This is an optimization exercise on Yosys and OpenROAD, whose aim is small area, a short achievable clock period and few clock cycles, not a production implementation.
RTL that was checked went through simulation tests only; none was proved equivalent to the original.
Some runs may be left out. An edit can pass the tests and still lose a function that they never use.
No functional check of the RTL was part of runs 3, 4, 13 and 14.

<file path="design/flow/constraint.sdc">
create_clock -name core_clock -period 6.5 [get_ports {clk}]
set_input_delay 1.3000 -clock core_clock [delete_from_list [all_inputs] [get_ports {clk}]]
set_output_delay 1.3000 -clock core_clock [all_outputs]
set_load 0.01 [all_outputs]
</file>
<file path="design/flow/run.sh">
#!/bin/bash
# synth_recipe.tcl (not shown) runs the flow's synth.tcl, then flattens the netlist and writes it again
# the make line also repeats each setting of config.mk as NAME=value (left out here)
make -C /OpenROAD-flow-scripts/flow DESIGN_CONFIG=/design/flow/config.mk WORK_HOME=/design/flow/orfs CLKGATE_MAP_FILE= SYNTH_SCRIPT=/design/flow/synth_recipe.tcl finish
</file>
<file path="design/flow/config.mk">
export PLATFORM = sky130hd
export DESIGN_NAME = CacheController
export DESIGN_NICKNAME = CacheController
export VERILOG_FILES = /design/flow/design.v
export SDC_FILE = /design/flow/constraint.sdc
export NUM_CORES = 4
export LEC_CHECK = 0
export CAP_MARGIN = 20
export CORE_MARGIN = 2
export CORE_UTILIZATION = 40
export SLEW_MARGIN = 20
</file>
<file path="design/flow/design.v">
`timescale 1ns / 1ps
module CacheController(
    rst,
    clk,
    wr,
    rd,
    data_rd,
    data_wr,
    addr_req,
    addr_resp,
    rdy,
    busy,
    wr_mem,
    rd_mem,
    busy_mem,
    data_rd_mem,
    data_wr_mem,
    addr_mem,
    cache_miss_count,
    cache_hit_count
    );
    input  rst; 
    input  clk; 
    input  wr;
    input  rd;
    output [31:0] data_rd;
    reg    [31:0] data_rd;
    input  [31:0] data_wr;
    input  [31:0] addr_req;
    output [31:0] addr_resp;
    reg    [31:0] addr_resp;
    output rdy;
    reg    rdy;
    output busy;
    output  wr_mem;
    output  rd_mem;
    input   busy_mem;
    input  [31:0] data_rd_mem;
    output [31:0] data_wr_mem;
    output [31:0] addr_mem;
    output [31:0] cache_miss_count;
    reg    [31:0] cache_miss_count;
    output [31:0] cache_hit_count;
    reg    [31:0] cache_hit_count;
    reg [15:0]  cache_valid;
    reg [23:0]  cache_tag [15:0];
    wire [23:0] addr_tag   = addr_req[31:8];
    wire [3:0]  addr_index = addr_req[7:4];
    assign busy        = busy_mem;
    assign rd_mem      = rd & ~rst;
    assign wr_mem      = wr & ~rst;
    assign addr_mem    = addr_req;
    assign data_wr_mem = data_wr;
    wire accept = (rd | wr) & ~busy_mem;
    wire hit    = cache_valid[addr_index] && (cache_tag[addr_index] == addr_tag);
    always @(posedge clk) begin
        addr_resp <= addr_req;
        data_rd   <= data_rd_mem;
    end
    always @(posedge clk) begin
        if (accept)
            cache_tag[addr_index] <= addr_tag;
    end
    always @(posedge clk or posedge rst) begin
        if (rst) begin
            rdy              <= 1'b0;
            cache_valid      <= 16'h0000;
            cache_hit_count  <= 32'h0;
            cache_miss_count <= 32'h0;
        end else begin
            rdy <= accept;
            if (accept) begin
                cache_valid[addr_index] <= 1'b1;
                if (hit)
                    cache_hit_count  <= cache_hit_count + 1'b1;
                else
                    cache_miss_count <= cache_miss_count + 1'b1;
            end
        end
    end
endmodule
</file>
**Run 1: the metal 3 layer**

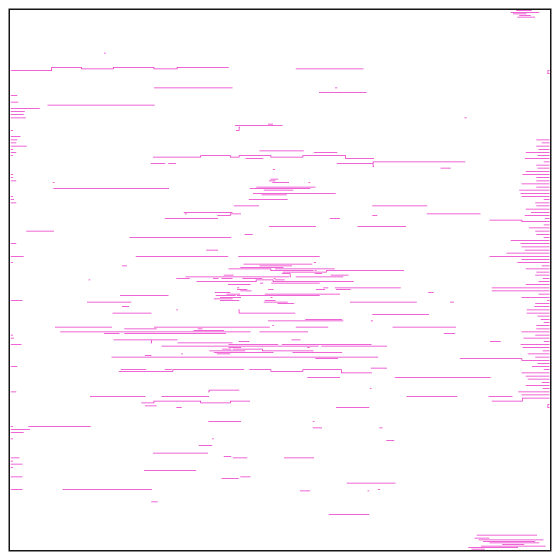
The layer holds 8.1% of the routed length. The wires run mostly horizontal. The layer carries 4090 um of wire. The longest straight run is 115 um. 231 nets have wire on it.
met3 Track Usage GR: 0.0458
WL final: 50700 um
routed via count: 11700

**Run 1: met1 routing**

Supply wires on this layer in gray.
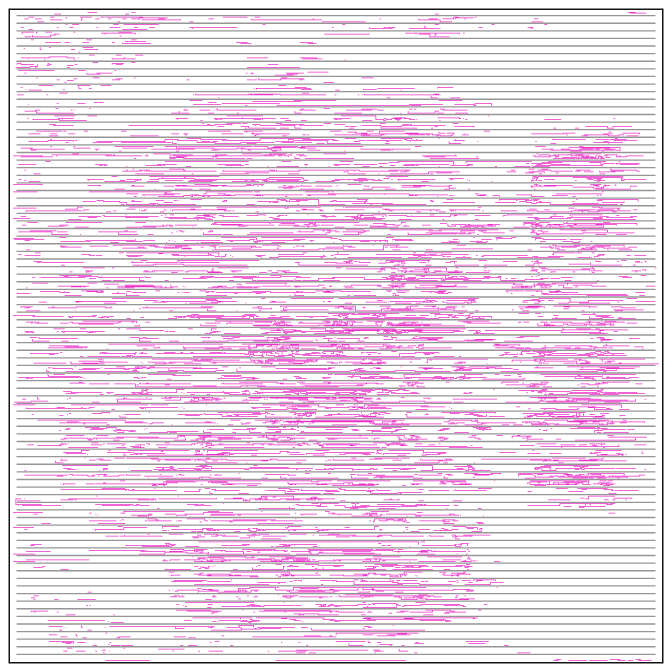
The layer carries 21.3 mm of wire. The layer holds 42% of the routed length.
GR Util met1: 0.253

**Run 1: gate families picked out**

Scale bar: 50 um.
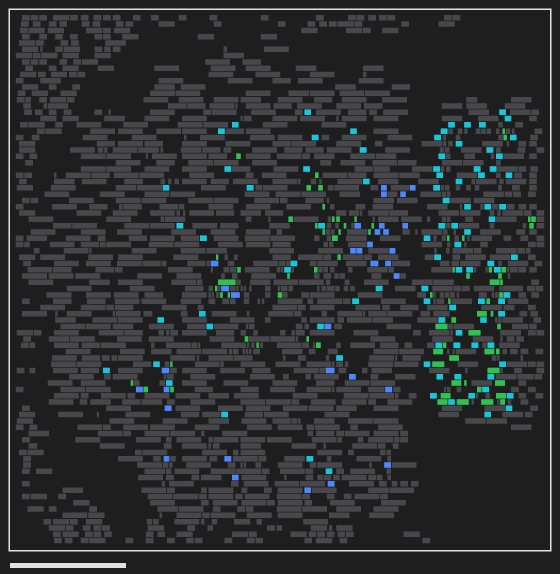
Key: blue = AND-OR and OR-AND gates [cells 33, most used a21o_1]; cyan = XOR/XNOR gates [cells 91, most used xnor2_1]; green = NOR gates [cells 75, most used nor2_1]
commonest non-fill, non-tap cell in the layout: edfxtp_1
fraction of area in multi-input gates: 0.207
final std cells w/o fill: 2186

==> impl_metrics.yaml, run 1 <==
layout:
  buffers: 279
  antenna-diode-count: 0
  register_area_mm2: 0.0148
  seq_area_frac: 0.580
  final_nets: 1558
  final_cell_mix: "edfxtp_1, clkdlybuf4s50_1, dfrtp_1"
  clkbuf_count: 79
  fin_area_mm2: 0.0256
  nFillCells: 4423
floorplan:
  die_w_um: 233
  num_rows: 84
critical_path:
  r2r_end: "cache_hit_count[28]"
  crit_top_cell: "buf_4"
  crit-reg2reg-launch: "cache_tag[15][5]"
  crit_end: "cache_hit_count[28]"
  path_cells: "clkbuf_8 > buf_4 > mux4_2 > mux2i_1 > o32ai_1 > nor3_1 > nand4_1 > a2bb2oi_1 > nand3_2 > buf_4 > nor4_1 > xor2_1"
  crit_slowest_cell: "mux4_2"
  path_max_fanout: 60
  cpPeakStageDelay_ns: 0.55
  ff2ff_path_depth: 10
  crit_start: "addr_req[4]"
  crit_path_end_kind: "register"
clock_tree:
  clock_sinks: 529
  holdBufCountCts: 0
  post-cts-setup-buffers: 0
  clock_latency_ns: 0.62
  cts_tree: "done"
place:
  dp_hpwl_um: 31900
  port_buffers: 232
sta:
  hold_viol_final: 0
  setup_viol: 0
  worstMarginPinSlew_ns: 1.08
  max-slew-margin-rel: 0.279
  finalSetupTns_ns: 0
  rsz0062_at_grt: "false"
  min_period_ns: 4.81
synth:
  syn_inst: 1230
  async_flop_share: 0.153
  synth_area_leaders: "edfxtp_1, dfrtp_1, mux4_2"
  synth_fa_ha_area_frac: 0.00417
  synth.avg_cell_area_um2: 17.1
  synth_edf_count: 384
  muxShareOfSynthArea: 0.116
  synthSimpleGateAreaFrac: 0.0578
  ys.flop_type: "edfxtp_1"
  synth_compound_area_frac: 0.0364
worst_hold_path:
  min_path_cells: 1
  holdCritPathClass: "register to register"
status:
  run_status: "timing/DRC/antenna clean"
global_routing:
  grt_antenna_before_repair: 0
  first_global_vias: 11600
drt:
  wl_per_cell_um: 23.2
Testbench counts for the RTL of run 1, summed over its fixed seeds: cycles 12,008.
## run 1: sequential cells by signal (all words and copies together), names as in the netlist
signal and cells:
addr_resp 32, cache_hit_count 32, cache_miss_count 32, cache_tag 384
cache_valid 16, data_rd 32, rdy 1
## run 1: routing by layer
layer,up-vias,share of wire
li1,5117,-
met1,6035,0.42
met2,462,0.47
met3,81,0.081
met4,0,0.024
met5,-,0
## run 1: synthesized netlist by cell type, drive strengths merged, types with 16 or more instances
master and instances:
nand2 40, xnor2 59, and3 31, nor3 16, a22oi 16, mux4 73, dfxtp 64, dfrtp 81
inv 25, nor2 30, nor4 16, buf 97, edfxtp 384, mux2i 74, xor2 32, nand4 23
clkbuf 21, nand3 25
## run 1: logic make-up (layout without fill, tap and decap cells)
group,after synthesis,count (layout)
buf+inv,143,411
compound gates,101,101
flops,529,529
mux,151,151
xor+xnor,91,91
fa+ha+maj,7,7
simple gates,208,208
==> inputs of run 2 (changes only) <==
--- a/design/flow/config.mk
+++ b/design/flow/config.mk
@@ -6,6 +6,8 @@
 export NUM_CORES = 4
 export LEC_CHECK = 0
+export ABC_CLOCK_PERIOD_IN_PS = 3000
 export CAP_MARGIN = 20
 export CORE_MARGIN = 2
-export CORE_UTILIZATION = 40
+export CORE_UTILIZATION = 55
+export SETUP_SLACK_MARGIN = 3.6
 export SLEW_MARGIN = 20
**Run 2: nets reached from selected ports**

Scale bar: 50 um.
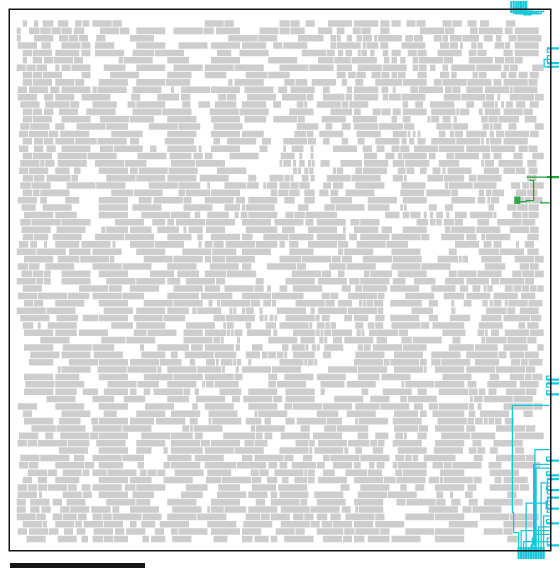
Key: green = `busy_mem` [bits 1, direction input, edge right, end cells 1, wire 26.9 um]; cyan = `data_wr` [bits 32, direction input, edge 14 right, 11 bottom, 7 top, end cells 0, wire 423 um]

==> run 2 against run 1 <==
  * Still clean
  * Cell area is 8.5% higher
  * Worst hold slack got worse by 0.0029 ns
  * Maximum frequency is 32% higher
  * Setup slack gained 1.2 ns
  * Critical path depth down 1
  * First-iteration DRC count grew 9.6%
  * Register-to-register slack better by 0.46 ns
  * Largest cell class unchanged
  * Highest routed layer unchanged
==> impl_metrics.yaml, run 2 <==
critical_path:
  crit_start: "addr_req[4]"
  cpPeakStageDelay_ns: 0.51
  crit_path_end_kind: "register"
  path_cells: "clkbuf_8 > mux4_2 > xor2_1 > o31ai_2 > o2111ai_2 > nor3_4 > a2bb2oi_4 > nand3_4 > buf_12 > nor4_2 > xor2_1"
  crit_end: "cache_hit_count[8]"
  ff2ff_path_depth: 10
  r2r_end: "cache_hit_count[8]"
  crit_slowest_cell: "mux4_2"
  path_max_fanout: 6
  crit-reg2reg-launch: "cache_tag[9][22]"
sta:
  setup_viol: 0
  rsz0062_at_grt: "true"
  finalSetupTns_ns: 0
  hold_viol_final: 0
  min_period_ns: 3.64
  max-slew-margin-rel: 0.358
layout:
  final_common_cell: "edfxtp_1"
  final_nets: 1650
  fin_cells: 2098
  antenna-diode-count: 0
  top_register: "cache_tag"
  largest_reg_flops: 384
  final_cell_mix: "edfxtp_1, clkdlybuf4s50_1, dfrtp_1"
worst_hold_path:
  holdCritPathClass: "register to register"
global_routing:
  grt_antenna_before_repair: 0
  first_global_vias: 12300
synth:
  synth.avg_cell_area_um2: 17.1
  async_flop_share: 0.153
  muxShareOfSynthArea: 0.116
  syn_inst: 1230
  synthTopCellsByCount: "edfxtp_1, dfrtp_1, buf_4, mux2i_1, mux4_2"
  yosysMostFrequentCell: "edfxtp_1"
  synth_fa_ha_area_frac: 0.00417
  synth_compound_area_frac: 0.0364
  ys.flop_type: "edfxtp_1"
  synth_edf_count: 384
  synth_area_leaders: "edfxtp_1, dfrtp_1, mux4_2"
status:
  run_status: "timing/DRC/antenna clean"
floorplan:
  num_rows: 71
  die_w_um: 199
clock_tree:
  clock_latency_ns: 0.60
  cts_tree: "done"
drt:
  totalWireLength_um: 56400
  num_vias: 12500
place:
  dp_hpwl_um: 28600
**Run 2: clock nets**

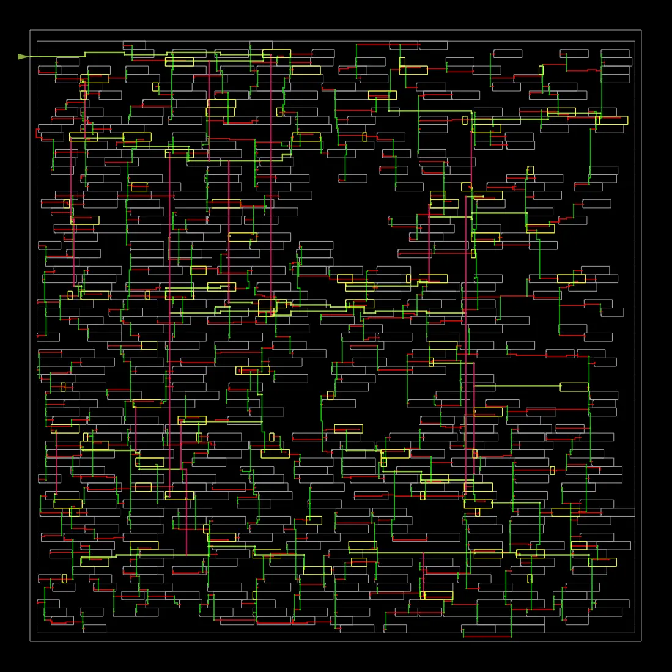
Clock Sinks: 529
TritonCTS buffer count: 54
clock buffer count in the final layout: 87
post-route clock skew: 0.0216 ns

run 2: logic make-up (layout without fill, tap and decap cells):
family                     after synthesis  count (layout)
DFF                                    529             529
and+or+nand+nor                        208             213
muxes                                  151             151
buffers and inverters                  143             495
AOI/OAI and AO/OA                      101             101
xor gates and xnor gates                91              91
adders and majority gates                7               7
run 2: layer usage:
| layer | up-vias | GRT usage | wire length (um) |
|---|---|---|---|
| li1 | 5338 | - | - |
| met1 | 6400 | 0.415 | 23100 |
| met2 | 654 | 0.448 | 26700 |
| met3 | 81 | 0.0547 | 5170 |
| met4 | 0 | 0.0916 | 1400 |
| met5 | - | 0 | 0 |
run 2: repair_timing:
item / in CTS / in global routing
cloned: 30 / 2
hold buffers: 0 / 0
gates resized for setup: 501 / 61
endpoints found under the hold margin: 0 / 0
setup endpoints to repair: 498 / 107
pin swaps: 35 / 31
setup buffers: 60 / 11
run 2: final cells by class:
type	instances	area (um2)
multi-input cells	563	6050
flip-flops and latches	529	14800
fillers	2378	9920
inverters	25	100
repair buffers	369	4380
clock buffers	87	1660
well taps	511	639
clock inverters	14	76.3
==> inputs of run 3 (changes only) <==
--- a/design/flow/design.v
+++ b/design/flow/design.v
@@ -45,6 +45,4 @@
     reg [15:0]  cache_valid;
     reg [23:0]  cache_tag [15:0];
-    wire [23:0] addr_tag   = addr_req[31:8];
-    wire [3:0]  addr_index = addr_req[7:4];
     assign busy        = busy_mem;
     assign rd_mem      = rd & ~rst;
@@ -53,15 +51,21 @@
     assign data_wr_mem = data_wr;
     wire accept = (rd | wr) & ~busy_mem;
-    wire hit    = cache_valid[addr_index] && (cache_tag[addr_index] == addr_tag);
+    reg         v1;
+    reg  [31:0] a1;
+    reg  [31:0] d1;
+    wire [23:0] a1_tag   = a1[31:8];
+    wire [3:0]  a1_index = a1[7:4];
+    wire        hit      = cache_valid[a1_index] && (cache_tag[a1_index] == a1_tag);
     always @(posedge clk) begin
-        addr_resp <= addr_req;
-        data_rd   <= data_rd_mem;
-    end
-    always @(posedge clk) begin
-        if (accept)
-            cache_tag[addr_index] <= addr_tag;
+        a1        <= addr_req;
+        d1        <= data_rd_mem;
+        addr_resp <= a1;
+        data_rd   <= d1;
+        if (v1)
+            cache_tag[a1_index] <= a1_tag;
     end
     always @(posedge clk or posedge rst) begin
         if (rst) begin
+            v1               <= 1'b0;
             rdy              <= 1'b0;
             cache_valid      <= 16'h0000;
@@ -69,7 +73,8 @@
             cache_miss_count <= 32'h0;
         end else begin
-            rdy <= accept;
-            if (accept) begin
-                cache_valid[addr_index] <= 1'b1;
+            v1  <= accept;
+            rdy <= v1;
+            if (v1) begin
+                cache_valid[a1_index] <= 1'b1;
                 if (hit)
                     cache_hit_count  <= cache_hit_count + 1'b1;
--- a/design/flow/config.mk
+++ b/design/flow/config.mk
@@ -6,8 +6,8 @@
 export NUM_CORES = 4
 export LEC_CHECK = 0
-export ABC_CLOCK_PERIOD_IN_PS = 3000
+export ABC_CLOCK_PERIOD_IN_PS = 2500
 export CAP_MARGIN = 20
 export CORE_MARGIN = 2
 export CORE_UTILIZATION = 55
-export SETUP_SLACK_MARGIN = 3.6
+export SETUP_SLACK_MARGIN = 3.7
 export SLEW_MARGIN = 20
**Run 3: nets reached from selected ports**

Scale bar: 50 um.
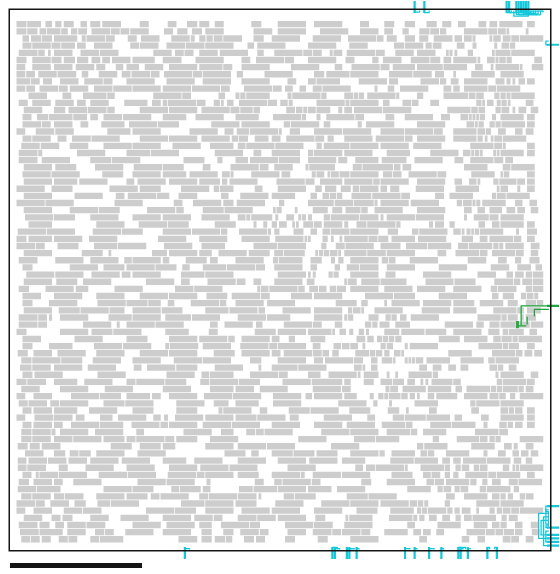
Key: cyan = `data_wr` [bits 32, direction input, edge 15 bottom, 10 top, 7 right, end cells 0, wire 175 um]; green = `busy_mem` [bits 1, direction input, edge right, end cells 1, wire 31.3 um]
PortBufs: 232
Top-Level Pins: 297

==> run 3 against run 2 <==
  * Still clean
  * Cell count rose by 3.6%
  * Sequential share of layout area rose by 3.6 points
  * Maximum frequency rose by 11%
  * Synthesized cell count rose by 5.7%
  * Global-route usage fell by 4.0 points
  * First-iteration DRC count fell by 19%
  * Register-to-register slack got worse by 0.19 ns
  * Synthesized area rose by 6.1%
  * Worst hold slack got worse by 0.13 ns
  * Critical path type is now register to register
==> impl_metrics.yaml, run 3 <==
clock_tree:
  holdBufCountCts: 0
  cts_tree: "done"
  clock_latency_ns: 0.61
  post_cts_resized: 490
  clock_sinks: 594
  clkSlewWorstSetupHoldPaths_ns: 0.07
  post-cts-setup-buffers: 62
  cts_buffers: 58
floorplan:
  num_rows: 73
  die_w_um: 205
  die_h_um: 205
  fp.coreArea_mm2: 0.0398
layout:
  fin_area_mm2: 0.0283
  final_cell_mix: "edfxtp_1, dfxtp_1, clkdlybuf4s50_1, buf_4, dfrtp_1"
  top_register: "cache_tag"
  largest_reg_flops: 384
  final_common_cell: "edfxtp_1"
  nFillCells: 2618
  final_nets: 1707
  fin_util: 0.710
  antenna-diode-count: 0
sta:
  max-slew-margin-rel: 0.413
  min_period_ns: 3.29
  setup_viol: 0
  finalSetupTns_ns: 0
  hold_viol_final: 0
  rsz0062_at_grt: "true"
  worstMarginPinSlew_ns: 0.877
  setup_slack_ns: 3.21
  clock_skew_ns: 0.0161
synth:
  synth_compound_area_frac: 0.0337
  synth_area_leaders: "edfxtp_1, dfxtp_1, dfrtp_1"
  muxShareOfSynthArea: 0.112
  ys.flop_type: "edfxtp_1"
  ys_seq_area_frac: 0.724
  synth_edf_count: 384
  async_flop_share: 0.138
  yosysMostFrequentCell: "edfxtp_1"
  synth_fa_ha_area_frac: 0.00393
  syn_inst: 1300
  synth_top_family_by_area: "multiplexers"
  synth_xor_xnor_area_share: 0.0377
  synth.avg_cell_area_um2: 17.1
  synthSimpleGateAreaFrac: 0.0488
  synthTopCellsByCount: "edfxtp_1, dfxtp_1, dfrtp_1, mux2i_1, buf_4"
drt:
  drc: 0
  routedLengthMet1_um: 21800
  dr.max_layer_used: "met4"
  wl_met2_um: 24200
  route.met3.wl_um: 3790
  totalWireLength_um: 51400
  wl_per_cell_um: 23.6
  num_vias: 12400
  ant_nets: 0
critical_path:
  worstPathRequired_ns: 6.99
  crit_slowest_cell: "mux4_2"
  startpoint_type: "register"
  path_max_fanout: 6
  path_cells: "buf_12 > buf_16 > mux4_2 > mux2i_1 > xor2_1 > nand4_1 > buf_6 > a2111oi_4 > buf_4 > buf_12 > nand4_4 > mux2_2"
  crit_top_cell: "buf_12"
  cpPeakStageDelay_ns: 0.51
  critPathBufInv: 5
  crit_path_end_kind: "register"
  cp_top_family: "multiplexers"
status:
  run_status: "timing/DRC/antenna clean"
place:
  dp_hpwl_um: 28700
global_routing:
  gr-max-usage-layer: "met2"
  gr-usage-met2: 0.390
  first_global_vias: 12300
  grt_antenna_before_repair: 0
  grt_first_pass_wirelength_um: 76300
  grtUsageMet3: 0.0448
  grt_use_met1: 0.351
  grt-ovfl-total: 0
worst_hold_path:
  holdCritPathClass: "register to register"
run:
  maxCapViolCount: 0
**Run 3: gate families picked out**

Scale bar: 50 um.
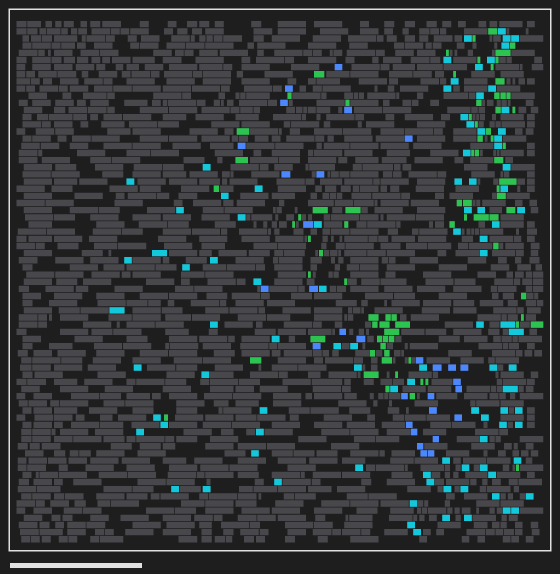
Key: green = NOR gates [cells 80, most used nor2_1]; blue = AND-OR and OR-AND gates [cells 30, most used a21o_1]; cyan = XOR/XNOR gates [cells 96, most used xnor2_1, where widely spread]
final std cells w/o fill: 2173
fraction of area in multi-input gates: 0.205

==> run 3: cell type report <==
| type | count | area [um2] | share of cell area |
|---|---|---|---|
| sequential | 594 | 16200 | 0.571 |
| multi-input combinational | 569 | 5790 | 0.205 |
| timing repair buffer | 347 | 3610 | 0.128 |
| clock buffer | 95 | 1880 | 0.0663 |
| tap | 525 | 657 | 0.0232 |
| inverter | 29 | 120 | 0.00425 |
| clock inverter | 14 | 80.1 | 0.00283 |
==> run 3: worst paths after layout <==
check | startpoint | end | slack [ns] | cells after the start
max | a1[4] | cache_hit_count[1] | 3.21 | 12
min | d1[15] | data_rd[15] | 0.32 | 0
min reg2reg | d1[15] | data_rd[15] | 0.32 | 0
max reg2reg | a1[4] | cache_hit_count[1] | 3.21 | 12
min in group asynchronous | rst | cache_hit_count[2] | 1.05 | 4
max in group asynchronous | rst | cache_hit_count[4] | 4.92 | 4
==> run 3: kinds of logic (layout without fill, tap and decap cells) <==
group,after synthesis,count (layout)
buf+inv,139,485
flops,594,594
fa+ha+maj,7,7
compound gates,94,94
simple gates,212,214
xor+xnor,96,96
mux,158,158
==> inputs of run 4 (changes only) <==
--- a/design/flow/design.v
+++ b/design/flow/design.v
@@ -45,4 +45,5 @@
     reg [15:0]  cache_valid;
     reg [23:0]  cache_tag [15:0];
+    wire [3:0]  addr_index = addr_req[7:4];
     assign busy        = busy_mem;
     assign rd_mem      = rd & ~rst;
@@ -54,10 +55,15 @@
     reg  [31:0] a1;
     reg  [31:0] d1;
+    reg  [23:0] old_tag;
+    reg         old_valid;
     wire [23:0] a1_tag   = a1[31:8];
     wire [3:0]  a1_index = a1[7:4];
-    wire        hit      = cache_valid[a1_index] && (cache_tag[a1_index] == a1_tag);
+    wire        hit      = old_valid && (old_tag == a1_tag);
+    wire        same_line = v1 && (a1_index == addr_index);
     always @(posedge clk) begin
         a1        <= addr_req;
         d1        <= data_rd_mem;
+        old_tag   <= same_line ? a1_tag : cache_tag[addr_index];
+        old_valid <= same_line | cache_valid[addr_index];
         addr_resp <= a1;
         data_rd   <= d1;
**Run 4: gate families picked out**

Scale bar: 50 um.
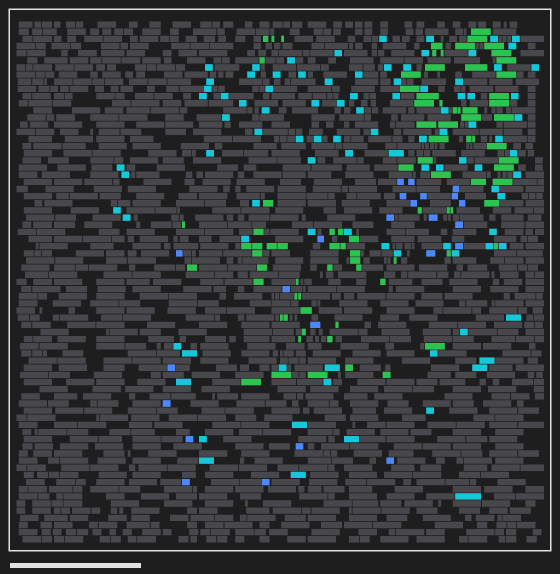
Key: cyan = XOR/XNOR gates [cells 95, most used xnor2_1]; green = NOR gates [cells 85, most used nor4_4]; blue = AND-OR and OR-AND gates [cells 24, most used a21o_1]
fraction of area in multi-input gates: 0.214
final std cells w/o fill: 2141

==> run 4 against run 3 <==
  * Still clean on timing, DRC and antenna
  * Setup slack got worse by 0.23 ns
  * Via count barely moved
  * Synthesized area rose by 0.16%
  * Cell count fell by 1.5%
  * Sequential share of layout area fell by 2.1 points
  * Maximum frequency fell by 6.6%
  * Non-clock buffer count rose by 49
  * Largest cell class unchanged
==> impl_metrics.yaml, run 4 <==
status:
  run_status: "timing/DRC/antenna clean"
critical_path:
  ff2ff_path_depth: 11
  path_cells: "buf_12 > buf_12 > mux4_2 > mux4_2 > xor2_4 > nor4_4 > o2111ai_4 > buf_12 > buf_12 > nor3_4 > mux2_4"
  worstPathRequired_ns: 7.00
  cpPeakStageDelay_ns: 0.54
  r2r_end: "cache_hit_count[1]"
  crit_slowest_cell: "mux4_2"
  crit-reg2reg-launch: "a1[4]"
  crit_path_end_kind: "register"
  critPathBufInv: 4
  startpoint_type: "register"
  crit_start: "a1[4]"
  crit_end: "cache_hit_count[1]"
  r2r_setup_slack_ns: 2.98
  cp.depth: 11
  path_max_fanout: 7
  cp_top_family: "multiplexers"
  cp_data_arrival_time_ns: 4.02
  crit_top_cell: "buf_12"
global_routing:
  grt_first_pass_wirelength_um: 78100
  grt_antenna_before_repair: 0
  grt-ovfl-total: 0
  first_global_vias: 12400
sta:
  rsz0062_at_grt: "true"
  min_period_ns: 3.52
  setup_viol: 0
  max_freq_mhz: 284
  finalSetupTns_ns: 0
  setup_slack_ns: 2.98
  hold_viol_final: 0
  max-slew-margin-rel: 0.304
layout:
  final_cell_mix: "edfxtp_1, dfxtp_1, buf_4"
  final_common_cell: "edfxtp_1"
  largest_reg_flops: 384
  area_growth_pct: 31.8
  fin_area_mm2: 0.0294
  fin_util: 0.737
  antenna-diode-count: 0
  final_nets: 1674
  top_register: "cache_tag"
floorplan:
  num_rows: 73
  pin_count: 297
  fp.coreArea_mm2: 0.0399
  die_h_um: 205
  die_w_um: 205
clock_tree:
  clkSlewWorstSetupHoldPaths_ns: 0.06
  cts_buffers: 59
  holdBufCountCts: 0
  clock_sinks: 595
  cts_tree: "done"
drt:
  viasPerCell: 5.79
  ant_nets: 0
  drc: 0
  totalWireLength_um: 53700
  num_vias: 12400
  wl_per_cell_um: 25.1
run:
  maxCapViolCount: 0
synth:
  yosys.area.top_type_share: 0.517
  async_flop_share: 0.138
  synth.avg_cell_area_um2: 18.2
  yosysMostFrequentCell: "edfxtp_1"
  ys.flop_type: "edfxtp_1"
  synth_area_leaders: "edfxtp_1, dfxtp_1, mux4_2"
  synth_edf_count: 384
  ys_seq_area_frac: 0.724
  synthTopCellsByCount: "edfxtp_1, dfxtp_1, mux4_2"
  syn_inst: 1226
worst_hold_path:
  holdCritStartpoint: "d1[21]"
  min_path_cells: 0
  holdCritPathClass: "register to register"
  min_to: "data_rd[21]"
place:
  port_buffers: 232
  dp_hpwl_um: 28300
**Run 4: clock nets**

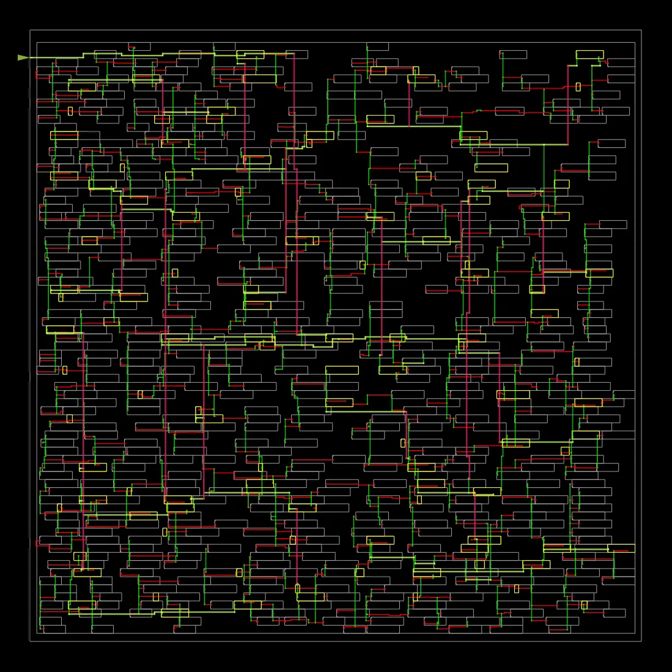
post-route clock skew: 0.0135 ns
clock buffer count in the final layout: 89
worst skew pair latency: 0.62 ns

[run 4: layout make-up]
| type | instances | area, um2 |
|---|---|---|
| clock buffers | 89 | 1730 |
| clock inverters | 22 | 262 |
| fillers | 2447 | 10500 |
| inverters | 14 | 56.3 |
| multi-input cells | 500 | 6280 |
| flip-flops and latches | 595 | 16200 |
| well taps | 525 | 657 |
| repair buffers | 396 | 4250 |
[run 4: timing repair]
action / in CTS / in global routing
pin swaps: 102 / 57
setup buffers: 83 / 40
gates resized for setup: 565 / 73
setup endpoints to repair: 463 / 246
cloned: 12 / 3
[run 4: logic make-up (layout without fill, tap and decap cells)]
logic type | count (synthesis) | after routing | share of synthesized area
XOR/XNOR | 95 | 95 | 0.0373
buffers and inverters | 135 | 521 | 0.0373
adder cells (fa/ha/maj) | 7 | 7 | 0.00392
flip-flops | 595 | 595 | 0.724
AND/OR/NAND/NOR | 167 | 169 | 0.0477
AO/OA/AOI/OAI | 96 | 98 | 0.0347
multiplexers | 131 | 131 | 0.115
[run 4: metal layers]
layer	global-route usage	vias to the layer above	wire, um
met3	0.0418	85	3430
met1	0.368	6502	22800
li1	-	5394	-
met4	0.0822	0	1290
met5	0	-	0
met2	0.399	421	26200
==> inputs of run 5 (changes only) <==
--- a/design/flow/design.v
+++ b/design/flow/design.v
@@ -68,7 +68,13 @@
         addr_resp <= a1;
         data_rd   <= d1;
-        if (v1)
-            cache_tag[a1_index] <= a1_tag;
     end
+    genvar i;
+    generate
+        for (i = 0; i < 16; i = i + 1) begin : line
+            always @(posedge clk)
+                if (v1 && a1_index == i)
+                    cache_tag[i] <= a1_tag;
+        end
+    endgenerate
     always @(posedge clk or posedge rst) begin
         if (rst) begin
**Run 5: the metal 3 layer**

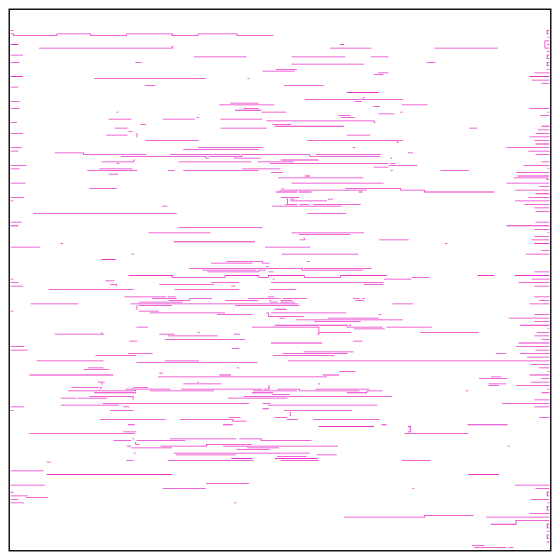
The layer holds 8.9% of the routed length. 245 nets have wire on it. The layer carries 5300 um of wire. The longest straight run is 99.8 um.

==> run 5 against run 4 <==
  * Worst hold slack got worse by 0.0010 ns
  * Cell area fell by 5.6%
  * Setup slack improved by 0.60 ns
  * Global-route usage rose by 2.8 points
  * Cell count rose by 8.8%
  * Routed wire length rose by 11%
  * Synthesized cell count rose by 22%
  * Sequential share of layout area rose by 5.0 points
  * Sequential cell count rose by 24
  * Non-clock buffer count fell by 78
==> impl_metrics.yaml, run 5 <==
drt:
  wl_per_cell_um: 25.5
  drc: 0
  viasPerCell: 6.00
  wl_met2_um: 28200
  dr.max_layer_used: "met4"
  totalWireLength_um: 59500
  route.met3.wl_um: 5300
  routedLengthMet1_um: 24100
  ant_nets: 0
floorplan:
  num_rows: 74
  die_h_um: 207
  fp.coreArea_mm2: 0.0406
  die_w_um: 207
synth:
  syn_inst: 1499
  synthTopCellsByCount: "edfxtp_1, dfxtp_1, dfrtp_1"
  synth_fa_ha_area_frac: 0.00388
  synth_area_leaders: "edfxtp_1, dfxtp_1, dfrtp_1"
  synth_edf_count: 384
  async_flop_share: 0.132
  synth.avg_cell_area_um2: 15.1
  yosys.area.top_type_share: 0.510
  synthSimpleGateAreaFrac: 0.0808
  muxShareOfSynthArea: 0.0191
  synth_top_family_by_area: "compound AO/OA/AOI/OAI gates"
  synth_xor_xnor_area_share: 0.0353
  synth_compound_area_frac: 0.0848
critical_path:
  worstPathRequired_ns: 5.20
  cpPeakStageDelay_ns: 0.12
  ff2ff_path_depth: 6
  path_max_fanout: 2
  crit_end: "rd_mem"
  crit_path_end_kind: "output pin"
  crit_slowest_cell: "nor2b_4"
  path_cells: "buf_6 > nor2b_4 > buf_6"
clock_tree:
  clock_sinks: 619
  clock_latency_ns: 0.64
  holdBufCountCts: 0
  post_cts_resized: 453
  cts_buffers: 60
  post-cts-setup-buffers: 34
  cts_tree: "done"
layout:
  final_nets: 1853
  largest_reg_flops: 384
  final_cell_mix: "edfxtp_1, dfxtp_1, dlygate4sd2_1"
  fin_area_mm2: 0.0278
  area_growth_pct: 23.0
  fin_cells: 2329
  nFillCells: 2855
  drive_above_1_share: 0.192
  top_register: "cache_tag"
  final_common_cell: "edfxtp_1"
place:
  dp_hpwl_um: 33800
  port_buffers: 232
global_routing:
  grt-ovfl-total: 0
  gr-max-usage-layer: "met2"
  grtUsageMet3: 0.0495
  first_global_vias: 13500
  gr-usage-met2: 0.455
sta:
  finalSetupTns_ns: 0
  rsz0062_at_grt: "true"
  max_freq_mhz: 342
  setup_viol: 0
  hold_viol_final: 0
  worstMarginPinSlew_ns: 1.01
  max-slew-margin-rel: 0.322
worst_hold_path:
  min_to: "data_rd[22]"
  holdCritStartpoint: "d1[22]"
  holdCritPathClass: "register to register"
run:
  maxCapViolCount: 0
status:
  run_status: "timing/DRC/antenna clean"
Testbench counts for the RTL of run 5, summed over its fixed seeds: cycles 12,016.
**Run 5: met1 routing**

Supply wires on this layer in gray.
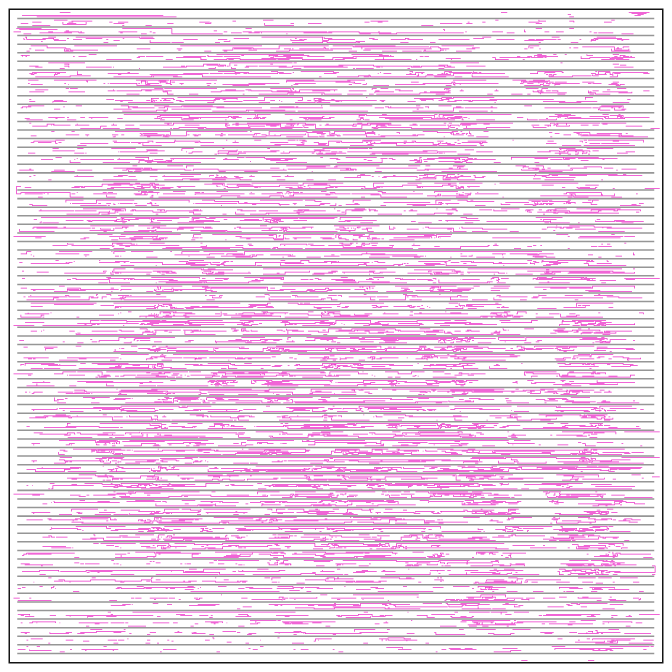
The wires run mostly horizontal. 1674 nets have wire on it. The layer carries 24.1 mm of wire. The layer holds 41% of the routed length. The longest straight run is 94.3 um.
routed via count: 14000
GR Util met1: 0.387

[run 5: cell types whose count changed after synthesis, moves of 24 or more]
cell,previous run,this run
a22oi_1,5,51
nand2_1,24,72
a21oi_1,5,32
mux4_2,100,6
nor2_1,33,66
nand4_1,5,38
dfxtp_1,129,153
[run 5: cell type report]
cell class | count | area (um2) | area share
Multi-Input combinational cell | 726 | 5260 | 0.189
Inverter | 20 | 78.8 | 0.00284
Clock inverter | 30 | 272 | 0.00977
Sequential cell | 619 | 16700 | 0.600
Tap cell | 532 | 666 | 0.0240
Clock buffer | 84 | 1700 | 0.0610
Timing Repair Buffer | 318 | 3140 | 0.113
[run 5: critical path: cells and delay by family]
kind,cells,cell delay (ns)
buffers and inverters,2,0.20
and+or+nand+nor,1,0.12
[run 5: logic make-up after synthesis]
kind of cell | Yosys count
xor+xnor | 91
buf+inv | 154
flops | 619
compound gates | 258
fa+ha+maj | 7
mux | 34
simple gates | 336
==> inputs of run 6 (changes only) <==
--- a/design/flow/config.mk
+++ b/design/flow/config.mk
@@ -9,5 +9,7 @@
 export CAP_MARGIN = 20
 export CORE_MARGIN = 2
-export CORE_UTILIZATION = 55
+export CORE_UTILIZATION = 65
+export CTS_CLUSTER_DIAMETER = 100
+export CTS_CLUSTER_SIZE = 20
 export SETUP_SLACK_MARGIN = 3.7
 export SLEW_MARGIN = 20
**Run 6: clock nets**

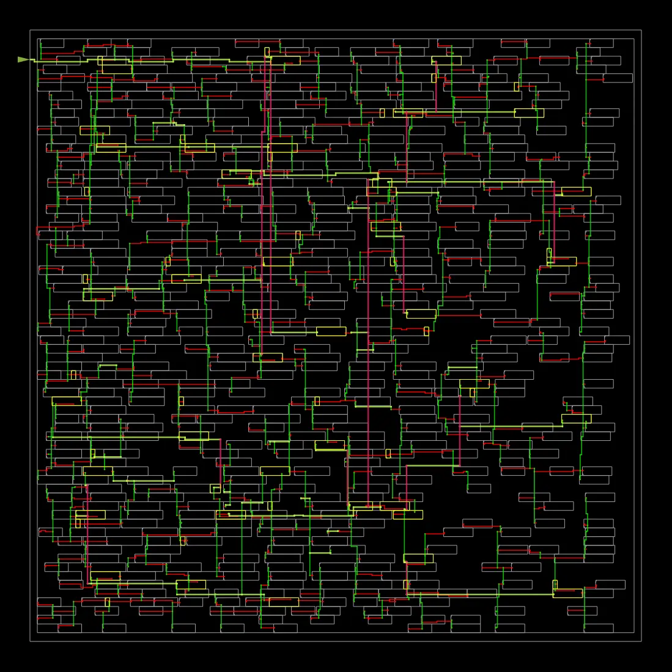
worst skew pair latency: 0.57 ns
clock buffer count in the final layout: 63
Seq cells: 619
TritonCTS buffer count: 36

==> run 6 against run 5 <==
  * Cell area decreased by 2.1%
  * Highest routed layer unchanged
  * Die area is 15% lower
  * Still clean
  * Routed wire length fell by 2.6%
  * First-iteration DRC count increased by 15%
  * Worst hold slack improved by 0.0073 ns
  * Setup slack lost 0.0083 ns
  * Sequential cell count unchanged
  * Critical path type unchanged
  * Synthesized area is the same
  * Utilization increased by 11 points
==> impl_metrics.yaml, run 6 <==
layout:
  register_area_mm2: 0.0167
  antenna-diode-count: 0
  final_common_cell: "edfxtp_1"
  fin_cells: 2239
  final_nets: 1864
  nFillCells: 1970
  final_cell_mix: "edfxtp_1, dfxtp_1, clkdlybuf4s50_1"
  top_register: "cache_tag"
  drive_above_1_share: 0.179
drt:
  dr.max_layer_used: "met4"
  viasPerCell: 6.40
  ant_nets: 0
  wl_per_cell_um: 25.9
  num_vias: 14300
  wl_met2_um: 27300
floorplan:
  die_h_um: 190
  pin_count: 297
sta:
  max-slew-margin-rel: 0.258
  finalSetupTns_ns: 0
  min_period_ns: 2.93
  hold_viol_final: 0
synth:
  syn_inst: 1499
  yosysMostFrequentCell: "edfxtp_1"
  synth.avg_cell_area_um2: 15.1
  ys.flop_type: "edfxtp_1"
  synthTopCellsByCount: "edfxtp_1, dfxtp_1, dfrtp_1"
  async_flop_share: 0.132
  synth_compound_area_frac: 0.0848
  synth_edf_count: 384
  synth_xor_xnor_area_share: 0.0353
  muxShareOfSynthArea: 0.0191
  yosys.area.top_type_share: 0.510
  ys_seq_area_frac: 0.737
  synth_top_family_by_area: "compound AO/OA/AOI/OAI gates"
clock_tree:
  clkSlewWorstSetupHoldPaths_ns: 0.07
  holdBufCountCts: 0
  post_cts_resized: 398
  post-cts-setup-buffers: 55
  clock_sinks: 619
  cts_tree: "done"
global_routing:
  grtUsageMet3: 0.0655
  gr-max-usage-layer: "met2"
  grt_first_pass_wirelength_um: 85200
  grt-ovfl-total: 0
  grt_antenna_before_repair: 0
critical_path:
  r2r_setup_slack_ns: 3.82
  crit_start: "wr"
  cpPeakStageDelay_ns: 0.13
  worstPathRequired_ns: 5.20
  crit_slowest_cell: "buf_2"
  startpoint_type: "input port"
  crit_path_end_kind: "output pin"
  cp_data_arrival_time_ns: 1.63
status:
  run_status: "timing/DRC/antenna clean"
run:
  maxCapViolCount: 0
place:
  dp_hpwl_um: 33300
worst_hold_path:
  min_to: "data_rd[16]"
  min_path_cells: 0
  holdCritStartpoint: "d1[16]"
**Run 6: met1 routing**

Supply wires on this layer in gray.
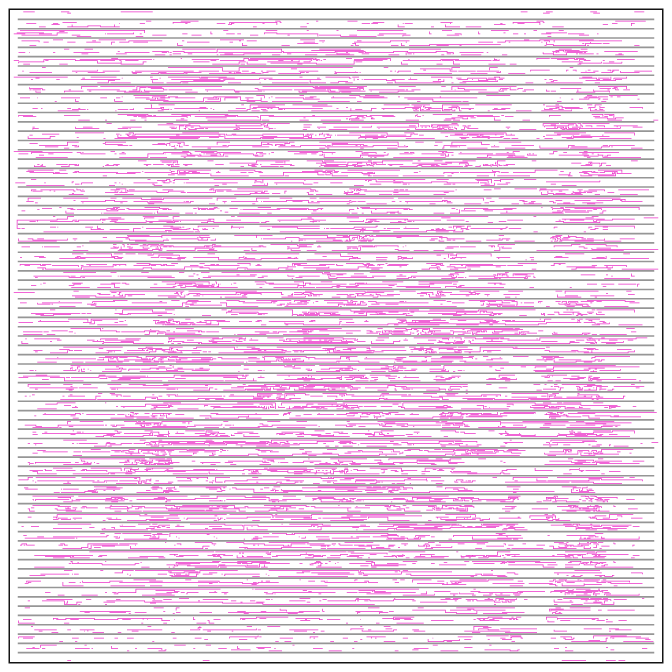
The wires run mostly horizontal. The longest straight run is 73.1 um. The layer carries 21.6 mm of wire. The layer holds 37% of the routed length. 1661 nets have wire on it.
WL final: 57900 um
GR Util met1: 0.436

==> run 6: cell types whose count changed in the layout (fill, tap and decap cells not counted), moves of 4 or more <==
cell             delta
bufinv_16           -4
clkinv_1           -10
dfxtp_1             +8
dlygate4sd2_1      -66
clkbuf_1           +14
clkdlybuf4s50_1    +61
clkinv_2           -12
buf_4              +29
clkbuf_8            -9
clkbuf_16          -24
dlymetal6s2s_1      +5
dfxtp_2             -8
==> run 6: area by class of cell <==
cell class | instances | area share
Inverter | 20 | 0.00304
Multi-Input combinational cell | 726 | 0.193
Timing Repair Buffer | 353 | 0.132
Tap cell | 455 | 0.0209
Clock buffer | 63 | 0.0369
Clock inverter | 3 | 0.00166
Sequential cell | 619 | 0.613
==> run 6: critical path: cells and delay by family <==
kind	cells	cell delay [ns]
buf+inv	2	0.22
simple gates	1	0.11
==> run 6: metrics by stage <==
step / setup slack, ns / cell area [um2] / hold slack (ns)
after floorplan: 3.70 / 22600 / 0.310
after global placement: 2.36 / 25100 / 0.310
after detailed placement: 2.24 / 25100 / 0.312
after CTS: 3.55 / 26900 / 0.331
after global routing: 3.56 / 27200 / 0.336
final: 3.57 / 27200 / 0.329
==> inputs of run 7 (changes only) <==
--- a/design/flow/config.mk
+++ b/design/flow/config.mk
@@ -10,6 +10,7 @@
 export CORE_MARGIN = 2
 export CORE_UTILIZATION = 65
-export CTS_CLUSTER_DIAMETER = 100
-export CTS_CLUSTER_SIZE = 20
+export CTS_BUF_LIST = sky130_fd_sc_hd__clkbuf_8
+export CTS_CLUSTER_DIAMETER = 60
+export CTS_CLUSTER_SIZE = 14
 export SETUP_SLACK_MARGIN = 3.7
 export SLEW_MARGIN = 20
**Run 7: nets reached from selected ports**

Scale bar: 50 um.
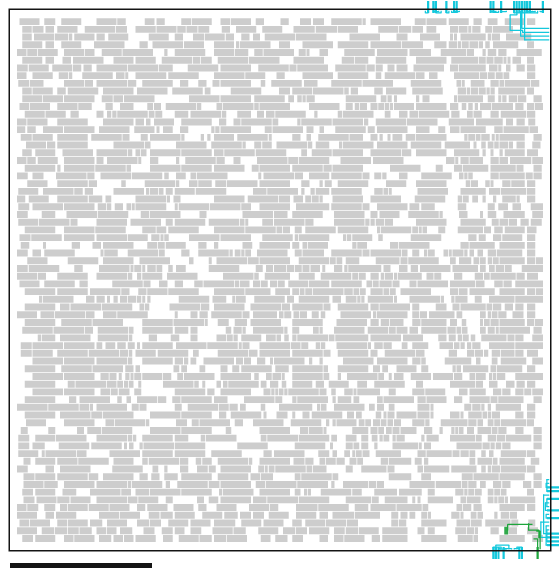
Key: green = `busy_mem` [bits 1, direction input, edge bottom, end cells 1, wire 32.2 um]; cyan = `data_wr` [bits 32, direction input, edge 17 top, 9 right, 6 bottom, end cells 0, wire 201 um]

==> run 7 against run 6 <==
  * Largest cell class unchanged
  * Via count is 0.73% higher
  * Still clean on timing, DRC and antenna
  * Non-clock buffer count up 1
  * Cell area is 1.0% lower
  * Maximum frequency down 0.86%
  * Synthesized cell count stayed put
  * Worst hold slack barely moved
  * Cell count grew 1.3%
  * First-iteration DRC count is 2.7% higher
  * Setup slack got worse by 0.026 ns
  * Sequential cell count did not move
==> impl_metrics.yaml, run 7 <==
status:
  run_status: "timing/DRC/antenna clean"
critical_path:
  critPathBufInv: 2
  cp_top_family: "buffers and inverters"
  worstPathRequired_ns: 5.20
  path_cells: "buf_8 > nor2b_1 > buf_2"
  crit_start: "rst"
  crit_path_end_kind: "output pin"
  startpoint_type: "input port"
  crit-reg2reg-launch: "a1[4]"
  cp_data_arrival_time_ns: 1.65
  cpPeakStageDelay_ns: 0.14
  crit_slowest_cell: "buf_2"
floorplan:
  die_h_um: 190
  die_w_um: 190
  nWellTaps: 455
  pin_count: 297
  fp.coreArea_mm2: 0.0344
run:
  maxCapViolCount: 0
layout:
  fin_area_mm2: 0.0269
  seq_area_frac: 0.619
  inverters: 20
  buf_share: 0.128
  clkCellAreaFrac: 0.0339
  comb.multi_input.count: 726
  area_growth_pct: 19.2
  fin_util: 0.783
  seq_cells: 619
  nFillCells: 2061
  final_cell_mix: "edfxtp_1, dfxtp_1, buf_4"
  multi_input_area_share: 0.195
  multiInputGateArea_mm2: 0.00524
  largest_reg_flops: 384
  final_nets: 1879
  drive_above_1_share: 0.185
  antenna-diode-count: 0
  dominant_cells: "flip-flops and latches"
synth:
  ys_seq_area_frac: 0.737
  yosys.area.top_type_share: 0.510
  async_flop_share: 0.132
  yosysMostFrequentCell: "edfxtp_1"
  synthTopCellsByCount: "edfxtp_1, dfxtp_1, dfrtp_1"
  ys.flop_type: "edfxtp_1"
  synth.avg_cell_area_um2: 15.1
  synth_edf_count: 384
global_routing:
  grt_first_pass_wirelength_um: 85100
  grt_use_met1: 0.424
  first_global_vias: 14000
  gr-usage-met2: 0.511
  grtUsageMet3: 0.0815
  grt-ovfl-total: 0
  gr-max-usage-layer: "met2"
  grt_antenna_before_repair: 1
  grtUsageTotal: 0.319
clock_tree:
  clkSlewWorstSetupHoldPaths_ns: 0.09
  cts_tree: "done"
  clock_latency_ns: 0.65
sta:
  max_freq_mhz: 339
  hold_viol_final: 0
  hold_slack_ns: 0.329
  min_period_ns: 2.95
  setup_viol: 0
  rsz0062_at_grt: "true"
  max-slew-margin-rel: 0.232
  setup_slack_ns: 3.55
drt:
  num_vias: 14400
  drc: 0
  wl_met2_um: 27400
  routedLengthMet1_um: 21000
  viasPerCell: 6.36
  dr.max_layer_used: "met5"
  totalWireLength_um: 57900
  ant_nets: 0
  wl_per_cell_um: 25.5
place:
  placed_cell_area_mm2: 0.0251
  port_buffers: 232
  dp_hpwl_um: 33300
worst_hold_path:
  holdCritStartpoint: "d1[15]"
**Run 7: clock nets**

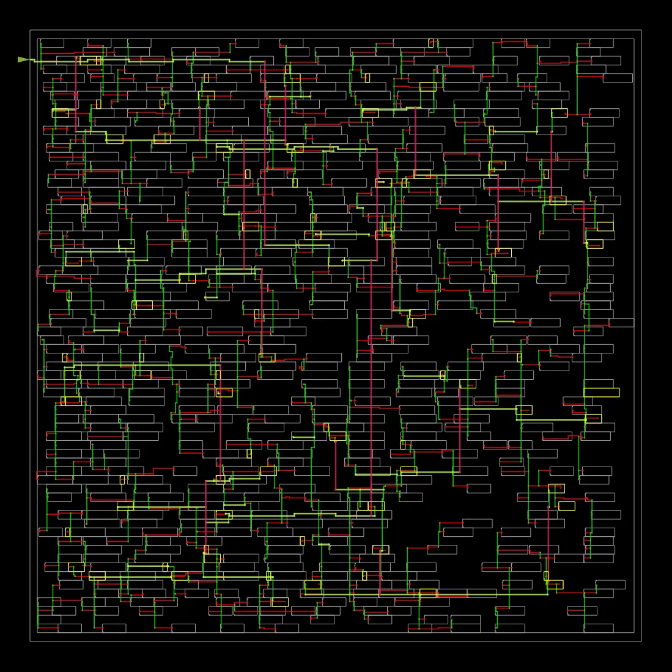
clock buffer count in the final layout: 52
Clock Sinks: 619
TritonCTS buffer count: 50
post-route clock skew: 0.0222 ns

==> run 7: through the flow <==
stage | std cells
final | 2268
after global routing | 2268
after CTS | 2250
after detailed placement | 2091
after global placement | 2091
after floorplan | 1499
==> run 7: worst paths after layout <==
check	end	slack [ns]	cells after the start
worst min register to register	data_rd[15]	0.33	0
min in group asynchronous	cache_valid[7]	0.71	2
worst min-delay path	data_rd[15]	0.33	0
worst max-delay path	wr_mem	3.55	3
max in group asynchronous	cache_hit_count[6]	4.68	3
worst max register to register	cache_tag[3][15]	3.82	4
==> run 7: logic make-up (layout without fill, tap and decap cells) <==
family | after synthesis | in the layout | synth area share
buffers and inverters | 154 | 468 | 0.0393
XOR/XNOR | 91 | 91 | 0.0353
AND/OR/NAND/NOR | 336 | 336 | 0.0808
AO/OA/AOI/OAI | 258 | 258 | 0.0848
adder cells (fa/ha/maj) | 7 | 7 | 0.00388
multiplexers | 34 | 34 | 0.0191
flip-flops | 619 | 619 | 0.737
==> run 7: repair_timing <==
action,4_1_cts,5_1_grt
resized for setup,471,38
setup endpoints to repair,231,88
pin swaps,3,3
buffers inserted,61,17
gates cloned,4,1
==> inputs of run 8 (changes only) <==
--- a/design/flow/config.mk
+++ b/design/flow/config.mk
@@ -13,4 +13,4 @@
 export CTS_CLUSTER_DIAMETER = 60
 export CTS_CLUSTER_SIZE = 14
-export SETUP_SLACK_MARGIN = 3.7
+export SETUP_SLACK_MARGIN = 3.45
 export SLEW_MARGIN = 20
**Run 8: the metal 3 layer**

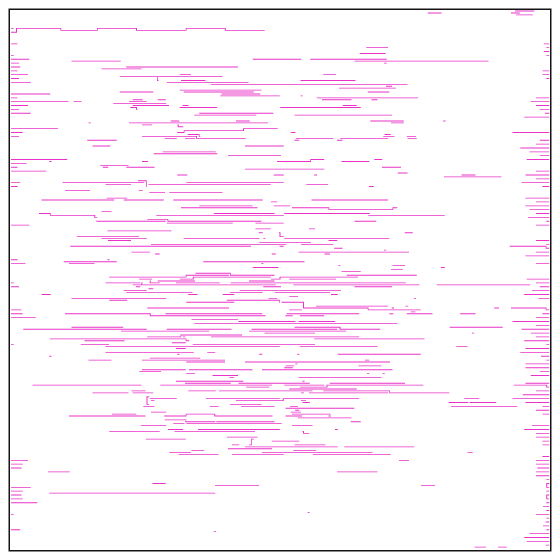
269 nets have wire on it. The layer holds 11% of the routed length. The layer carries 6150 um of wire. The wires run mostly horizontal. The longest straight run is 71.3 um.

==> run 8 against run 7 <==
  * Utilization fell by 3.0 points
  * Non-clock buffer count fell by 79
  * Die area did not move
==> impl_metrics.yaml, run 8 <==
clock_tree:
  clock_sinks: 619
  clkSlewWorstSetupHoldPaths_ns: 0.09
  cts_tree: "done"
  clock_latency_ns: 0.63
  cts_buffers: 50
  holdBufCountCts: 0
critical_path:
  r2r_setup_slack_ns: 3.69
  worstPathRequired_ns: 5.20
  cp.depth: 2
  startpoint_type: "input port"
  crit-reg2reg-launch: "a1[27]"
  cp_top_family: "buffers and inverters"
  r2r_end: "cache_miss_count[1]"
  cpPeakStageDelay_ns: 0.25
  crit_end: "addr_mem[4]"
  crit_path_end_kind: "output pin"
sta:
  worstMarginPinSlew_ns: 1.05
  clock_skew_ns: 0.0382
  min_period_ns: 3.02
  max-slew-margin-rel: 0.298
  setup_slack_ns: 3.48
  finalSetupTns_ns: 0
  rsz0062_at_grt: "false"
  hold_slack_ns: 0.323
  setup_viol: 0
synth:
  ys_seq_area_frac: 0.737
  yosys.area.top_type_share: 0.510
  async_flop_share: 0.132
  syn_inst: 1499
  yosysMostFrequentCell: "edfxtp_1"
  synth_area_leaders: "edfxtp_1, dfxtp_1, dfrtp_1"
  synth.avg_cell_area_um2: 15.1
  synth_edf_count: 384
  synth_area_leader_cell: "edfxtp_1"
  synthTopCellsByCount: "edfxtp_1, dfxtp_1, dfrtp_1"
global_routing:
  grt_use_met1: 0.420
  grt-ovfl-total: 0
  grt_antenna_before_repair: 0
  gr-usage-met2: 0.477
  gr-max-usage-layer: "met2"
  grtUsageMet3: 0.0580
  grt_first_pass_wirelength_um: 80000
  first_global_vias: 13300
  grtUsageTotal: 0.298
floorplan:
  fp.coreArea_mm2: 0.0344
  num_rows: 68
  pin_count: 297
  die_h_um: 190
layout:
  top_register: "cache_tag"
  fin_util: 0.753
  antenna-diode-count: 0
  largest_reg_flops: 384
  final_cell_mix: "edfxtp_1, clkdlybuf4s50_1, dfxtp_1"
  nFillCells: 2245
  area_growth_pct: 14.6
  final_nets: 1800
  drive_above_1_share: 0.120
drt:
  routedLengthMet1_um: 20700
  route.met3.wl_um: 6150
  ant_nets: 0
  wl_met2_um: 25600
  num_vias: 13700
  dr.max_layer_used: "met4"
  viasPerCell: 6.27
  wl_per_cell_um: 24.7
  drc: 0
place:
  dp_worst_setup_slack_ns: 2.41
  port_buffers: 232
  dp.cells: 2088
  placed_cell_area_mm2: 0.0250
  dp_hpwl_um: 32100
run:
  maxCapViolCount: 0
status:
  run_status: "timing/DRC/antenna clean"
worst_hold_path:
  holdCritPathClass: "register to register"
**Run 8: gate families picked out**

Scale bar: 50 um.
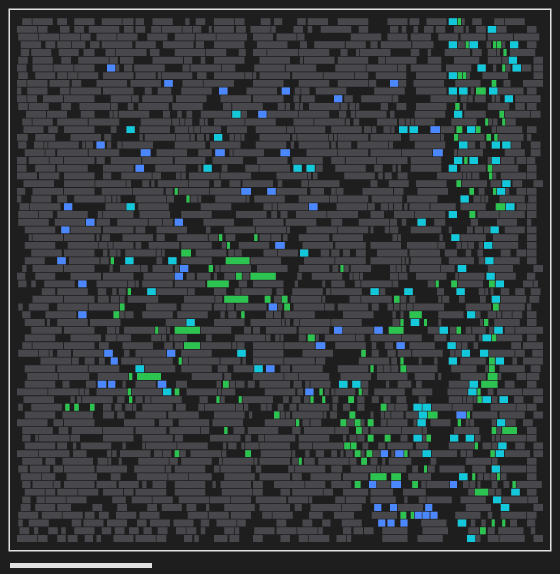
Key: green = NOR gates [cells 133, most used nor2_1]; blue = AND-OR and OR-AND gates [cells 55, most used a22o_1, where widely spread]; cyan = XOR/XNOR gates [cells 91, most used xnor2_1]
final std cells w/o fill: 2187
fraction of area in multi-input gates: 0.201

## run 8: worst min path at each step
stage | from | end | slack [ns] | depth (start not counted)
floorplan | a1[0] | addr_resp[0] | 0.31 | 0
global placement | d1[22] | data_rd[22] | 0.31 | 0
detailed placement | d1[17] | data_rd[17] | 0.31 | 0
CTS | d1[10] | data_rd[10] | 0.33 | 0
global route | d1[19] | data_rd[19] | 0.33 | 0
finish | d1[29] | data_rd[29] | 0.32 | 0
## run 8: area by class of cell
cell class	instances	area [um2]	area share
Clock buffer	52	716	0.0276
Inverter	20	78.8	0.00304
Tap cell	455	569	0.0220
Timing Repair Buffer	275	2510	0.0971
Multi-Input combinational cell	726	5200	0.201
Sequential cell	619	16700	0.643
Clock inverter	40	159	0.00614
## run 8: cells by family after synthesis
kind of cell | synth area share
muxes | 0.0191
xor gates and xnor gates | 0.0353
AOI/OAI and AO/OA | 0.0848
DFF | 0.737
adders and majority gates | 0.00388
buffers and inverters | 0.0393
and+or+nand+nor | 0.0808
## run 8: repair_timing
| item | in CTS | in global routing |
|---|---|---|
| setup endpoints to repair | 118 | 33 |
| pin swaps | 2 | 0 |
| resized for setup | 195 | 14 |
| buffers inserted | 7 | 0 |
==> inputs of run 9 (changes only) <==
==> design/flow/flow/run.sh (new file) <==
#!/bin/bash
# The standard layout (standard.sh, unchanged synthesis and steps),
# with the port buffers that global placement inserts made of the smallest
# buffer cell instead of the one buffer_ports picks by itself; the resizer
# still upsizes any that timing or slew needs.
set -euo pipefail
export BUFFER_PORTS_ARGS="-buffer_cell sky130_fd_sc_hd__buf_1"
bash standard.sh > standard_flow.log 2>&1
==> design/flow/standard.sh (new file) <==
#!/bin/bash
# synth_recipe.tcl (not shown) runs the flow's synth.tcl, then flattens the netlist and writes it again
# the make line also repeats each setting of config.mk as NAME=value (left out here)
make -C /OpenROAD-flow-scripts/flow DESIGN_CONFIG=/design/flow/config.mk WORK_HOME=/design/flow/orfs CLKGATE_MAP_FILE= SYNTH_SCRIPT=/design/flow/synth_recipe.tcl "${@:-finish}"
--- a/design/flow/config.mk
+++ b/design/flow/config.mk
@@ -13,4 +13,4 @@
 export CTS_CLUSTER_DIAMETER = 60
 export CTS_CLUSTER_SIZE = 14
-export SETUP_SLACK_MARGIN = 3.45
+export SETUP_SLACK_MARGIN = 3.7
 export SLEW_MARGIN = 20
removed: design/flow/run.sh
**Run 9: met1 routing**

Supply wires on this layer in gray.
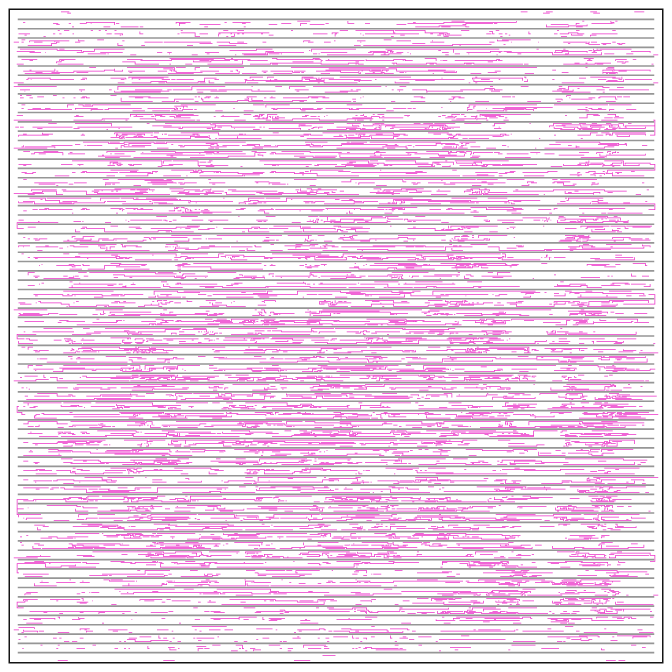
1648 nets have wire on it. The layer carries 21.7 mm of wire. The wires run mostly horizontal.
WL final: 56500 um
routed via count: 14100
GR Util met1: 0.440

==> run 9 against run 8 <==
  * Still clean
  * Routed wire length is 4.6% higher
  * Critical path type unchanged
  * Sequential share of layout area up 0.96 points
  * Via count grew 2.9%
==> impl_metrics.yaml, run 9 <==
synth:
  yosysMostFrequentCell: "edfxtp_1"
  ys_seq_area_frac: 0.737
  synth.avg_cell_area_um2: 15.1
  synthTopCellsByCount: "edfxtp_1, dfxtp_1, dfrtp_1"
  syn_inst: 1499
  synth_area_leaders: "edfxtp_1, dfxtp_1, dfrtp_1"
  ys.flop_type: "edfxtp_1"
  yosys.area.top_type_share: 0.510
clock_tree:
  clock_sinks: 619
  clock_latency_ns: 0.66
  holdBufCountCts: 0
  post-cts-setup-buffers: 35
  cts_tree: "done"
  cts_buffers: 50
critical_path:
  crit_end: "addr_mem[7]"
  cp_data_arrival_time_ns: 1.69
  startpoint_type: "input port"
  crit_start: "addr_req[7]"
  crit-reg2reg-launch: "a1[13]"
  crit_path_end_kind: "output pin"
  ff2ff_path_depth: 6
  r2r_setup_slack_ns: 3.83
  r2r_end: "cache_hit_count[1]"
sta:
  finalSetupTns_ns: 0
  clock_skew_ns: 0.0238
  hold_viol_final: 0
  setup_viol: 0
  min_period_ns: 2.99
  rsz0062_at_grt: "true"
drt:
  ant_nets: 0
layout:
  drive_above_1_share: 0.157
  area_growth_pct: 12.9
  final_nets: 1849
  fin_area_mm2: 0.0255
  antenna-diode-count: 0
  top_register: "cache_tag"
  fin_util: 0.742
  final_cell_mix: "edfxtp_1, buf_1, dfxtp_1"
place:
  dp_worst_setup_slack_ns: 2.56
  dp.cells: 2092
  placed_cell_area_mm2: 0.0236
global_routing:
  first_global_vias: 13400
  grt_first_pass_wirelength_um: 82600
  grt-ovfl-total: 0
status:
  run_status: "timing/DRC/antenna clean"
worst_hold_path:
  holdCritPathClass: "register to register"
  min_path_cells: 0
**Run 9: gate families picked out**

Scale bar: 50 um.
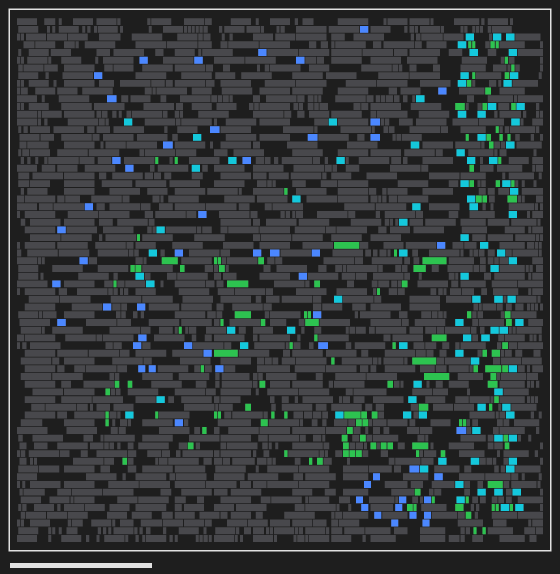
Key: green = NOR gates [cells 133, most used nor2_1, where widely spread]; cyan = XOR/XNOR gates [cells 91, most used xnor2_1]; blue = AND-OR and OR-AND gates [cells 55, most used a22o_1, where widely spread]
fraction of area in multi-input gates: 0.206
final std cells w/o fill: 2236

[run 9: cell counts after synthesis]
No cell type changed its count.
[run 9: metal layers]
metal  wire length (um)  GRT usage
met5                 13          0
met4               1890      0.111
met3               6870     0.0696
met2              26100      0.486
met1              21700      0.440
[run 9: area by class of cell]
cell class | instances | area (um2)
Fill cell | 2208 | 8860
Clock inverter | 42 | 190
Timing Repair Buffer | 324 | 2070
Sequential cell | 619 | 16700
Tap cell | 455 | 569
Inverter | 20 | 83.8
Multi-Input combinational cell | 726 | 5250
Clock buffer | 50 | 688
[run 9: logic make-up (layout without fill, tap and decap cells)]
| logic type | after synthesis | count (layout) | share of synthesized area |
|---|---|---|---|
| AOI/OAI and AO/OA | 258 | 258 | 0.0848 |
| buffers and inverters | 154 | 436 | 0.0393 |
| xor gates and xnor gates | 91 | 91 | 0.0353 |
| adders and majority gates | 7 | 7 | 0.00388 |
| and+or+nand+nor | 336 | 336 | 0.0808 |
| DFF | 619 | 619 | 0.737 |
| muxes | 34 | 34 | 0.0191 |
[run 9: worst max-delay path: stages]
cell	delay, ns
clkbuf_16	0.14
buf_16	0.13
buf_6	0.12
==> inputs of run 10 (changes only) <==
--- a/design/flow/config.mk
+++ b/design/flow/config.mk
@@ -13,4 +13,4 @@
 export CTS_CLUSTER_DIAMETER = 60
 export CTS_CLUSTER_SIZE = 14
-export SETUP_SLACK_MARGIN = 3.7
+export SETUP_SLACK_MARGIN = 3.5
 export SLEW_MARGIN = 20
**Run 10: the metal 3 layer**

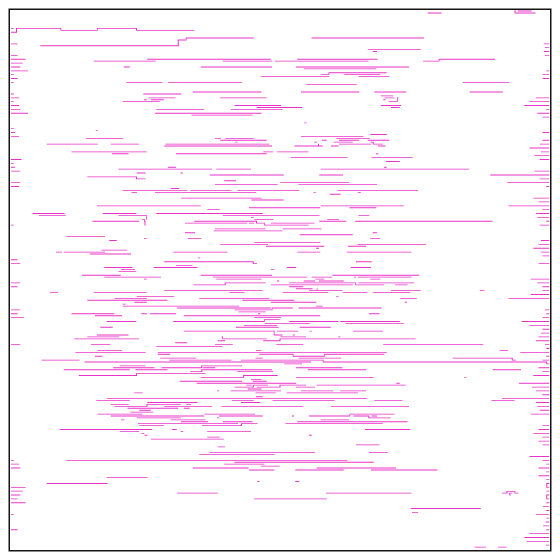
The layer holds 11% of the routed length. 304 nets have wire on it. The longest straight run is 98.9 um. The layer carries 6270 um of wire.

==> run 10 against run 9 <==
  * Maximum frequency shrank 3.8%
  * Worst hold slack lost 0.0038 ns
  * Setup slack lost 0.12 ns
  * Still clean on timing, DRC and antenna
  * Sequential share of layout area grew 1.4 points
  * Routed wire length shrank 2.0%
  * Sequential cell count is the same
  * Largest cell class unchanged
  * Die area is the same
==> impl_metrics.yaml, run 10 <==
place:
  port_buffers: 232
  dp_hpwl_um: 32200
  placed_cell_area_mm2: 0.0236
  dp_worst_setup_slack_ns: 2.19
synth:
  async_flop_share: 0.132
  synth_area_leaders: "edfxtp_1, dfxtp_1, dfrtp_1"
  synth_area_leader_cell: "edfxtp_1"
  muxShareOfSynthArea: 0.0191
  yosys.area.top_type_share: 0.510
  syn_inst: 1499
  yosysMostFrequentCell: "edfxtp_1"
  synth_xor_xnor_area_share: 0.0353
  synth_fa_ha_area_frac: 0.00388
  synthTopCellsByCount: "edfxtp_1, dfxtp_1, dfrtp_1"
  ys.flop_type: "edfxtp_1"
  synthSimpleGateAreaFrac: 0.0808
  synth_top_family_by_area: "compound AO/OA/AOI/OAI gates"
  synth_edf_count: 384
  ys_seq_area_frac: 0.737
layout:
  seq_area_frac: 0.667
  multiInputGateArea_mm2: 0.00521
  fin_util: 0.726
  final_common_cell: "edfxtp_1"
  fin_area_mm2: 0.0250
  area_growth_pct: 10.5
  inverters: 20
  clkCellAreaFrac: 0.0366
  buf_share: 0.0615
  nFillCells: 2314
  final_cell_mix: "edfxtp_1, buf_1, dfxtp_1"
  seq_cells: 619
  antenna-diode-count: 1
  buffers: 286
  dominant_cells: "flip-flops and latches"
  clkbuf_count: 52
  drive_above_1_share: 0.108
  largest_reg_flops: 384
  comb.multi_input.count: 726
global_routing:
  grtUsageMet3: 0.0528
  gr-usage-met2: 0.469
  grtUsageTotal: 0.302
  gr-max-usage-layer: "met2"
  grt_first_pass_wirelength_um: 80700
  grt_use_met1: 0.437
  grt_antenna_before_repair: 0
  grt-ovfl-total: 0
clock_tree:
  clock_sinks: 619
  clock_latency_ns: 0.62
  htree_levels: 2
  cts_tree: "done"
  cts_buffers: 50
  clkSlewWorstSetupHoldPaths_ns: 0.10
worst_hold_path:
  holdCritPathClass: "register to register"
  holdCritStartpoint: "d1[8]"
critical_path:
  crit_path_end_kind: "output pin"
  cp_data_arrival_time_ns: 1.81
  crit_top_cell: "buf_16"
  worstPathRequired_ns: 5.20
  startpoint_type: "input port"
  critPathBufInv: 4
  crit_slowest_cell: "buf_12"
  path_max_fanout: 11
  cpPeakStageDelay_ns: 0.14
  cp_top_family: "buffers and inverters"
  crit-reg2reg-launch: "a1[13]"
sta:
  rsz0062_at_grt: "true"
  hold_viol_final: 0
  finalSetupTns_ns: 0
  max-slew-margin-rel: 0.246
  worstMarginPinSlew_ns: 1.12
  clock_skew_ns: 0.0267
  setup_slack_ns: 3.39
  max_freq_mhz: 322
  min_period_ns: 3.11
  hold_slack_ns: 0.320
floorplan:
  die_h_um: 190
  num_rows: 68
  nWellTaps: 455
  die_w_um: 190
  pin_count: 297
drt:
  wl_met2_um: 25400
  num_vias: 13800
  totalWireLength_um: 55400
  viasPerCell: 6.29
  routedLengthMet1_um: 22100
  wl_per_cell_um: 25.2
  route.met3.wl_um: 6270
  dr.max_layer_used: "met4"
  ant_nets: 0
status:
  run_status: "timing/DRC/antenna clean"
run:
  maxCapViolCount: 0
**Run 10: gate families picked out**

Scale bar: 50 um.
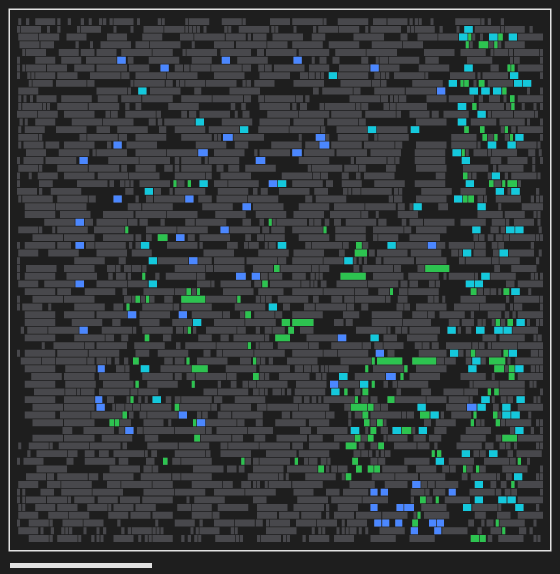
Key: green = NOR gates [cells 133, most used nor2_1, where widely spread]; blue = AND-OR and OR-AND gates [cells 55, most used a22o_1, where widely spread]; cyan = XOR/XNOR gates [cells 91, most used xnor2_1]
fraction of area in multi-input gates: 0.209
final std cells w/o fill: 2201

## run 10: cell counts after synthesis
Identical to the previous run, type by type.
## run 10: path summary, 6_finish.rpt
path	to	slack (ns)	cells after the start
max reg2reg	cache_hit_count[1]	3.62	6
min	data_rd[8]	0.32	0
min reg2reg	data_rd[8]	0.32	0
min in group asynchronous	v1	0.88	3
max in group asynchronous	cache_hit_count[12]	5.10	3
max	addr_mem[4]	3.39	4
## run 10: worst register-to-register path, delay by kind of cell, from the launching register on
kind	cells	cell delay, ns
flip-flops	1	0.84
AND/OR/NAND/NOR	4	1.39
XOR/XNOR	1	0.24
multiplexers	1	0.30
## run 10: timing repair
item	in CTS	in global routing
pin swaps	2	0
endpoints found under the setup margin	92	8
gates resized for setup	32	17
buffers inserted	7	2
hold buffers	0	0
gates cloned	2	4
==> inputs of run 11 (changes only) <==
--- a/design/flow/config.mk
+++ b/design/flow/config.mk
@@ -9,8 +9,8 @@
 export CAP_MARGIN = 20
 export CORE_MARGIN = 2
-export CORE_UTILIZATION = 65
+export CORE_UTILIZATION = 75
 export CTS_BUF_LIST = sky130_fd_sc_hd__clkbuf_8
 export CTS_CLUSTER_DIAMETER = 60
 export CTS_CLUSTER_SIZE = 14
-export SETUP_SLACK_MARGIN = 3.5
+export SETUP_SLACK_MARGIN = 3.6
 export SLEW_MARGIN = 20
**Run 11: clock nets**

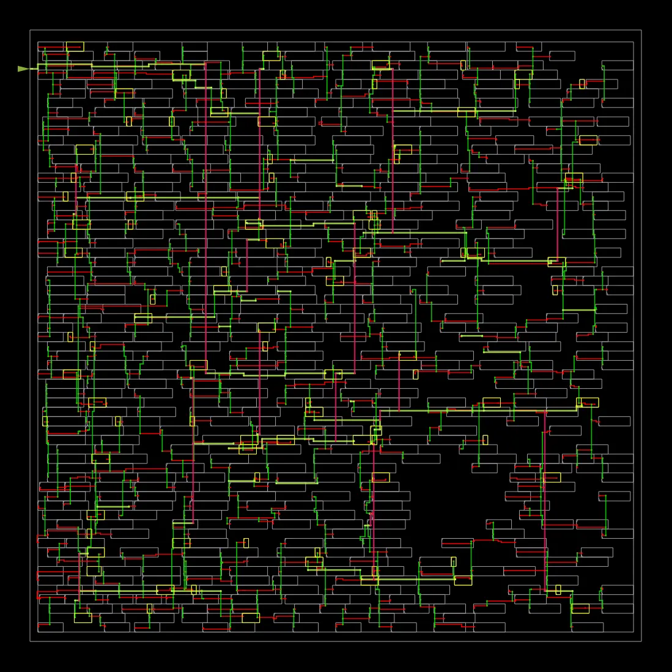
clock buffer count in the final layout: 51
worst skew pair latency: 0.61 ns
post-route clock skew: 0.0307 ns

==> run 11 against run 10 <==
  * Still clean
  * Critical path depth down 1
  * Synthesized area unchanged
  * Setup slack better by 0.16 ns
  * Maximum frequency up 5.3%
  * Cell count down 2.8%
==> impl_metrics.yaml, run 11 <==
drt:
  wl_per_cell_um: 25.8
  route.met3.wl_um: 7590
critical_path:
  path_max_fanout: 3
  startpoint_type: "input port"
  crit_slowest_cell: "clkbuf_16"
  r2r_setup_slack_ns: 3.69
layout:
  area_growth_pct: 10.2
  final_nets: 1816
  top_register: "cache_tag"
  final_common_cell: "edfxtp_1"
  drive_above_1_share: 0.117
  largest_reg_flops: 384
global_routing:
  grtUsageTotal: 0.353
  grt-ovfl-total: 0
synth:
  synth_compound_area_frac: 0.0848
  muxShareOfSynthArea: 0.0191
  syn_inst: 1499
  synth_edf_count: 384
  synthSimpleGateAreaFrac: 0.0808
  ys.flop_type: "edfxtp_1"
  yosys.area.top_type_share: 0.510
sta:
  max_freq_mhz: 339
  finalSetupTns_ns: 0
  worstMarginPinSlew_ns: 1.07
  setup_viol: 0
  hold_viol_final: 0
place:
  dp.cells: 2021
  placed_cell_area_mm2: 0.0235
clock_tree:
  cts_tree: "done"
  clkSlewWorstSetupHoldPaths_ns: 0.09
  post_cts_resized: 47
floorplan:
  die_w_um: 178
  die_h_um: 178
status:
  run_status: "timing/DRC/antenna clean"
**Run 11: met1 routing**

Supply wires on this layer in gray.
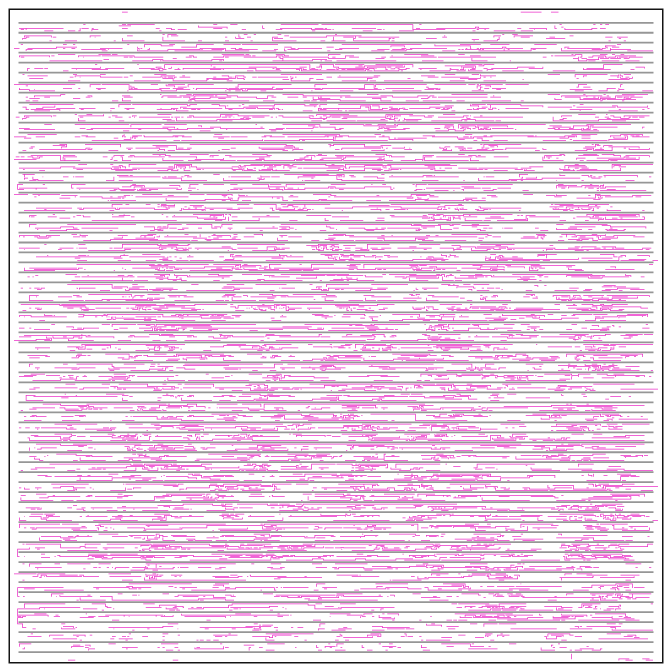
The longest straight run is 84.6 um. The layer carries 19300 um of wire. The wires run mostly horizontal. 1612 nets have wire on it. The layer holds 35% of the routed length.
WL final: 55200 um
routed via count: 14200
GR Util met1: 0.468

run 11: worst max-delay path: cells and delay by family:
kind,cells,cell delay [ns]
buf+inv,3,0.35
run 11: logic make-up (layout without fill, tap and decap cells):
family	after synthesis	in the layout
flip-flops	619	619
AND/OR/NAND/NOR	336	336
AO/OA/AOI/OAI	258	258
buffers and inverters	154	405
XOR/XNOR	91	91
multiplexers	34	34
adder cells (fa/ha/maj)	7	7
run 11: final cells by class:
cell class                      instances  area, um2
Tap cell                              390        488
Clock buffer                           51        702
Sequential cell                       619      16700
Clock inverter                         43        179
Timing Repair Buffer                  291       1590
Fill cell                            1495       4730
Inverter                               20       83.8
Multi-Input combinational cell        726       5210
run 11: worst max-delay path by stage:
stage	startpoint	to	slack (ns)	cells after the start
2_1_floorplan	addr_req[7]	old_tag[10]	3.68	9
5_1_grt	wr	wr_mem	3.50	3
3_3_place_gp	addr_req[4]	old_tag[15]	2.43	8
3_5_place_dp	addr_req[4]	old_tag[13]	2.32	8
6_report	addr_req[7]	addr_mem[7]	3.55	3
4_1_cts	rd	rd_mem	3.53	3
==> inputs of run 12 (changes only) <==
--- a/design/flow/config.mk
+++ b/design/flow/config.mk
@@ -9,8 +9,7 @@
 export CAP_MARGIN = 20
 export CORE_MARGIN = 2
-export CORE_UTILIZATION = 75
-export CTS_BUF_LIST = sky130_fd_sc_hd__clkbuf_8
-export CTS_CLUSTER_DIAMETER = 60
-export CTS_CLUSTER_SIZE = 14
+export CORE_UTILIZATION = 65
+export CTS_CLUSTER_DIAMETER = 100
+export CTS_CLUSTER_SIZE = 20
 export SETUP_SLACK_MARGIN = 3.6
 export SLEW_MARGIN = 20
**Run 12: the metal 3 layer**

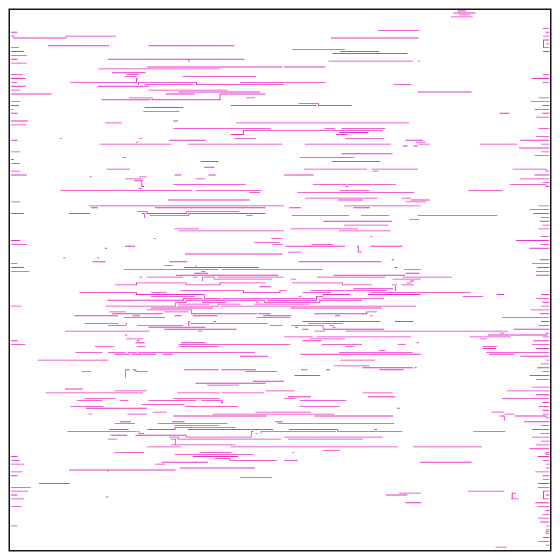
The longest straight run is 68.8 um. The layer holds 11% of the routed length. The layer carries 6040 um of wire. 285 nets have wire on it. The wires run mostly horizontal.
routed via count: 13800
met3 Track Usage GR: 0.0508

==> run 12 against run 11 <==
  * Critical path depth stayed put
  * Setup slack lost 0.092 ns
  * Maximum frequency decreased by 3.0%
  * Worst hold slack worse by 0.0080 ns
  * Non-clock buffer count stayed put
  * Critical path type unchanged
  * Sequential cell count unchanged
  * Clock-buffer cell count grew 12
==> impl_metrics.yaml, run 12 <==
status:
  run_status: "timing/DRC/antenna clean"
sta:
  setup_viol: 0
  hold_viol_final: 0
  slew_viol_final: 0
  max_freq_mhz: 328
  hold_slack_ns: 0.321
  max-slew-margin-rel: 0.197
  min_period_ns: 3.04
  worstMarginPinSlew_ns: 1.20
  setup_slack_ns: 3.46
  finalSetupTns_ns: 0
layout:
  fin_cells: 2176
  nFillCells: 2270
  antenna-diode-count: 0
  largest_reg_flops: 384
  area_growth_pct: 11.2
  fin_area_mm2: 0.0251
  top_register: "cache_tag"
  drive_above_1_share: 0.108
  fin_util: 0.731
  final_nets: 1802
  final_cell_mix: "edfxtp_1, buf_1, dfxtp_1"
  final_common_cell: "edfxtp_1"
synth:
  synth_fp_nets: 1607
  ys_seq_area_frac: 0.737
  synth_area_leaders: "edfxtp_1, dfxtp_1, dfrtp_1"
  ys.flop_type: "edfxtp_1"
  synth_area_leader_cell: "edfxtp_1"
  yosysMostFrequentCell: "edfxtp_1"
  synth_edf_count: 384
  async_flop_share: 0.132
  yosys.area.top_type_share: 0.510
  synth.avg_cell_area_um2: 15.1
  synthTopCellsByCount: "edfxtp_1, dfxtp_1, dfrtp_1"
clock_tree:
  clkSlewWorstSetupHoldPaths_ns: 0.08
  clock_sinks: 619
  post_cts_resized: 40
  cts_buffers: 36
  post-cts-setup-buffers: 16
  cts_tree: "done"
critical_path:
  path_cells: "buf_16 > buf_16 > clkbuf_2"
  crit_slowest_cell: "buf_16"
  worstPathRequired_ns: 5.20
  path_max_fanout: 17
  startpoint_type: "input port"
  cpPeakStageDelay_ns: 0.15
  crit_path_end_kind: "output pin"
  cp_data_arrival_time_ns: 1.74
floorplan:
  fp.coreArea_mm2: 0.0344
  die_h_um: 190
  pin_count: 297
  num_rows: 68
  die_w_um: 190
run:
  maxCapViolCount: 0
worst_hold_path:
  holdCritPathClass: "register to register"
global_routing:
  grt-ovfl-total: 0
  grtUsageTotal: 0.301
  grt_antenna_before_repair: 0
  gr-max-usage-layer: "met2"
  grt_first_pass_wirelength_um: 80000
place:
  dp.cells: 2091
  dp_hpwl_um: 31600
  port_buffers: 232
  dp_worst_setup_slack_ns: 2.46
drt:
  totalWireLength_um: 54900
  drc: 0
  dr.max_layer_used: "met4"
  wl_met2_um: 25200
  viasPerCell: 6.32
  drtPass1Iterations: 6
  route.met3.wl_um: 6040
  wl_per_cell_um: 25.2
  ant_nets: 0
  routedLengthMet1_um: 21700
**Run 12: clock nets**

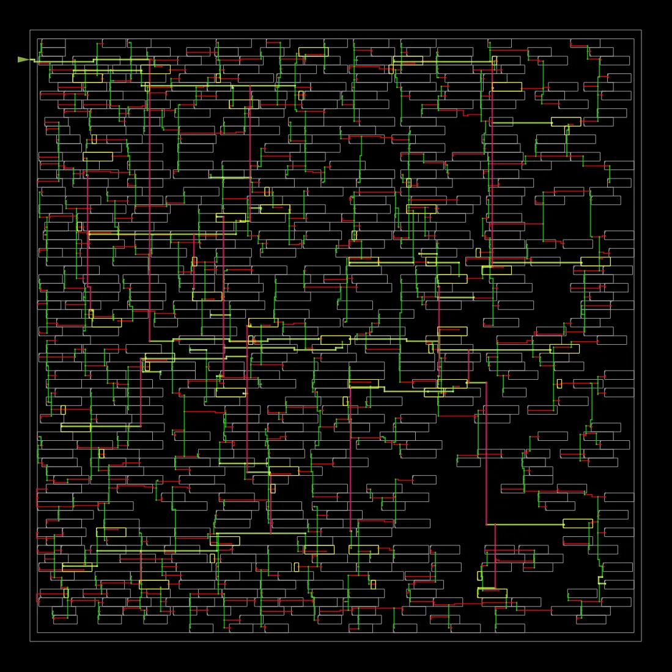
clock buffer count in the final layout: 63
post-route clock skew: 0.0250 ns
worst skew pair latency: 0.55 ns

## run 12: worst max-delay path: cells and delay by family
kind     cells  cell delay (ns)
buf+inv      3             0.42
## run 12: final timing paths
check	end	cells after the start	slack [ns]	startpoint
setup / recovery	addr_mem[7]	3	3.46	addr_req[7]
hold / removal	data_rd[5]	0	0.32	d1[5]
setup reg to reg	cache_hit_count[1]	6	3.75	a1[8]
hold reg to reg	data_rd[5]	0	0.32	d1[5]
max in group asynchronous	cache_hit_count[17]	3	5.01	rst
min in group asynchronous	cache_miss_count[21]	3	0.95	rst
## run 12: layout make-up
type,instances,area (um2),share of cell area
Multi-Input combinational cell,726,5210,0.207
Sequential cell,619,16700,0.663
Tap cell,455,569,0.0227
Clock inverter,2,25.0,0.000996
Timing Repair Buffer,291,1580,0.0630
Inverter,20,83.8,0.00334
Clock buffer,63,1000,0.0399
## run 12: cell families after synthesis
family / share of synthesized area
flops: 0.737
compound gates: 0.0848
simple gates: 0.0808
xor+xnor: 0.0353
mux: 0.0191
fa+ha+maj: 0.00388
buf+inv: 0.0393
==> inputs of run 13 (changes only) <==
--- a/design/flow/design.v
+++ b/design/flow/design.v
@@ -45,4 +45,5 @@
     reg [15:0]  cache_valid;
     reg [23:0]  cache_tag [15:0];
+    wire [23:0] addr_tag   = addr_req[31:8];
     wire [3:0]  addr_index = addr_req[7:4];
     assign busy        = busy_mem;
@@ -52,18 +53,13 @@
     assign data_wr_mem = data_wr;
     wire accept = (rd | wr) & ~busy_mem;
+    wire hit    = cache_valid[addr_index] && (cache_tag[addr_index] == addr_tag);
     reg         v1;
+    reg         hit1;
     reg  [31:0] a1;
     reg  [31:0] d1;
-    reg  [23:0] old_tag;
-    reg         old_valid;
-    wire [23:0] a1_tag   = a1[31:8];
-    wire [3:0]  a1_index = a1[7:4];
-    wire        hit      = old_valid && (old_tag == a1_tag);
-    wire        same_line = v1 && (a1_index == addr_index);
     always @(posedge clk) begin
+        hit1      <= hit;
         a1        <= addr_req;
         d1        <= data_rd_mem;
-        old_tag   <= same_line ? a1_tag : cache_tag[addr_index];
-        old_valid <= same_line | cache_valid[addr_index];
         addr_resp <= a1;
         data_rd   <= d1;
@@ -73,6 +69,6 @@
         for (i = 0; i < 16; i = i + 1) begin : line
             always @(posedge clk)
-                if (v1 && a1_index == i)
-                    cache_tag[i] <= a1_tag;
+                if (accept && addr_index == i)
+                    cache_tag[i] <= addr_tag;
         end
     endgenerate
@@ -87,7 +83,8 @@
             v1  <= accept;
             rdy <= v1;
+            if (accept)
+                cache_valid[addr_index] <= 1'b1;
             if (v1) begin
-                cache_valid[a1_index] <= 1'b1;
-                if (hit)
+                if (hit1)
                     cache_hit_count  <= cache_hit_count + 1'b1;
                 else
--- a/design/flow/config.mk
+++ b/design/flow/config.mk
@@ -9,7 +9,8 @@
 export CAP_MARGIN = 20
 export CORE_MARGIN = 2
-export CORE_UTILIZATION = 65
-export CTS_CLUSTER_DIAMETER = 100
-export CTS_CLUSTER_SIZE = 20
+export CORE_UTILIZATION = 75
+export CTS_BUF_LIST = sky130_fd_sc_hd__clkbuf_8
+export CTS_CLUSTER_DIAMETER = 60
+export CTS_CLUSTER_SIZE = 14
 export SETUP_SLACK_MARGIN = 3.6
 export SLEW_MARGIN = 20
**Run 13: clock nets**

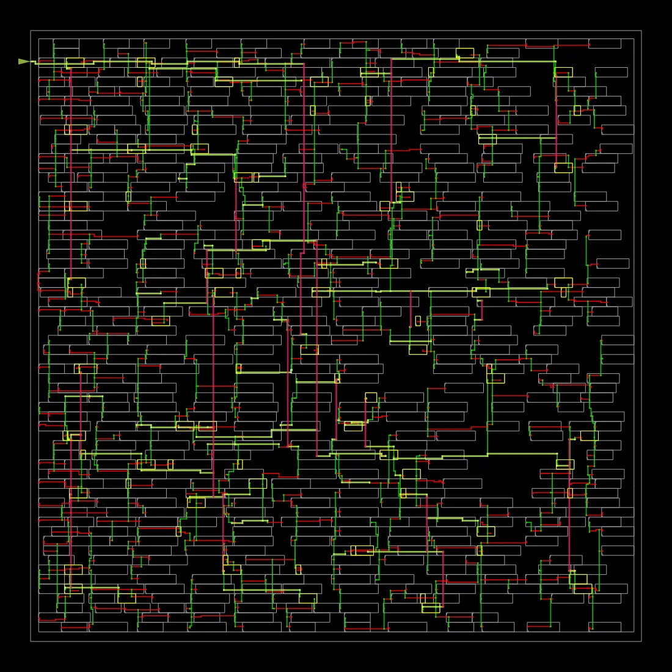
Seq cells: 595
clock buffer count in the final layout: 50
TritonCTS buffer count: 48
post-route clock skew: 0.0256 ns

==> run 13 against run 12 <==
  * Global-route usage rose by 5.8 points
  * Non-clock buffer count rose by 44
  * Synthesized area fell by 4.4%
  * Still clean on timing, DRC and antenna
==> impl_metrics.yaml, run 13 <==
sta:
  rsz0062_at_grt: "true"
  worstMarginPinSlew_ns: 0.905
  hold_slack_ns: 0.328
  finalSetupTns_ns: 0
  setup_viol: 0
  setup_slack_ns: 2.92
  slew_viol_final: 0
  max_freq_mhz: 279
  max-slew-margin-rel: 0.392
  hold_viol_final: 0
place:
  dp_worst_setup_slack_ns: 1.24
  dp.cells: 1877
  placed_cell_area_mm2: 0.0225
  port_buffers: 232
  dp_hpwl_um: 28600
critical_path:
  cp_top_family: "simple AND/OR/NAND/NOR gates"
  cpPeakStageDelay_ns: 0.58
  crit_start: "addr_req[5]"
  crit_path_end_kind: "register"
  crit-reg2reg-launch: "cache_tag[9][11]"
  crit_slowest_cell: "or4_4"
  path_cells: "buf_12 > inv_4 > ha_4 > nor3_2 > and2_4 > a22o_1 > a2111oi_2 > xor2_1 > nand4_1 > or4_4 > nor4_4"
  ff2ff_path_depth: 8
  r2r_setup_slack_ns: 3.77
  cp_data_arrival_time_ns: 4.11
  worstPathRequired_ns: 7.03
  critPathBufInv: 2
  startpoint_type: "input port"
  r2r_end: "hit1"
  cp.depth: 11
floorplan:
  pin_count: 297
  die_h_um: 174
  fp.coreArea_mm2: 0.0285
  num_rows: 62
  die_w_um: 174
status:
  run_status: "timing/DRC/antenna clean"
drt:
  route.met3.wl_um: 7900
  routedLengthMet1_um: 19000
  viasPerCell: 6.78
  drc: 0
  drtPass1Iterations: 7
  dr.max_layer_used: "met4"
  wl_per_cell_um: 28.0
  ant_nets: 0
clock_tree:
  post_cts_resized: 146
  holdBufCountCts: 0
  cts_tree: "done"
  htree_levels: 2
layout:
  largest_reg_flops: 384
  drive_above_1_share: 0.181
  nFillCells: 1238
  final_nets: 1730
  multiInputGateArea_mm2: 0.00497
  antenna-diode-count: 0
  area_growth_pct: 15.7
  final_common_cell: "edfxtp_1"
  fin_util: 0.875
  fin_cells: 2045
  top_register: "cache_tag"
  register_area_mm2: 0.0162
  final_cell_mix: "edfxtp_1, buf_1, dfxtp_1"
synth:
  syn_inst: 1359
  synthTopCellsByCount: "edfxtp_1, dfxtp_1, dfrtp_1"
  ys.flop_type: "edfxtp_1"
  synth_area_leader_cell: "edfxtp_1"
  synth_xor_xnor_area_share: 0.0357
  synthSimpleGateAreaFrac: 0.0611
  synth_edf_count: 384
  async_flop_share: 0.138
  synth_top_family_by_area: "compound AO/OA/AOI/OAI gates"
  synth_compound_area_frac: 0.0842
global_routing:
  grt-ovfl-total: 0
  gr-max-usage-layer: "met2"
  gr-usage-met2: 0.572
  first_global_vias: 13000
  grt_use_met1: 0.483
  grt_first_pass_wirelength_um: 79600
  grtUsageTotal: 0.359
  grt_antenna_before_repair: 0
run:
  maxCapViolCount: 0
worst_hold_path:
  holdCritPathClass: "register to register"
**Run 13: the metal 3 layer**

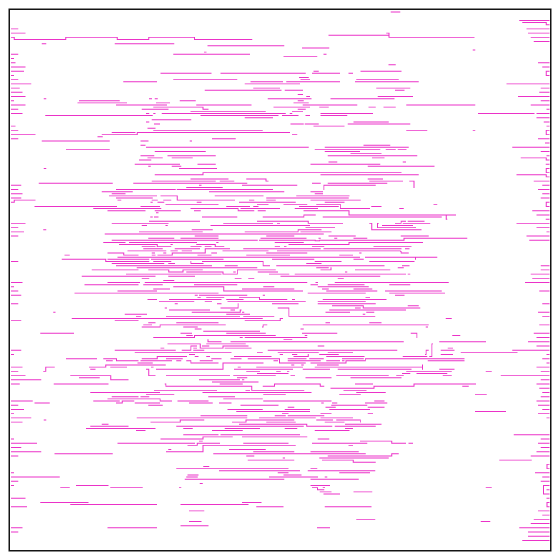
The longest straight run is 77.7 um. 396 nets have wire on it. The layer carries 7900 um of wire. The layer holds 14% of the routed length.
routed via count: 13900
WL final: 57200 um
met3 Track Usage GR: 0.0796

==> run 13: cell types whose count changed after synthesis, sizes merged, moves of 10 or more <==
cell,before,now
dfxtp,153,129
a21oi,32,20
nand4,39,29
o21ai,25,14
nand2b,16,5
nor3,35,11
nor2,66,45
o22ai,20,5
a22oi,51,37
==> run 13: cell families after synthesis <==
kind of cell	Yosys count
AO/OA/AOI/OAI	224
XOR/XNOR	88
adder cells (fa/ha/maj)	7
buffers and inverters	143
flip-flops	595
multiplexers	45
AND/OR/NAND/NOR	257
==> run 13: layout make-up <==
class                   instances  share of cell area
flip-flops and latches        595               0.647
clock inverters                39             0.00626
well taps                     384              0.0192
repair buffers                335              0.0978
inverters                      16             0.00310
multi-input cells             626               0.199
clock buffers                  50              0.0275
==> run 13: worst min path at each step <==
stage	start	end	slack [ns]	depth (start not counted)
finish	d1[9]	data_rd[9]	0.33	0
global placement	a1[19]	addr_resp[19]	0.31	0
CTS	d1[2]	data_rd[2]	0.33	0
floorplan	a1[0]	addr_resp[0]	0.31	0
global route	d1[9]	data_rd[9]	0.33	0
detailed placement	a1[17]	addr_resp[17]	0.31	0
==> inputs of run 14 (changes only) <==
--- a/design/flow/config.mk
+++ b/design/flow/config.mk
@@ -9,5 +9,5 @@
 export CAP_MARGIN = 20
 export CORE_MARGIN = 2
-export CORE_UTILIZATION = 75
+export CORE_UTILIZATION = 85
 export CTS_BUF_LIST = sky130_fd_sc_hd__clkbuf_8
 export CTS_CLUSTER_DIAMETER = 60
==> run 14 against run 13 <==
  * The run now fails in clock tree synthesis (4_1_cts)
  * Synthesized cell count did not move
  * Synthesized area did not move
==> impl_metrics.yaml, run 14 <==
place:
  port_buffers: 232
  dp_worst_setup_slack_ns: 1.23
  dp_hpwl_um: 32100
  dp.cells: 1827
  gp_congestion: 0.864
synth:
  synth_area_leader_cell: "edfxtp_1"
  synth_warnings: 2
  ys_types: 67
  yosys.area.top_type_share: 0.534
  synthTopCellsByCount: "edfxtp_1, dfxtp_1, dfrtp_1"
  async_flop_share: 0.138
  synth.avg_cell_area_um2: 15.9
  synth_fp_nets: 1467
  synthesis.area_mm2: 0.0216
  ys.flop_type: "edfxtp_1"
  synth_seq_cells: 595
  synth_edf_count: 384
  synth_area_leaders: "edfxtp_1, dfxtp_1, dfrtp_1"
  ys_seq_area_frac: 0.748
  syn_inst: 1359
  yosysMostFrequentCell: "edfxtp_1"
status:
  run_status: "aborted with a tool error"
  stop_stage: "clock tree synthesis (4_1_cts)"
  error: "[ERROR DPL-0033] detailed placement checks failed during check placement."
floorplan:
  pin_count: 297
  die_h_um: 163
  die_w_um: 163
  start_util: 0.863
  num_rows: 58
clock_tree:
  holdBufCountCts: 0
  cts_buffers: 48
  clock_sinks: 595
  htree_levels: 2
  clk_path_buf_depth: 3
  post_cts_resized: 200
  cts-root-buf: "clkbuf_8"
  post-cts-setup-buffers: 66
-- run 14: worst min-delay path by stage --
stage	start	to	slack, ns	cells past startpoint
3_5_place_dp	d1[22]	data_rd[22]	0.31	0
3_3_place_gp	d1[18]	data_rd[18]	0.31	0
2_1_floorplan	a1[0]	addr_resp[0]	0.31	0
-- run 14: stage by stage --
| step | hold slack (ns) | cell area (um2) |
|---|---|---|
| 2_1_floorplan | 0.310 | 21900 |
| 3_3_place_gp | 0.310 | 22500 |
| 3_5_place_dp | 0.312 | 22500 |
-- run 14: cells by family after synthesis --
group | Yosys count | share of synthesized area
muxes | 45 | 0.0265
DFF | 595 | 0.748
and+or+nand+nor | 257 | 0.0611
xor gates and xnor gates | 88 | 0.0357
buffers and inverters | 143 | 0.0400
AOI/OAI and AO/OA | 224 | 0.0842
adders and majority gates | 7 | 0.00405
==> inputs of run 15 (changes only) <==
--- a/design/flow/design.v
+++ b/design/flow/design.v
@@ -53,11 +53,13 @@
     assign data_wr_mem = data_wr;
     wire accept = (rd | wr) & ~busy_mem;
-    wire hit    = cache_valid[addr_index] && (cache_tag[addr_index] == addr_tag);
     reg         v1;
-    reg         hit1;
     reg  [31:0] a1;
     reg  [31:0] d1;
+    reg  [23:0] old_tag;
+    reg         old_valid;
+    wire        hit1 = old_valid && (old_tag == a1[31:8]);
     always @(posedge clk) begin
-        hit1      <= hit;
+        old_tag   <= cache_tag[addr_index];
+        old_valid <= cache_valid[addr_index];
         a1        <= addr_req;
         d1        <= data_rd_mem;
--- a/design/flow/config.mk
+++ b/design/flow/config.mk
@@ -6,8 +6,7 @@
 export NUM_CORES = 4
 export LEC_CHECK = 0
-export ABC_CLOCK_PERIOD_IN_PS = 2500
 export CAP_MARGIN = 20
 export CORE_MARGIN = 2
-export CORE_UTILIZATION = 85
+export CORE_UTILIZATION = 75
 export CTS_BUF_LIST = sky130_fd_sc_hd__clkbuf_8
 export CTS_CLUSTER_DIAMETER = 60
**Run 15: the metal 3 layer**

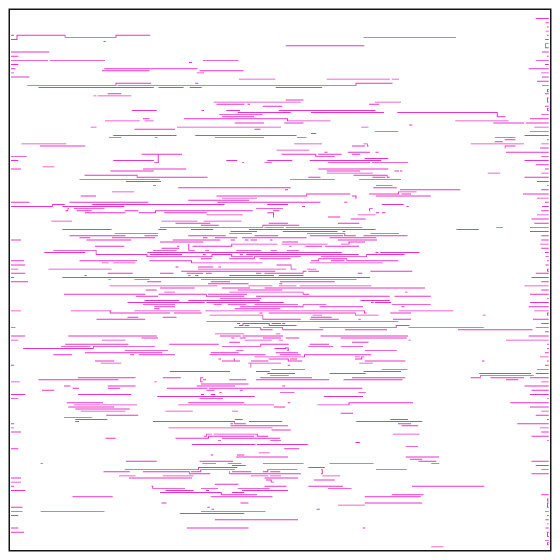
349 nets have wire on it. The layer holds 12% of the routed length. The longest straight run is 99.8 um. The layer carries 6710 um of wire. The wires run mostly horizontal.
WL final: 54800 um
met3 Track Usage GR: 0.0762
routed via count: 13500

==> run 15 against run 14 <==
  * Now clean on timing, DRC and antenna
  * Synthesized area up 2.6%
  * Synthesized cell count is 3.8% higher
==> impl_metrics.yaml, run 15 <==
status:
  run_status: "timing/DRC/antenna clean"
layout:
  final_cell_mix: "edfxtp_1, buf_1, dfxtp_1"
  area_growth_pct: 11.2
  final_nets: 1707
  top_register: "cache_tag"
  drive_above_1_share: 0.151
  fin_cells: 2025
  final_common_cell: "edfxtp_1"
  largest_reg_flops: 384
  multiInputGateArea_mm2: 0.00480
  register_area_mm2: 0.0166
  nFillCells: 1332
  fin_util: 0.854
  antenna-diode-count: 0
synth:
  synthesis.area_mm2: 0.0222
  synth_top_family_by_area: "compound AO/OA/AOI/OAI gates"
  yosysMostFrequentCell: "edfxtp_1"
  synth_fp_nets: 1518
  synth_area_leader_cell: "edfxtp_1"
  muxShareOfSynthArea: 0.0206
  synth.avg_cell_area_um2: 15.7
  synthSimpleGateAreaFrac: 0.0726
  synthTopCellsByCount: "edfxtp_1, dfxtp_1, dfrtp_1"
  synth_warnings: 2
  synth_area_leaders: "edfxtp_1, dfxtp_1, dfrtp_1"
  synth_compound_area_frac: 0.0774
  synth_xor_xnor_area_share: 0.0352
  ys_seq_area_frac: 0.751
  syn_inst: 1410
  ys_types: 62
  synth_seq_cells: 619
  synth_fa_ha_area_frac: 0.00395
floorplan:
  fp.coreArea_mm2: 0.0289
  die_w_um: 176
  die_h_um: 176
place:
  dp_hpwl_um: 30700
  dp.cells: 1911
  dp_worst_setup_slack_ns: 1.96
  port_buffers: 232
  gp_congestion: 0.825
  placed_cell_area_mm2: 0.0229
sta:
  hold_slack_ns: 0.323
  min_period_ns: 3.01
  finalSetupTns_ns: 0
  rsz0062_at_grt: "true"
  slew_viol_final: 0
  max_freq_mhz: 332
  setup_viol: 0
  max-slew-margin-rel: 0.510
  setup_slack_ns: 3.49
  worstMarginPinSlew_ns: 0.735
clock_tree:
  cts_buffers: 50
  cts-root-buf: "clkbuf_8"
  clk_path_buf_depth: 3
  clock_latency_ns: 0.62
  clock_sinks: 619
  htree_levels: 2
  clkSlewWorstSetupHoldPaths_ns: 0.09
critical_path:
  cp_top_family: "buffers and inverters"
  worstPathRequired_ns: 5.20
  ff2ff_path_depth: 6
  crit-reg2reg-launch: "a1[21]"
  crit_end: "addr_mem[7]"
  critPathBufInv: 3
  path_cells: "clkbuf_16 > buf_16 > buf_2"
  path_max_fanout: 8
  crit_start: "addr_req[7]"
  crit_path_end_kind: "output pin"
  cp_data_arrival_time_ns: 1.71
  crit_slowest_cell: "clkbuf_16"
  cp.depth: 3
  r2r_end: "cache_hit_count[23]"
global_routing:
  grt_antenna_before_repair: 0
  grt_first_pass_wirelength_um: 80700
  first_global_vias: 13400
drt:
  wl_per_cell_um: 27.0
  ant_nets: 0
  viasPerCell: 6.67
  drc: 0
  drtPass1Iterations: 5
worst_hold_path:
  min_path_cells: 0
  holdCritStartpoint: "d1[13]"
Testbench counts for the RTL of run 15, summed over its fixed seeds: cycles 12,016.
**Run 15: met1 routing**

Supply wires on this layer in gray.
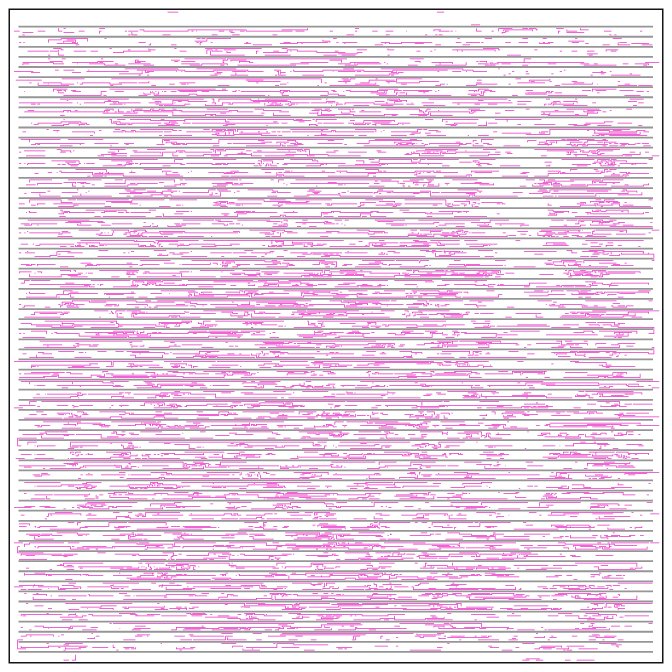
The longest straight run is 58.4 um. The layer holds 35% of the routed length. The wires run mostly horizontal.
GR Util met1: 0.473

[run 15: changes by cell type after synthesis, sizes merged, moves of 10 or more]
cell	before	now
nor3	11	23
and2	11	31
a221oi	14	24
a41oi	1	14
dfxtp	129	153
clkbuf	24	34
and3	16	27
xnor2	51	61
a32oi	21	5
a22oi	37	51
[run 15: metal layers]
metal	global-route usage	up-vias	wire length [um]
met5	0	-	0
met4	0.176	0	2870
met3	0.0762	219	6710
met2	0.569	1122	26200
met1	0.473	6535	19000
li1	-	5622	-
[run 15: cell type report]
cell class / instances / share of cell area
Multi-Input combinational cell: 644 / 0.195
Timing Repair Buffer: 269 / 0.0708
Clock inverter: 43 / 0.00813
Tap cell: 384 / 0.0195
Clock buffer: 51 / 0.0285
Inverter: 15 / 0.00244
Sequential cell: 619 / 0.676
[run 15: cell families after synthesis]
group                    Yosys count
XOR/XNOR                          89
adder cells (fa/ha/maj)            7
flip-flops                       619
buffers and inverters            150
multiplexers                      36
AO/OA/AOI/OAI                    222
AND/OR/NAND/NOR                  287
[run 15: repair_timing]
item                       in CTS  in global routing
cloned                          7                  1
setup buffers                   9                  3
pin swaps                       2                  2
resized for setup             167                 26
setup endpoints to repair     422                 59
==> inputs of run 16 (changes only) <==
--- a/design/flow/config.mk
+++ b/design/flow/config.mk
@@ -8,5 +8,5 @@
 export CAP_MARGIN = 20
 export CORE_MARGIN = 2
-export CORE_UTILIZATION = 75
+export CORE_UTILIZATION = 70
 export CTS_BUF_LIST = sky130_fd_sc_hd__clkbuf_8
 export CTS_CLUSTER_DIAMETER = 60
**Run 16: gate families picked out**

Scale bar: 50 um.
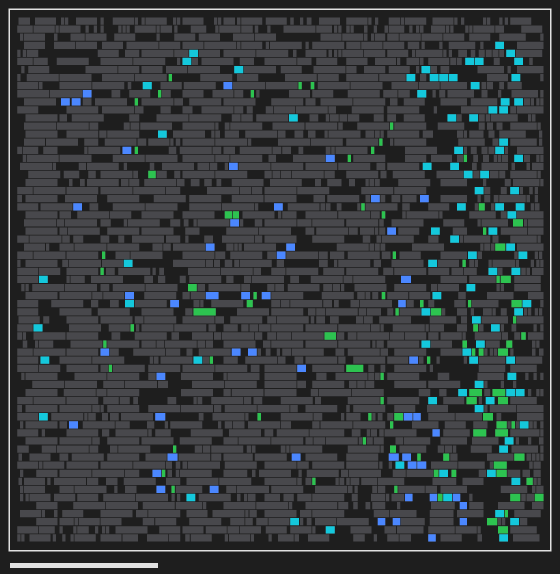
Key: green = NOR gates [cells 88, most used nor2_1, where widely spread]; blue = AND-OR and OR-AND gates [cells 51, most used a22o_1, where widely spread]; cyan = XOR/XNOR gates [cells 89, most used xnor2_1, where widely spread]
final std cells w/o fill: 2048
fraction of area in multi-input gates: 0.197

==> run 16 against run 15 <==
  * Still clean on timing, DRC and antenna
  * Sequential share of layout area is essentially flat
  * Synthesized cell count is the same
  * Routed wire length down 3.4%
  * Clock-buffer cell count stayed put
  * Die area is 7.0% higher
  * Cell area hardly changed
  * Register-to-register slack got worse by 0.04 ns
  * Sequential cell count did not move
  * Critical endpoint is now cache_tag[1][5]
  * Largest cell class unchanged
==> impl_metrics.yaml, run 16 <==
layout:
  area_growth_pct: 11.2
  final_nets: 1712
  drive_above_1_share: 0.152
  final_cell_mix: "edfxtp_1, buf_1, dfxtp_1"
  fin_util: 0.784
  nFillCells: 1800
synth:
  synthesis.area_mm2: 0.0222
  yosysMostFrequentCell: "edfxtp_1"
  synth_area_leaders: "edfxtp_1, dfxtp_1, dfrtp_1"
  synth_area_leader_cell: "edfxtp_1"
  ys_seq_area_frac: 0.751
  synthTopCellsByCount: "edfxtp_1, dfxtp_1, dfrtp_1"
  syn_inst: 1410
place:
  dp_worst_setup_slack_ns: 2.00
  placed_cell_area_mm2: 0.0229
  gp_congestion: 0.856
  dp.cells: 1928
clock_tree:
  htree_levels: 2
  holdBufCountCts: 0
  post-cts-setup-buffers: 9
status:
  run_status: "timing/DRC/antenna clean"
drt:
  drtPass1Iterations: 6
  totalWireLength_um: 52900
  wl_met2_um: 25300
  routedLengthMet1_um: 19400
  viasPerCell: 6.39
global_routing:
  grt_use_met1: 0.435
  grt-ovfl-total: 0
  grtUsageTotal: 0.320
  grtUsageMet3: 0.0624
  grt_antenna_before_repair: 0
  gr-max-usage-layer: "met2"
sta:
  max-slew-margin-rel: 0.478
  worstMarginPinSlew_ns: 0.783
  max_freq_mhz: 337
  rsz0062_at_grt: "true"
  setup_viol: 0
  setup_slack_ns: 3.53
  hold_slack_ns: 0.324
critical_path:
  crit_start: "addr_req[5]"
floorplan:
  num_rows: 65
  fp.coreArea_mm2: 0.0314
  die_w_um: 182
  pin_count: 297
  start_util: 0.706
worst_hold_path:
  holdCritPathClass: "register to register"
**Run 16: met1 routing**

Supply wires on this layer in gray.
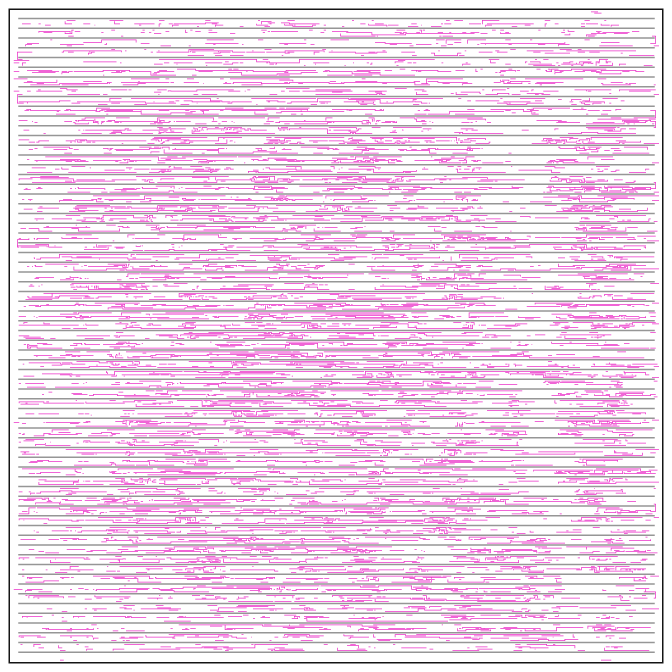
The wires run mostly horizontal. The layer carries 19400 um of wire.

run 16: area by class of cell:
class | count | area, um2 | share of cell area
repair buffers | 268 | 1690 | 0.0688
flip-flops and latches | 619 | 16600 | 0.676
multi-input cells | 650 | 4840 | 0.197
inverters | 15 | 60.1 | 0.00244
well taps | 402 | 503 | 0.0204
clock inverters | 43 | 176 | 0.00716
clock buffers | 51 | 702 | 0.0285
run 16: worst paths after layout:
kind / end / cells past startpoint
setup / recovery: cache_tag[1][5] / 7
hold / removal: data_rd[7] / 0
setup reg to reg: cache_hit_count[23] / 6
hold reg to reg: data_rd[7] / 0
max in group asynchronous: cache_miss_count[6] / 4
min in group asynchronous: cache_hit_count[20] / 2
run 16: logic make-up after synthesis:
group                    share of synthesized area
AO/OA/AOI/OAI                               0.0774
XOR/XNOR                                    0.0352
flip-flops                                   0.751
adder cells (fa/ha/maj)                    0.00395
multiplexers                                0.0206
AND/OR/NAND/NOR                             0.0726
buffers and inverters                       0.0387
run 16: critical path, cell delays in order:
cell and delay, ns:
buf_6 0.12, inv_1 0.10, ha_1 0.22, buf_6 0.31, and2_2 0.37, buf_4 0.36
and2_2 0.44

## Gallery

Gate families picked out.
Scale bar: 50 um.
image #1
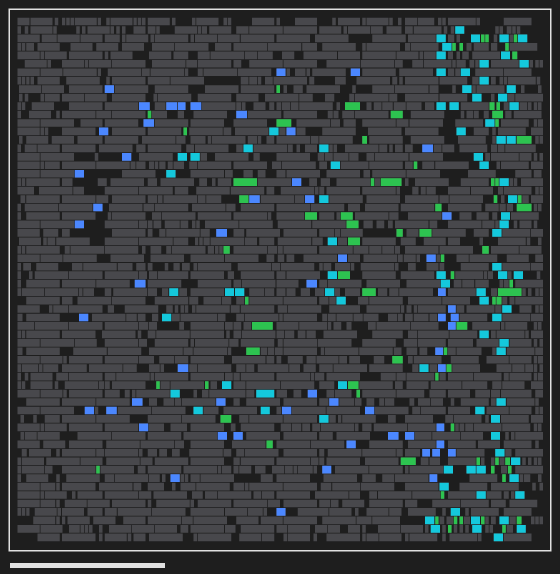
image #2
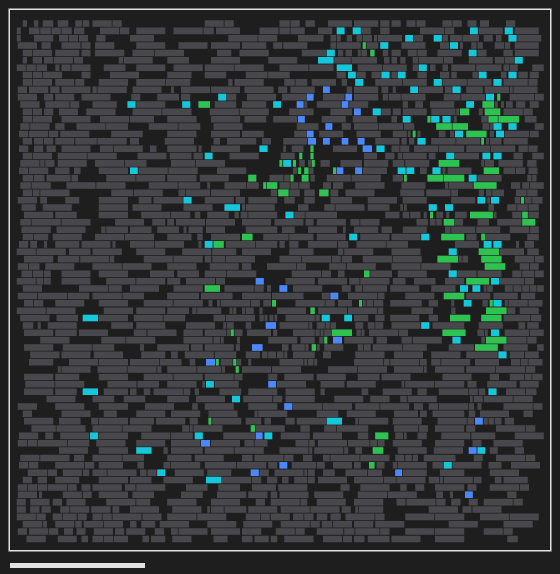
image #3
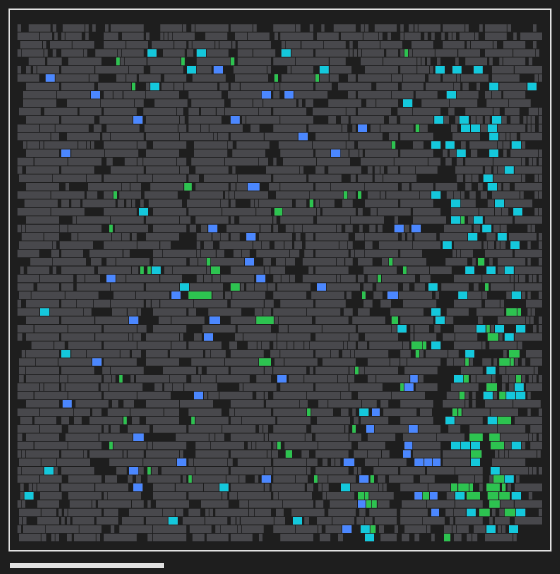
image #4
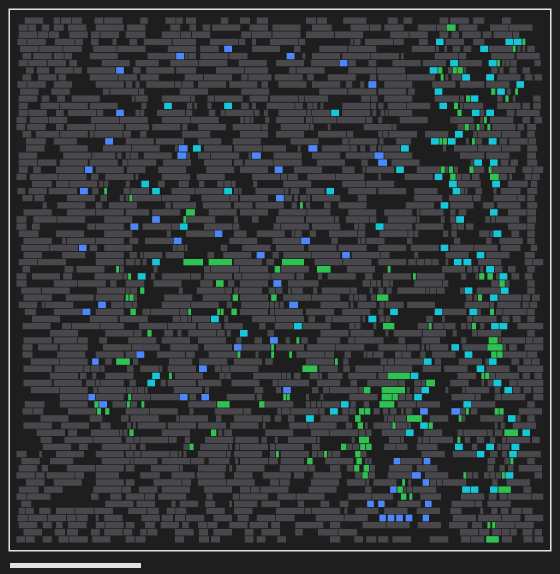
image #5
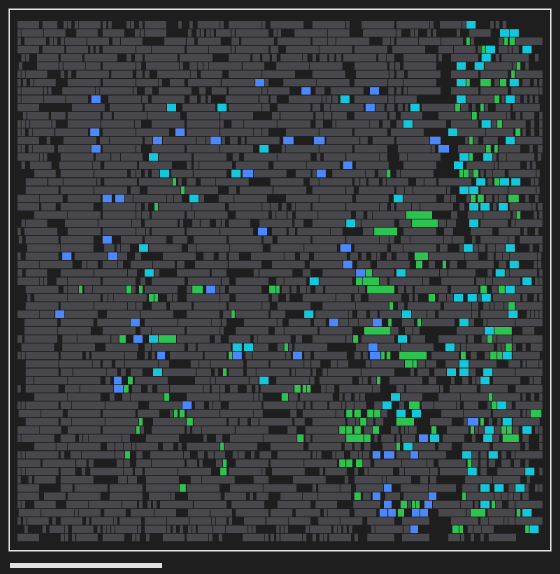
Image #2 comes from run 2.
Image #5 comes from run 11.
Image #3 comes from run 15.
Image #4 comes from run 5.
Image #1 comes from run 13.


==> layout pictures side by side <==
Clock nets.
(a)
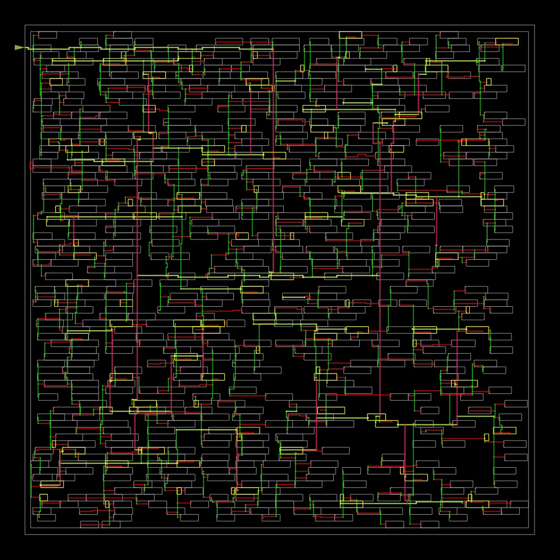
(b)
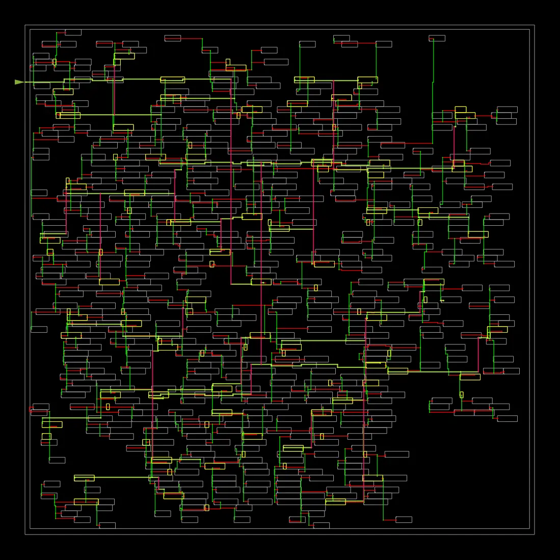
(c)
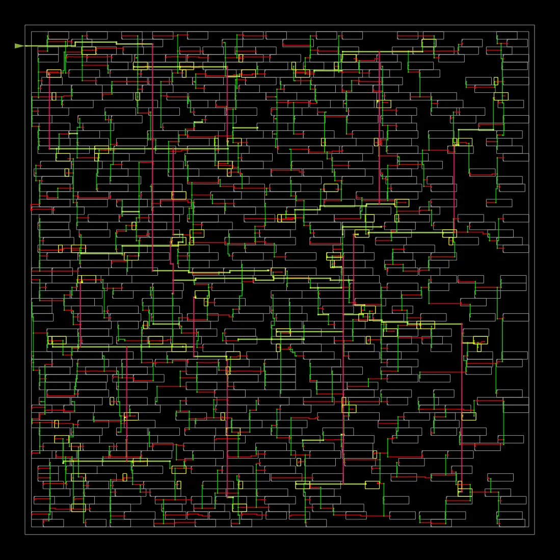
(d)
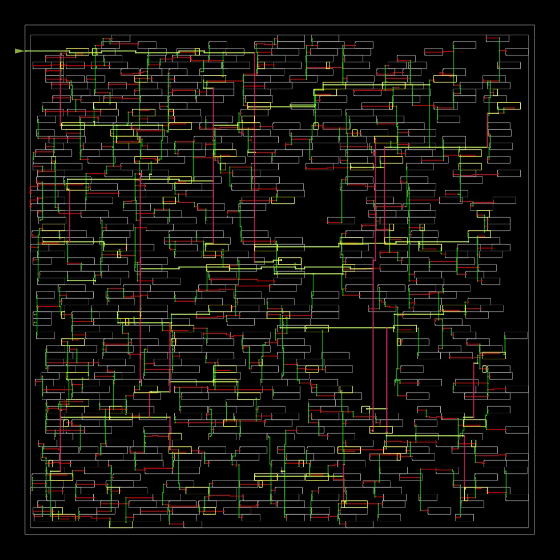
(e)
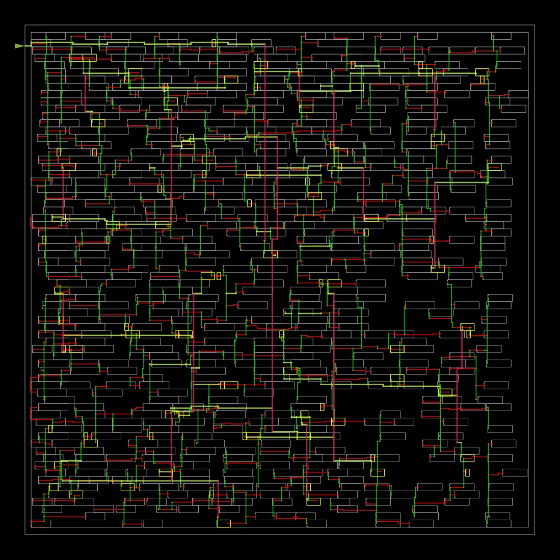
(f)
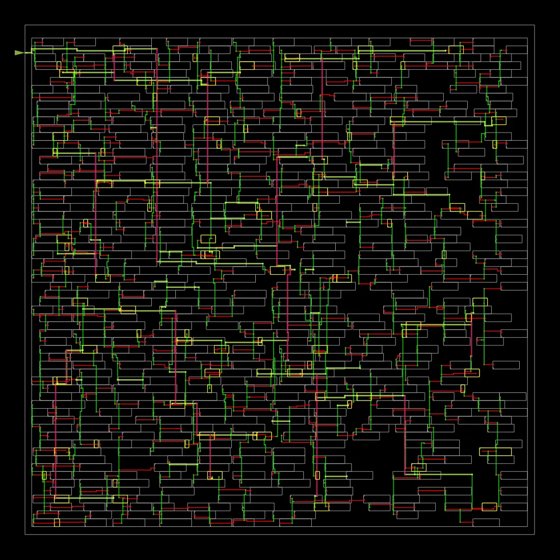
| picture | from |
|---|---|
| (a) | run 5 |
| (e) | run 8 |
| (f) | run 15 |
| (c) | run 16 |
| (b) | run 1 |
| (d) | run 3 |

afterwards: timing with drivers on the ports:
Ports are ideal in the flow. The routed layouts listed here were re-timed in OpenROAD. Step 1 sets driving cells, clkbuf_16 on the clock port and buf_2 on the other inputs (assumed; they add their load-dependent delay and slew). Step 2 also shifts input and output timing later by t, the mid clock arrival at the registers, as if the neighbouring blocks saw the same clock. Three values: ideal, step 1, step 2; two values: the first two.
| run | t, ns | slack for setup (ns) | worst hold slack (ns) | worst setup path after step 2 |
|---|---|---|---|---|
| run 1 | 0.662 | 1.689 / 1.695 / 1.033 | 0.456 / 0.456 / 0.456 | input to register |
| run 2 | 0.644 | 2.859 / 2.552 / 1.908 | 0.453 / 0.453 / 0.453 | input to register |
| run 3 | 0.658 | 3.213 / 3.213 / 3.213 | 0.320 / 0.320 / 0.320 | register to register |
| run 4 | 0.670 | 2.979 / 2.979 / 2.979 | 0.323 / 0.323 / 0.323 | register to register |
| run 5 | 0.690 | 3.580 / 3.515 / 2.971 | 0.322 / 0.322 / 0.322 | input to register |
| run 6 | 0.613 | 3.572 / 3.457 / 2.972 | 0.329 / 0.329 / 0.329 | input to register |
| run 7 | 0.680 | 3.546 / 3.455 / 2.876 | 0.329 / 0.329 / 0.329 | input to register |
| run 8 | 0.661 | 3.476 / 3.384 / 2.870 | 0.323 / 0.323 / 0.323 | input to register |
| run 9 | 0.698 | 3.509 / 3.408 / 3.002 | 0.324 / 0.324 / 0.324 | input to register |
| run 10 | 0.656 | 3.391 / 3.248 / 2.739 | 0.320 / 0.320 / 0.320 | input to register |
| run 11 | 0.651 | 3.547 / 3.462 / 2.946 | 0.329 / 0.329 / 0.329 | input to register |
| run 12 | 0.593 | 3.456 / 3.274 / 2.927 | 0.321 / 0.321 / 0.321 | input to register |
| run 13 | 0.663 | 2.916 / 2.850 / 2.187 | 0.328 / 0.328 / 0.328 | input to register |
| run 15 | 0.656 | 3.492 / 3.317 / 2.775 | 0.323 / 0.323 / 0.323 | input to register |
| run 16 | 0.649 | 3.533 / 3.370 / 2.754 | 0.324 / 0.324 / 0.324 | input to register |
After both steps setup and hold are still met in every run listed. The setup slack of run 2, which loses most, moves by -0.307 ns with the drivers and by -0.951 ns with both steps.
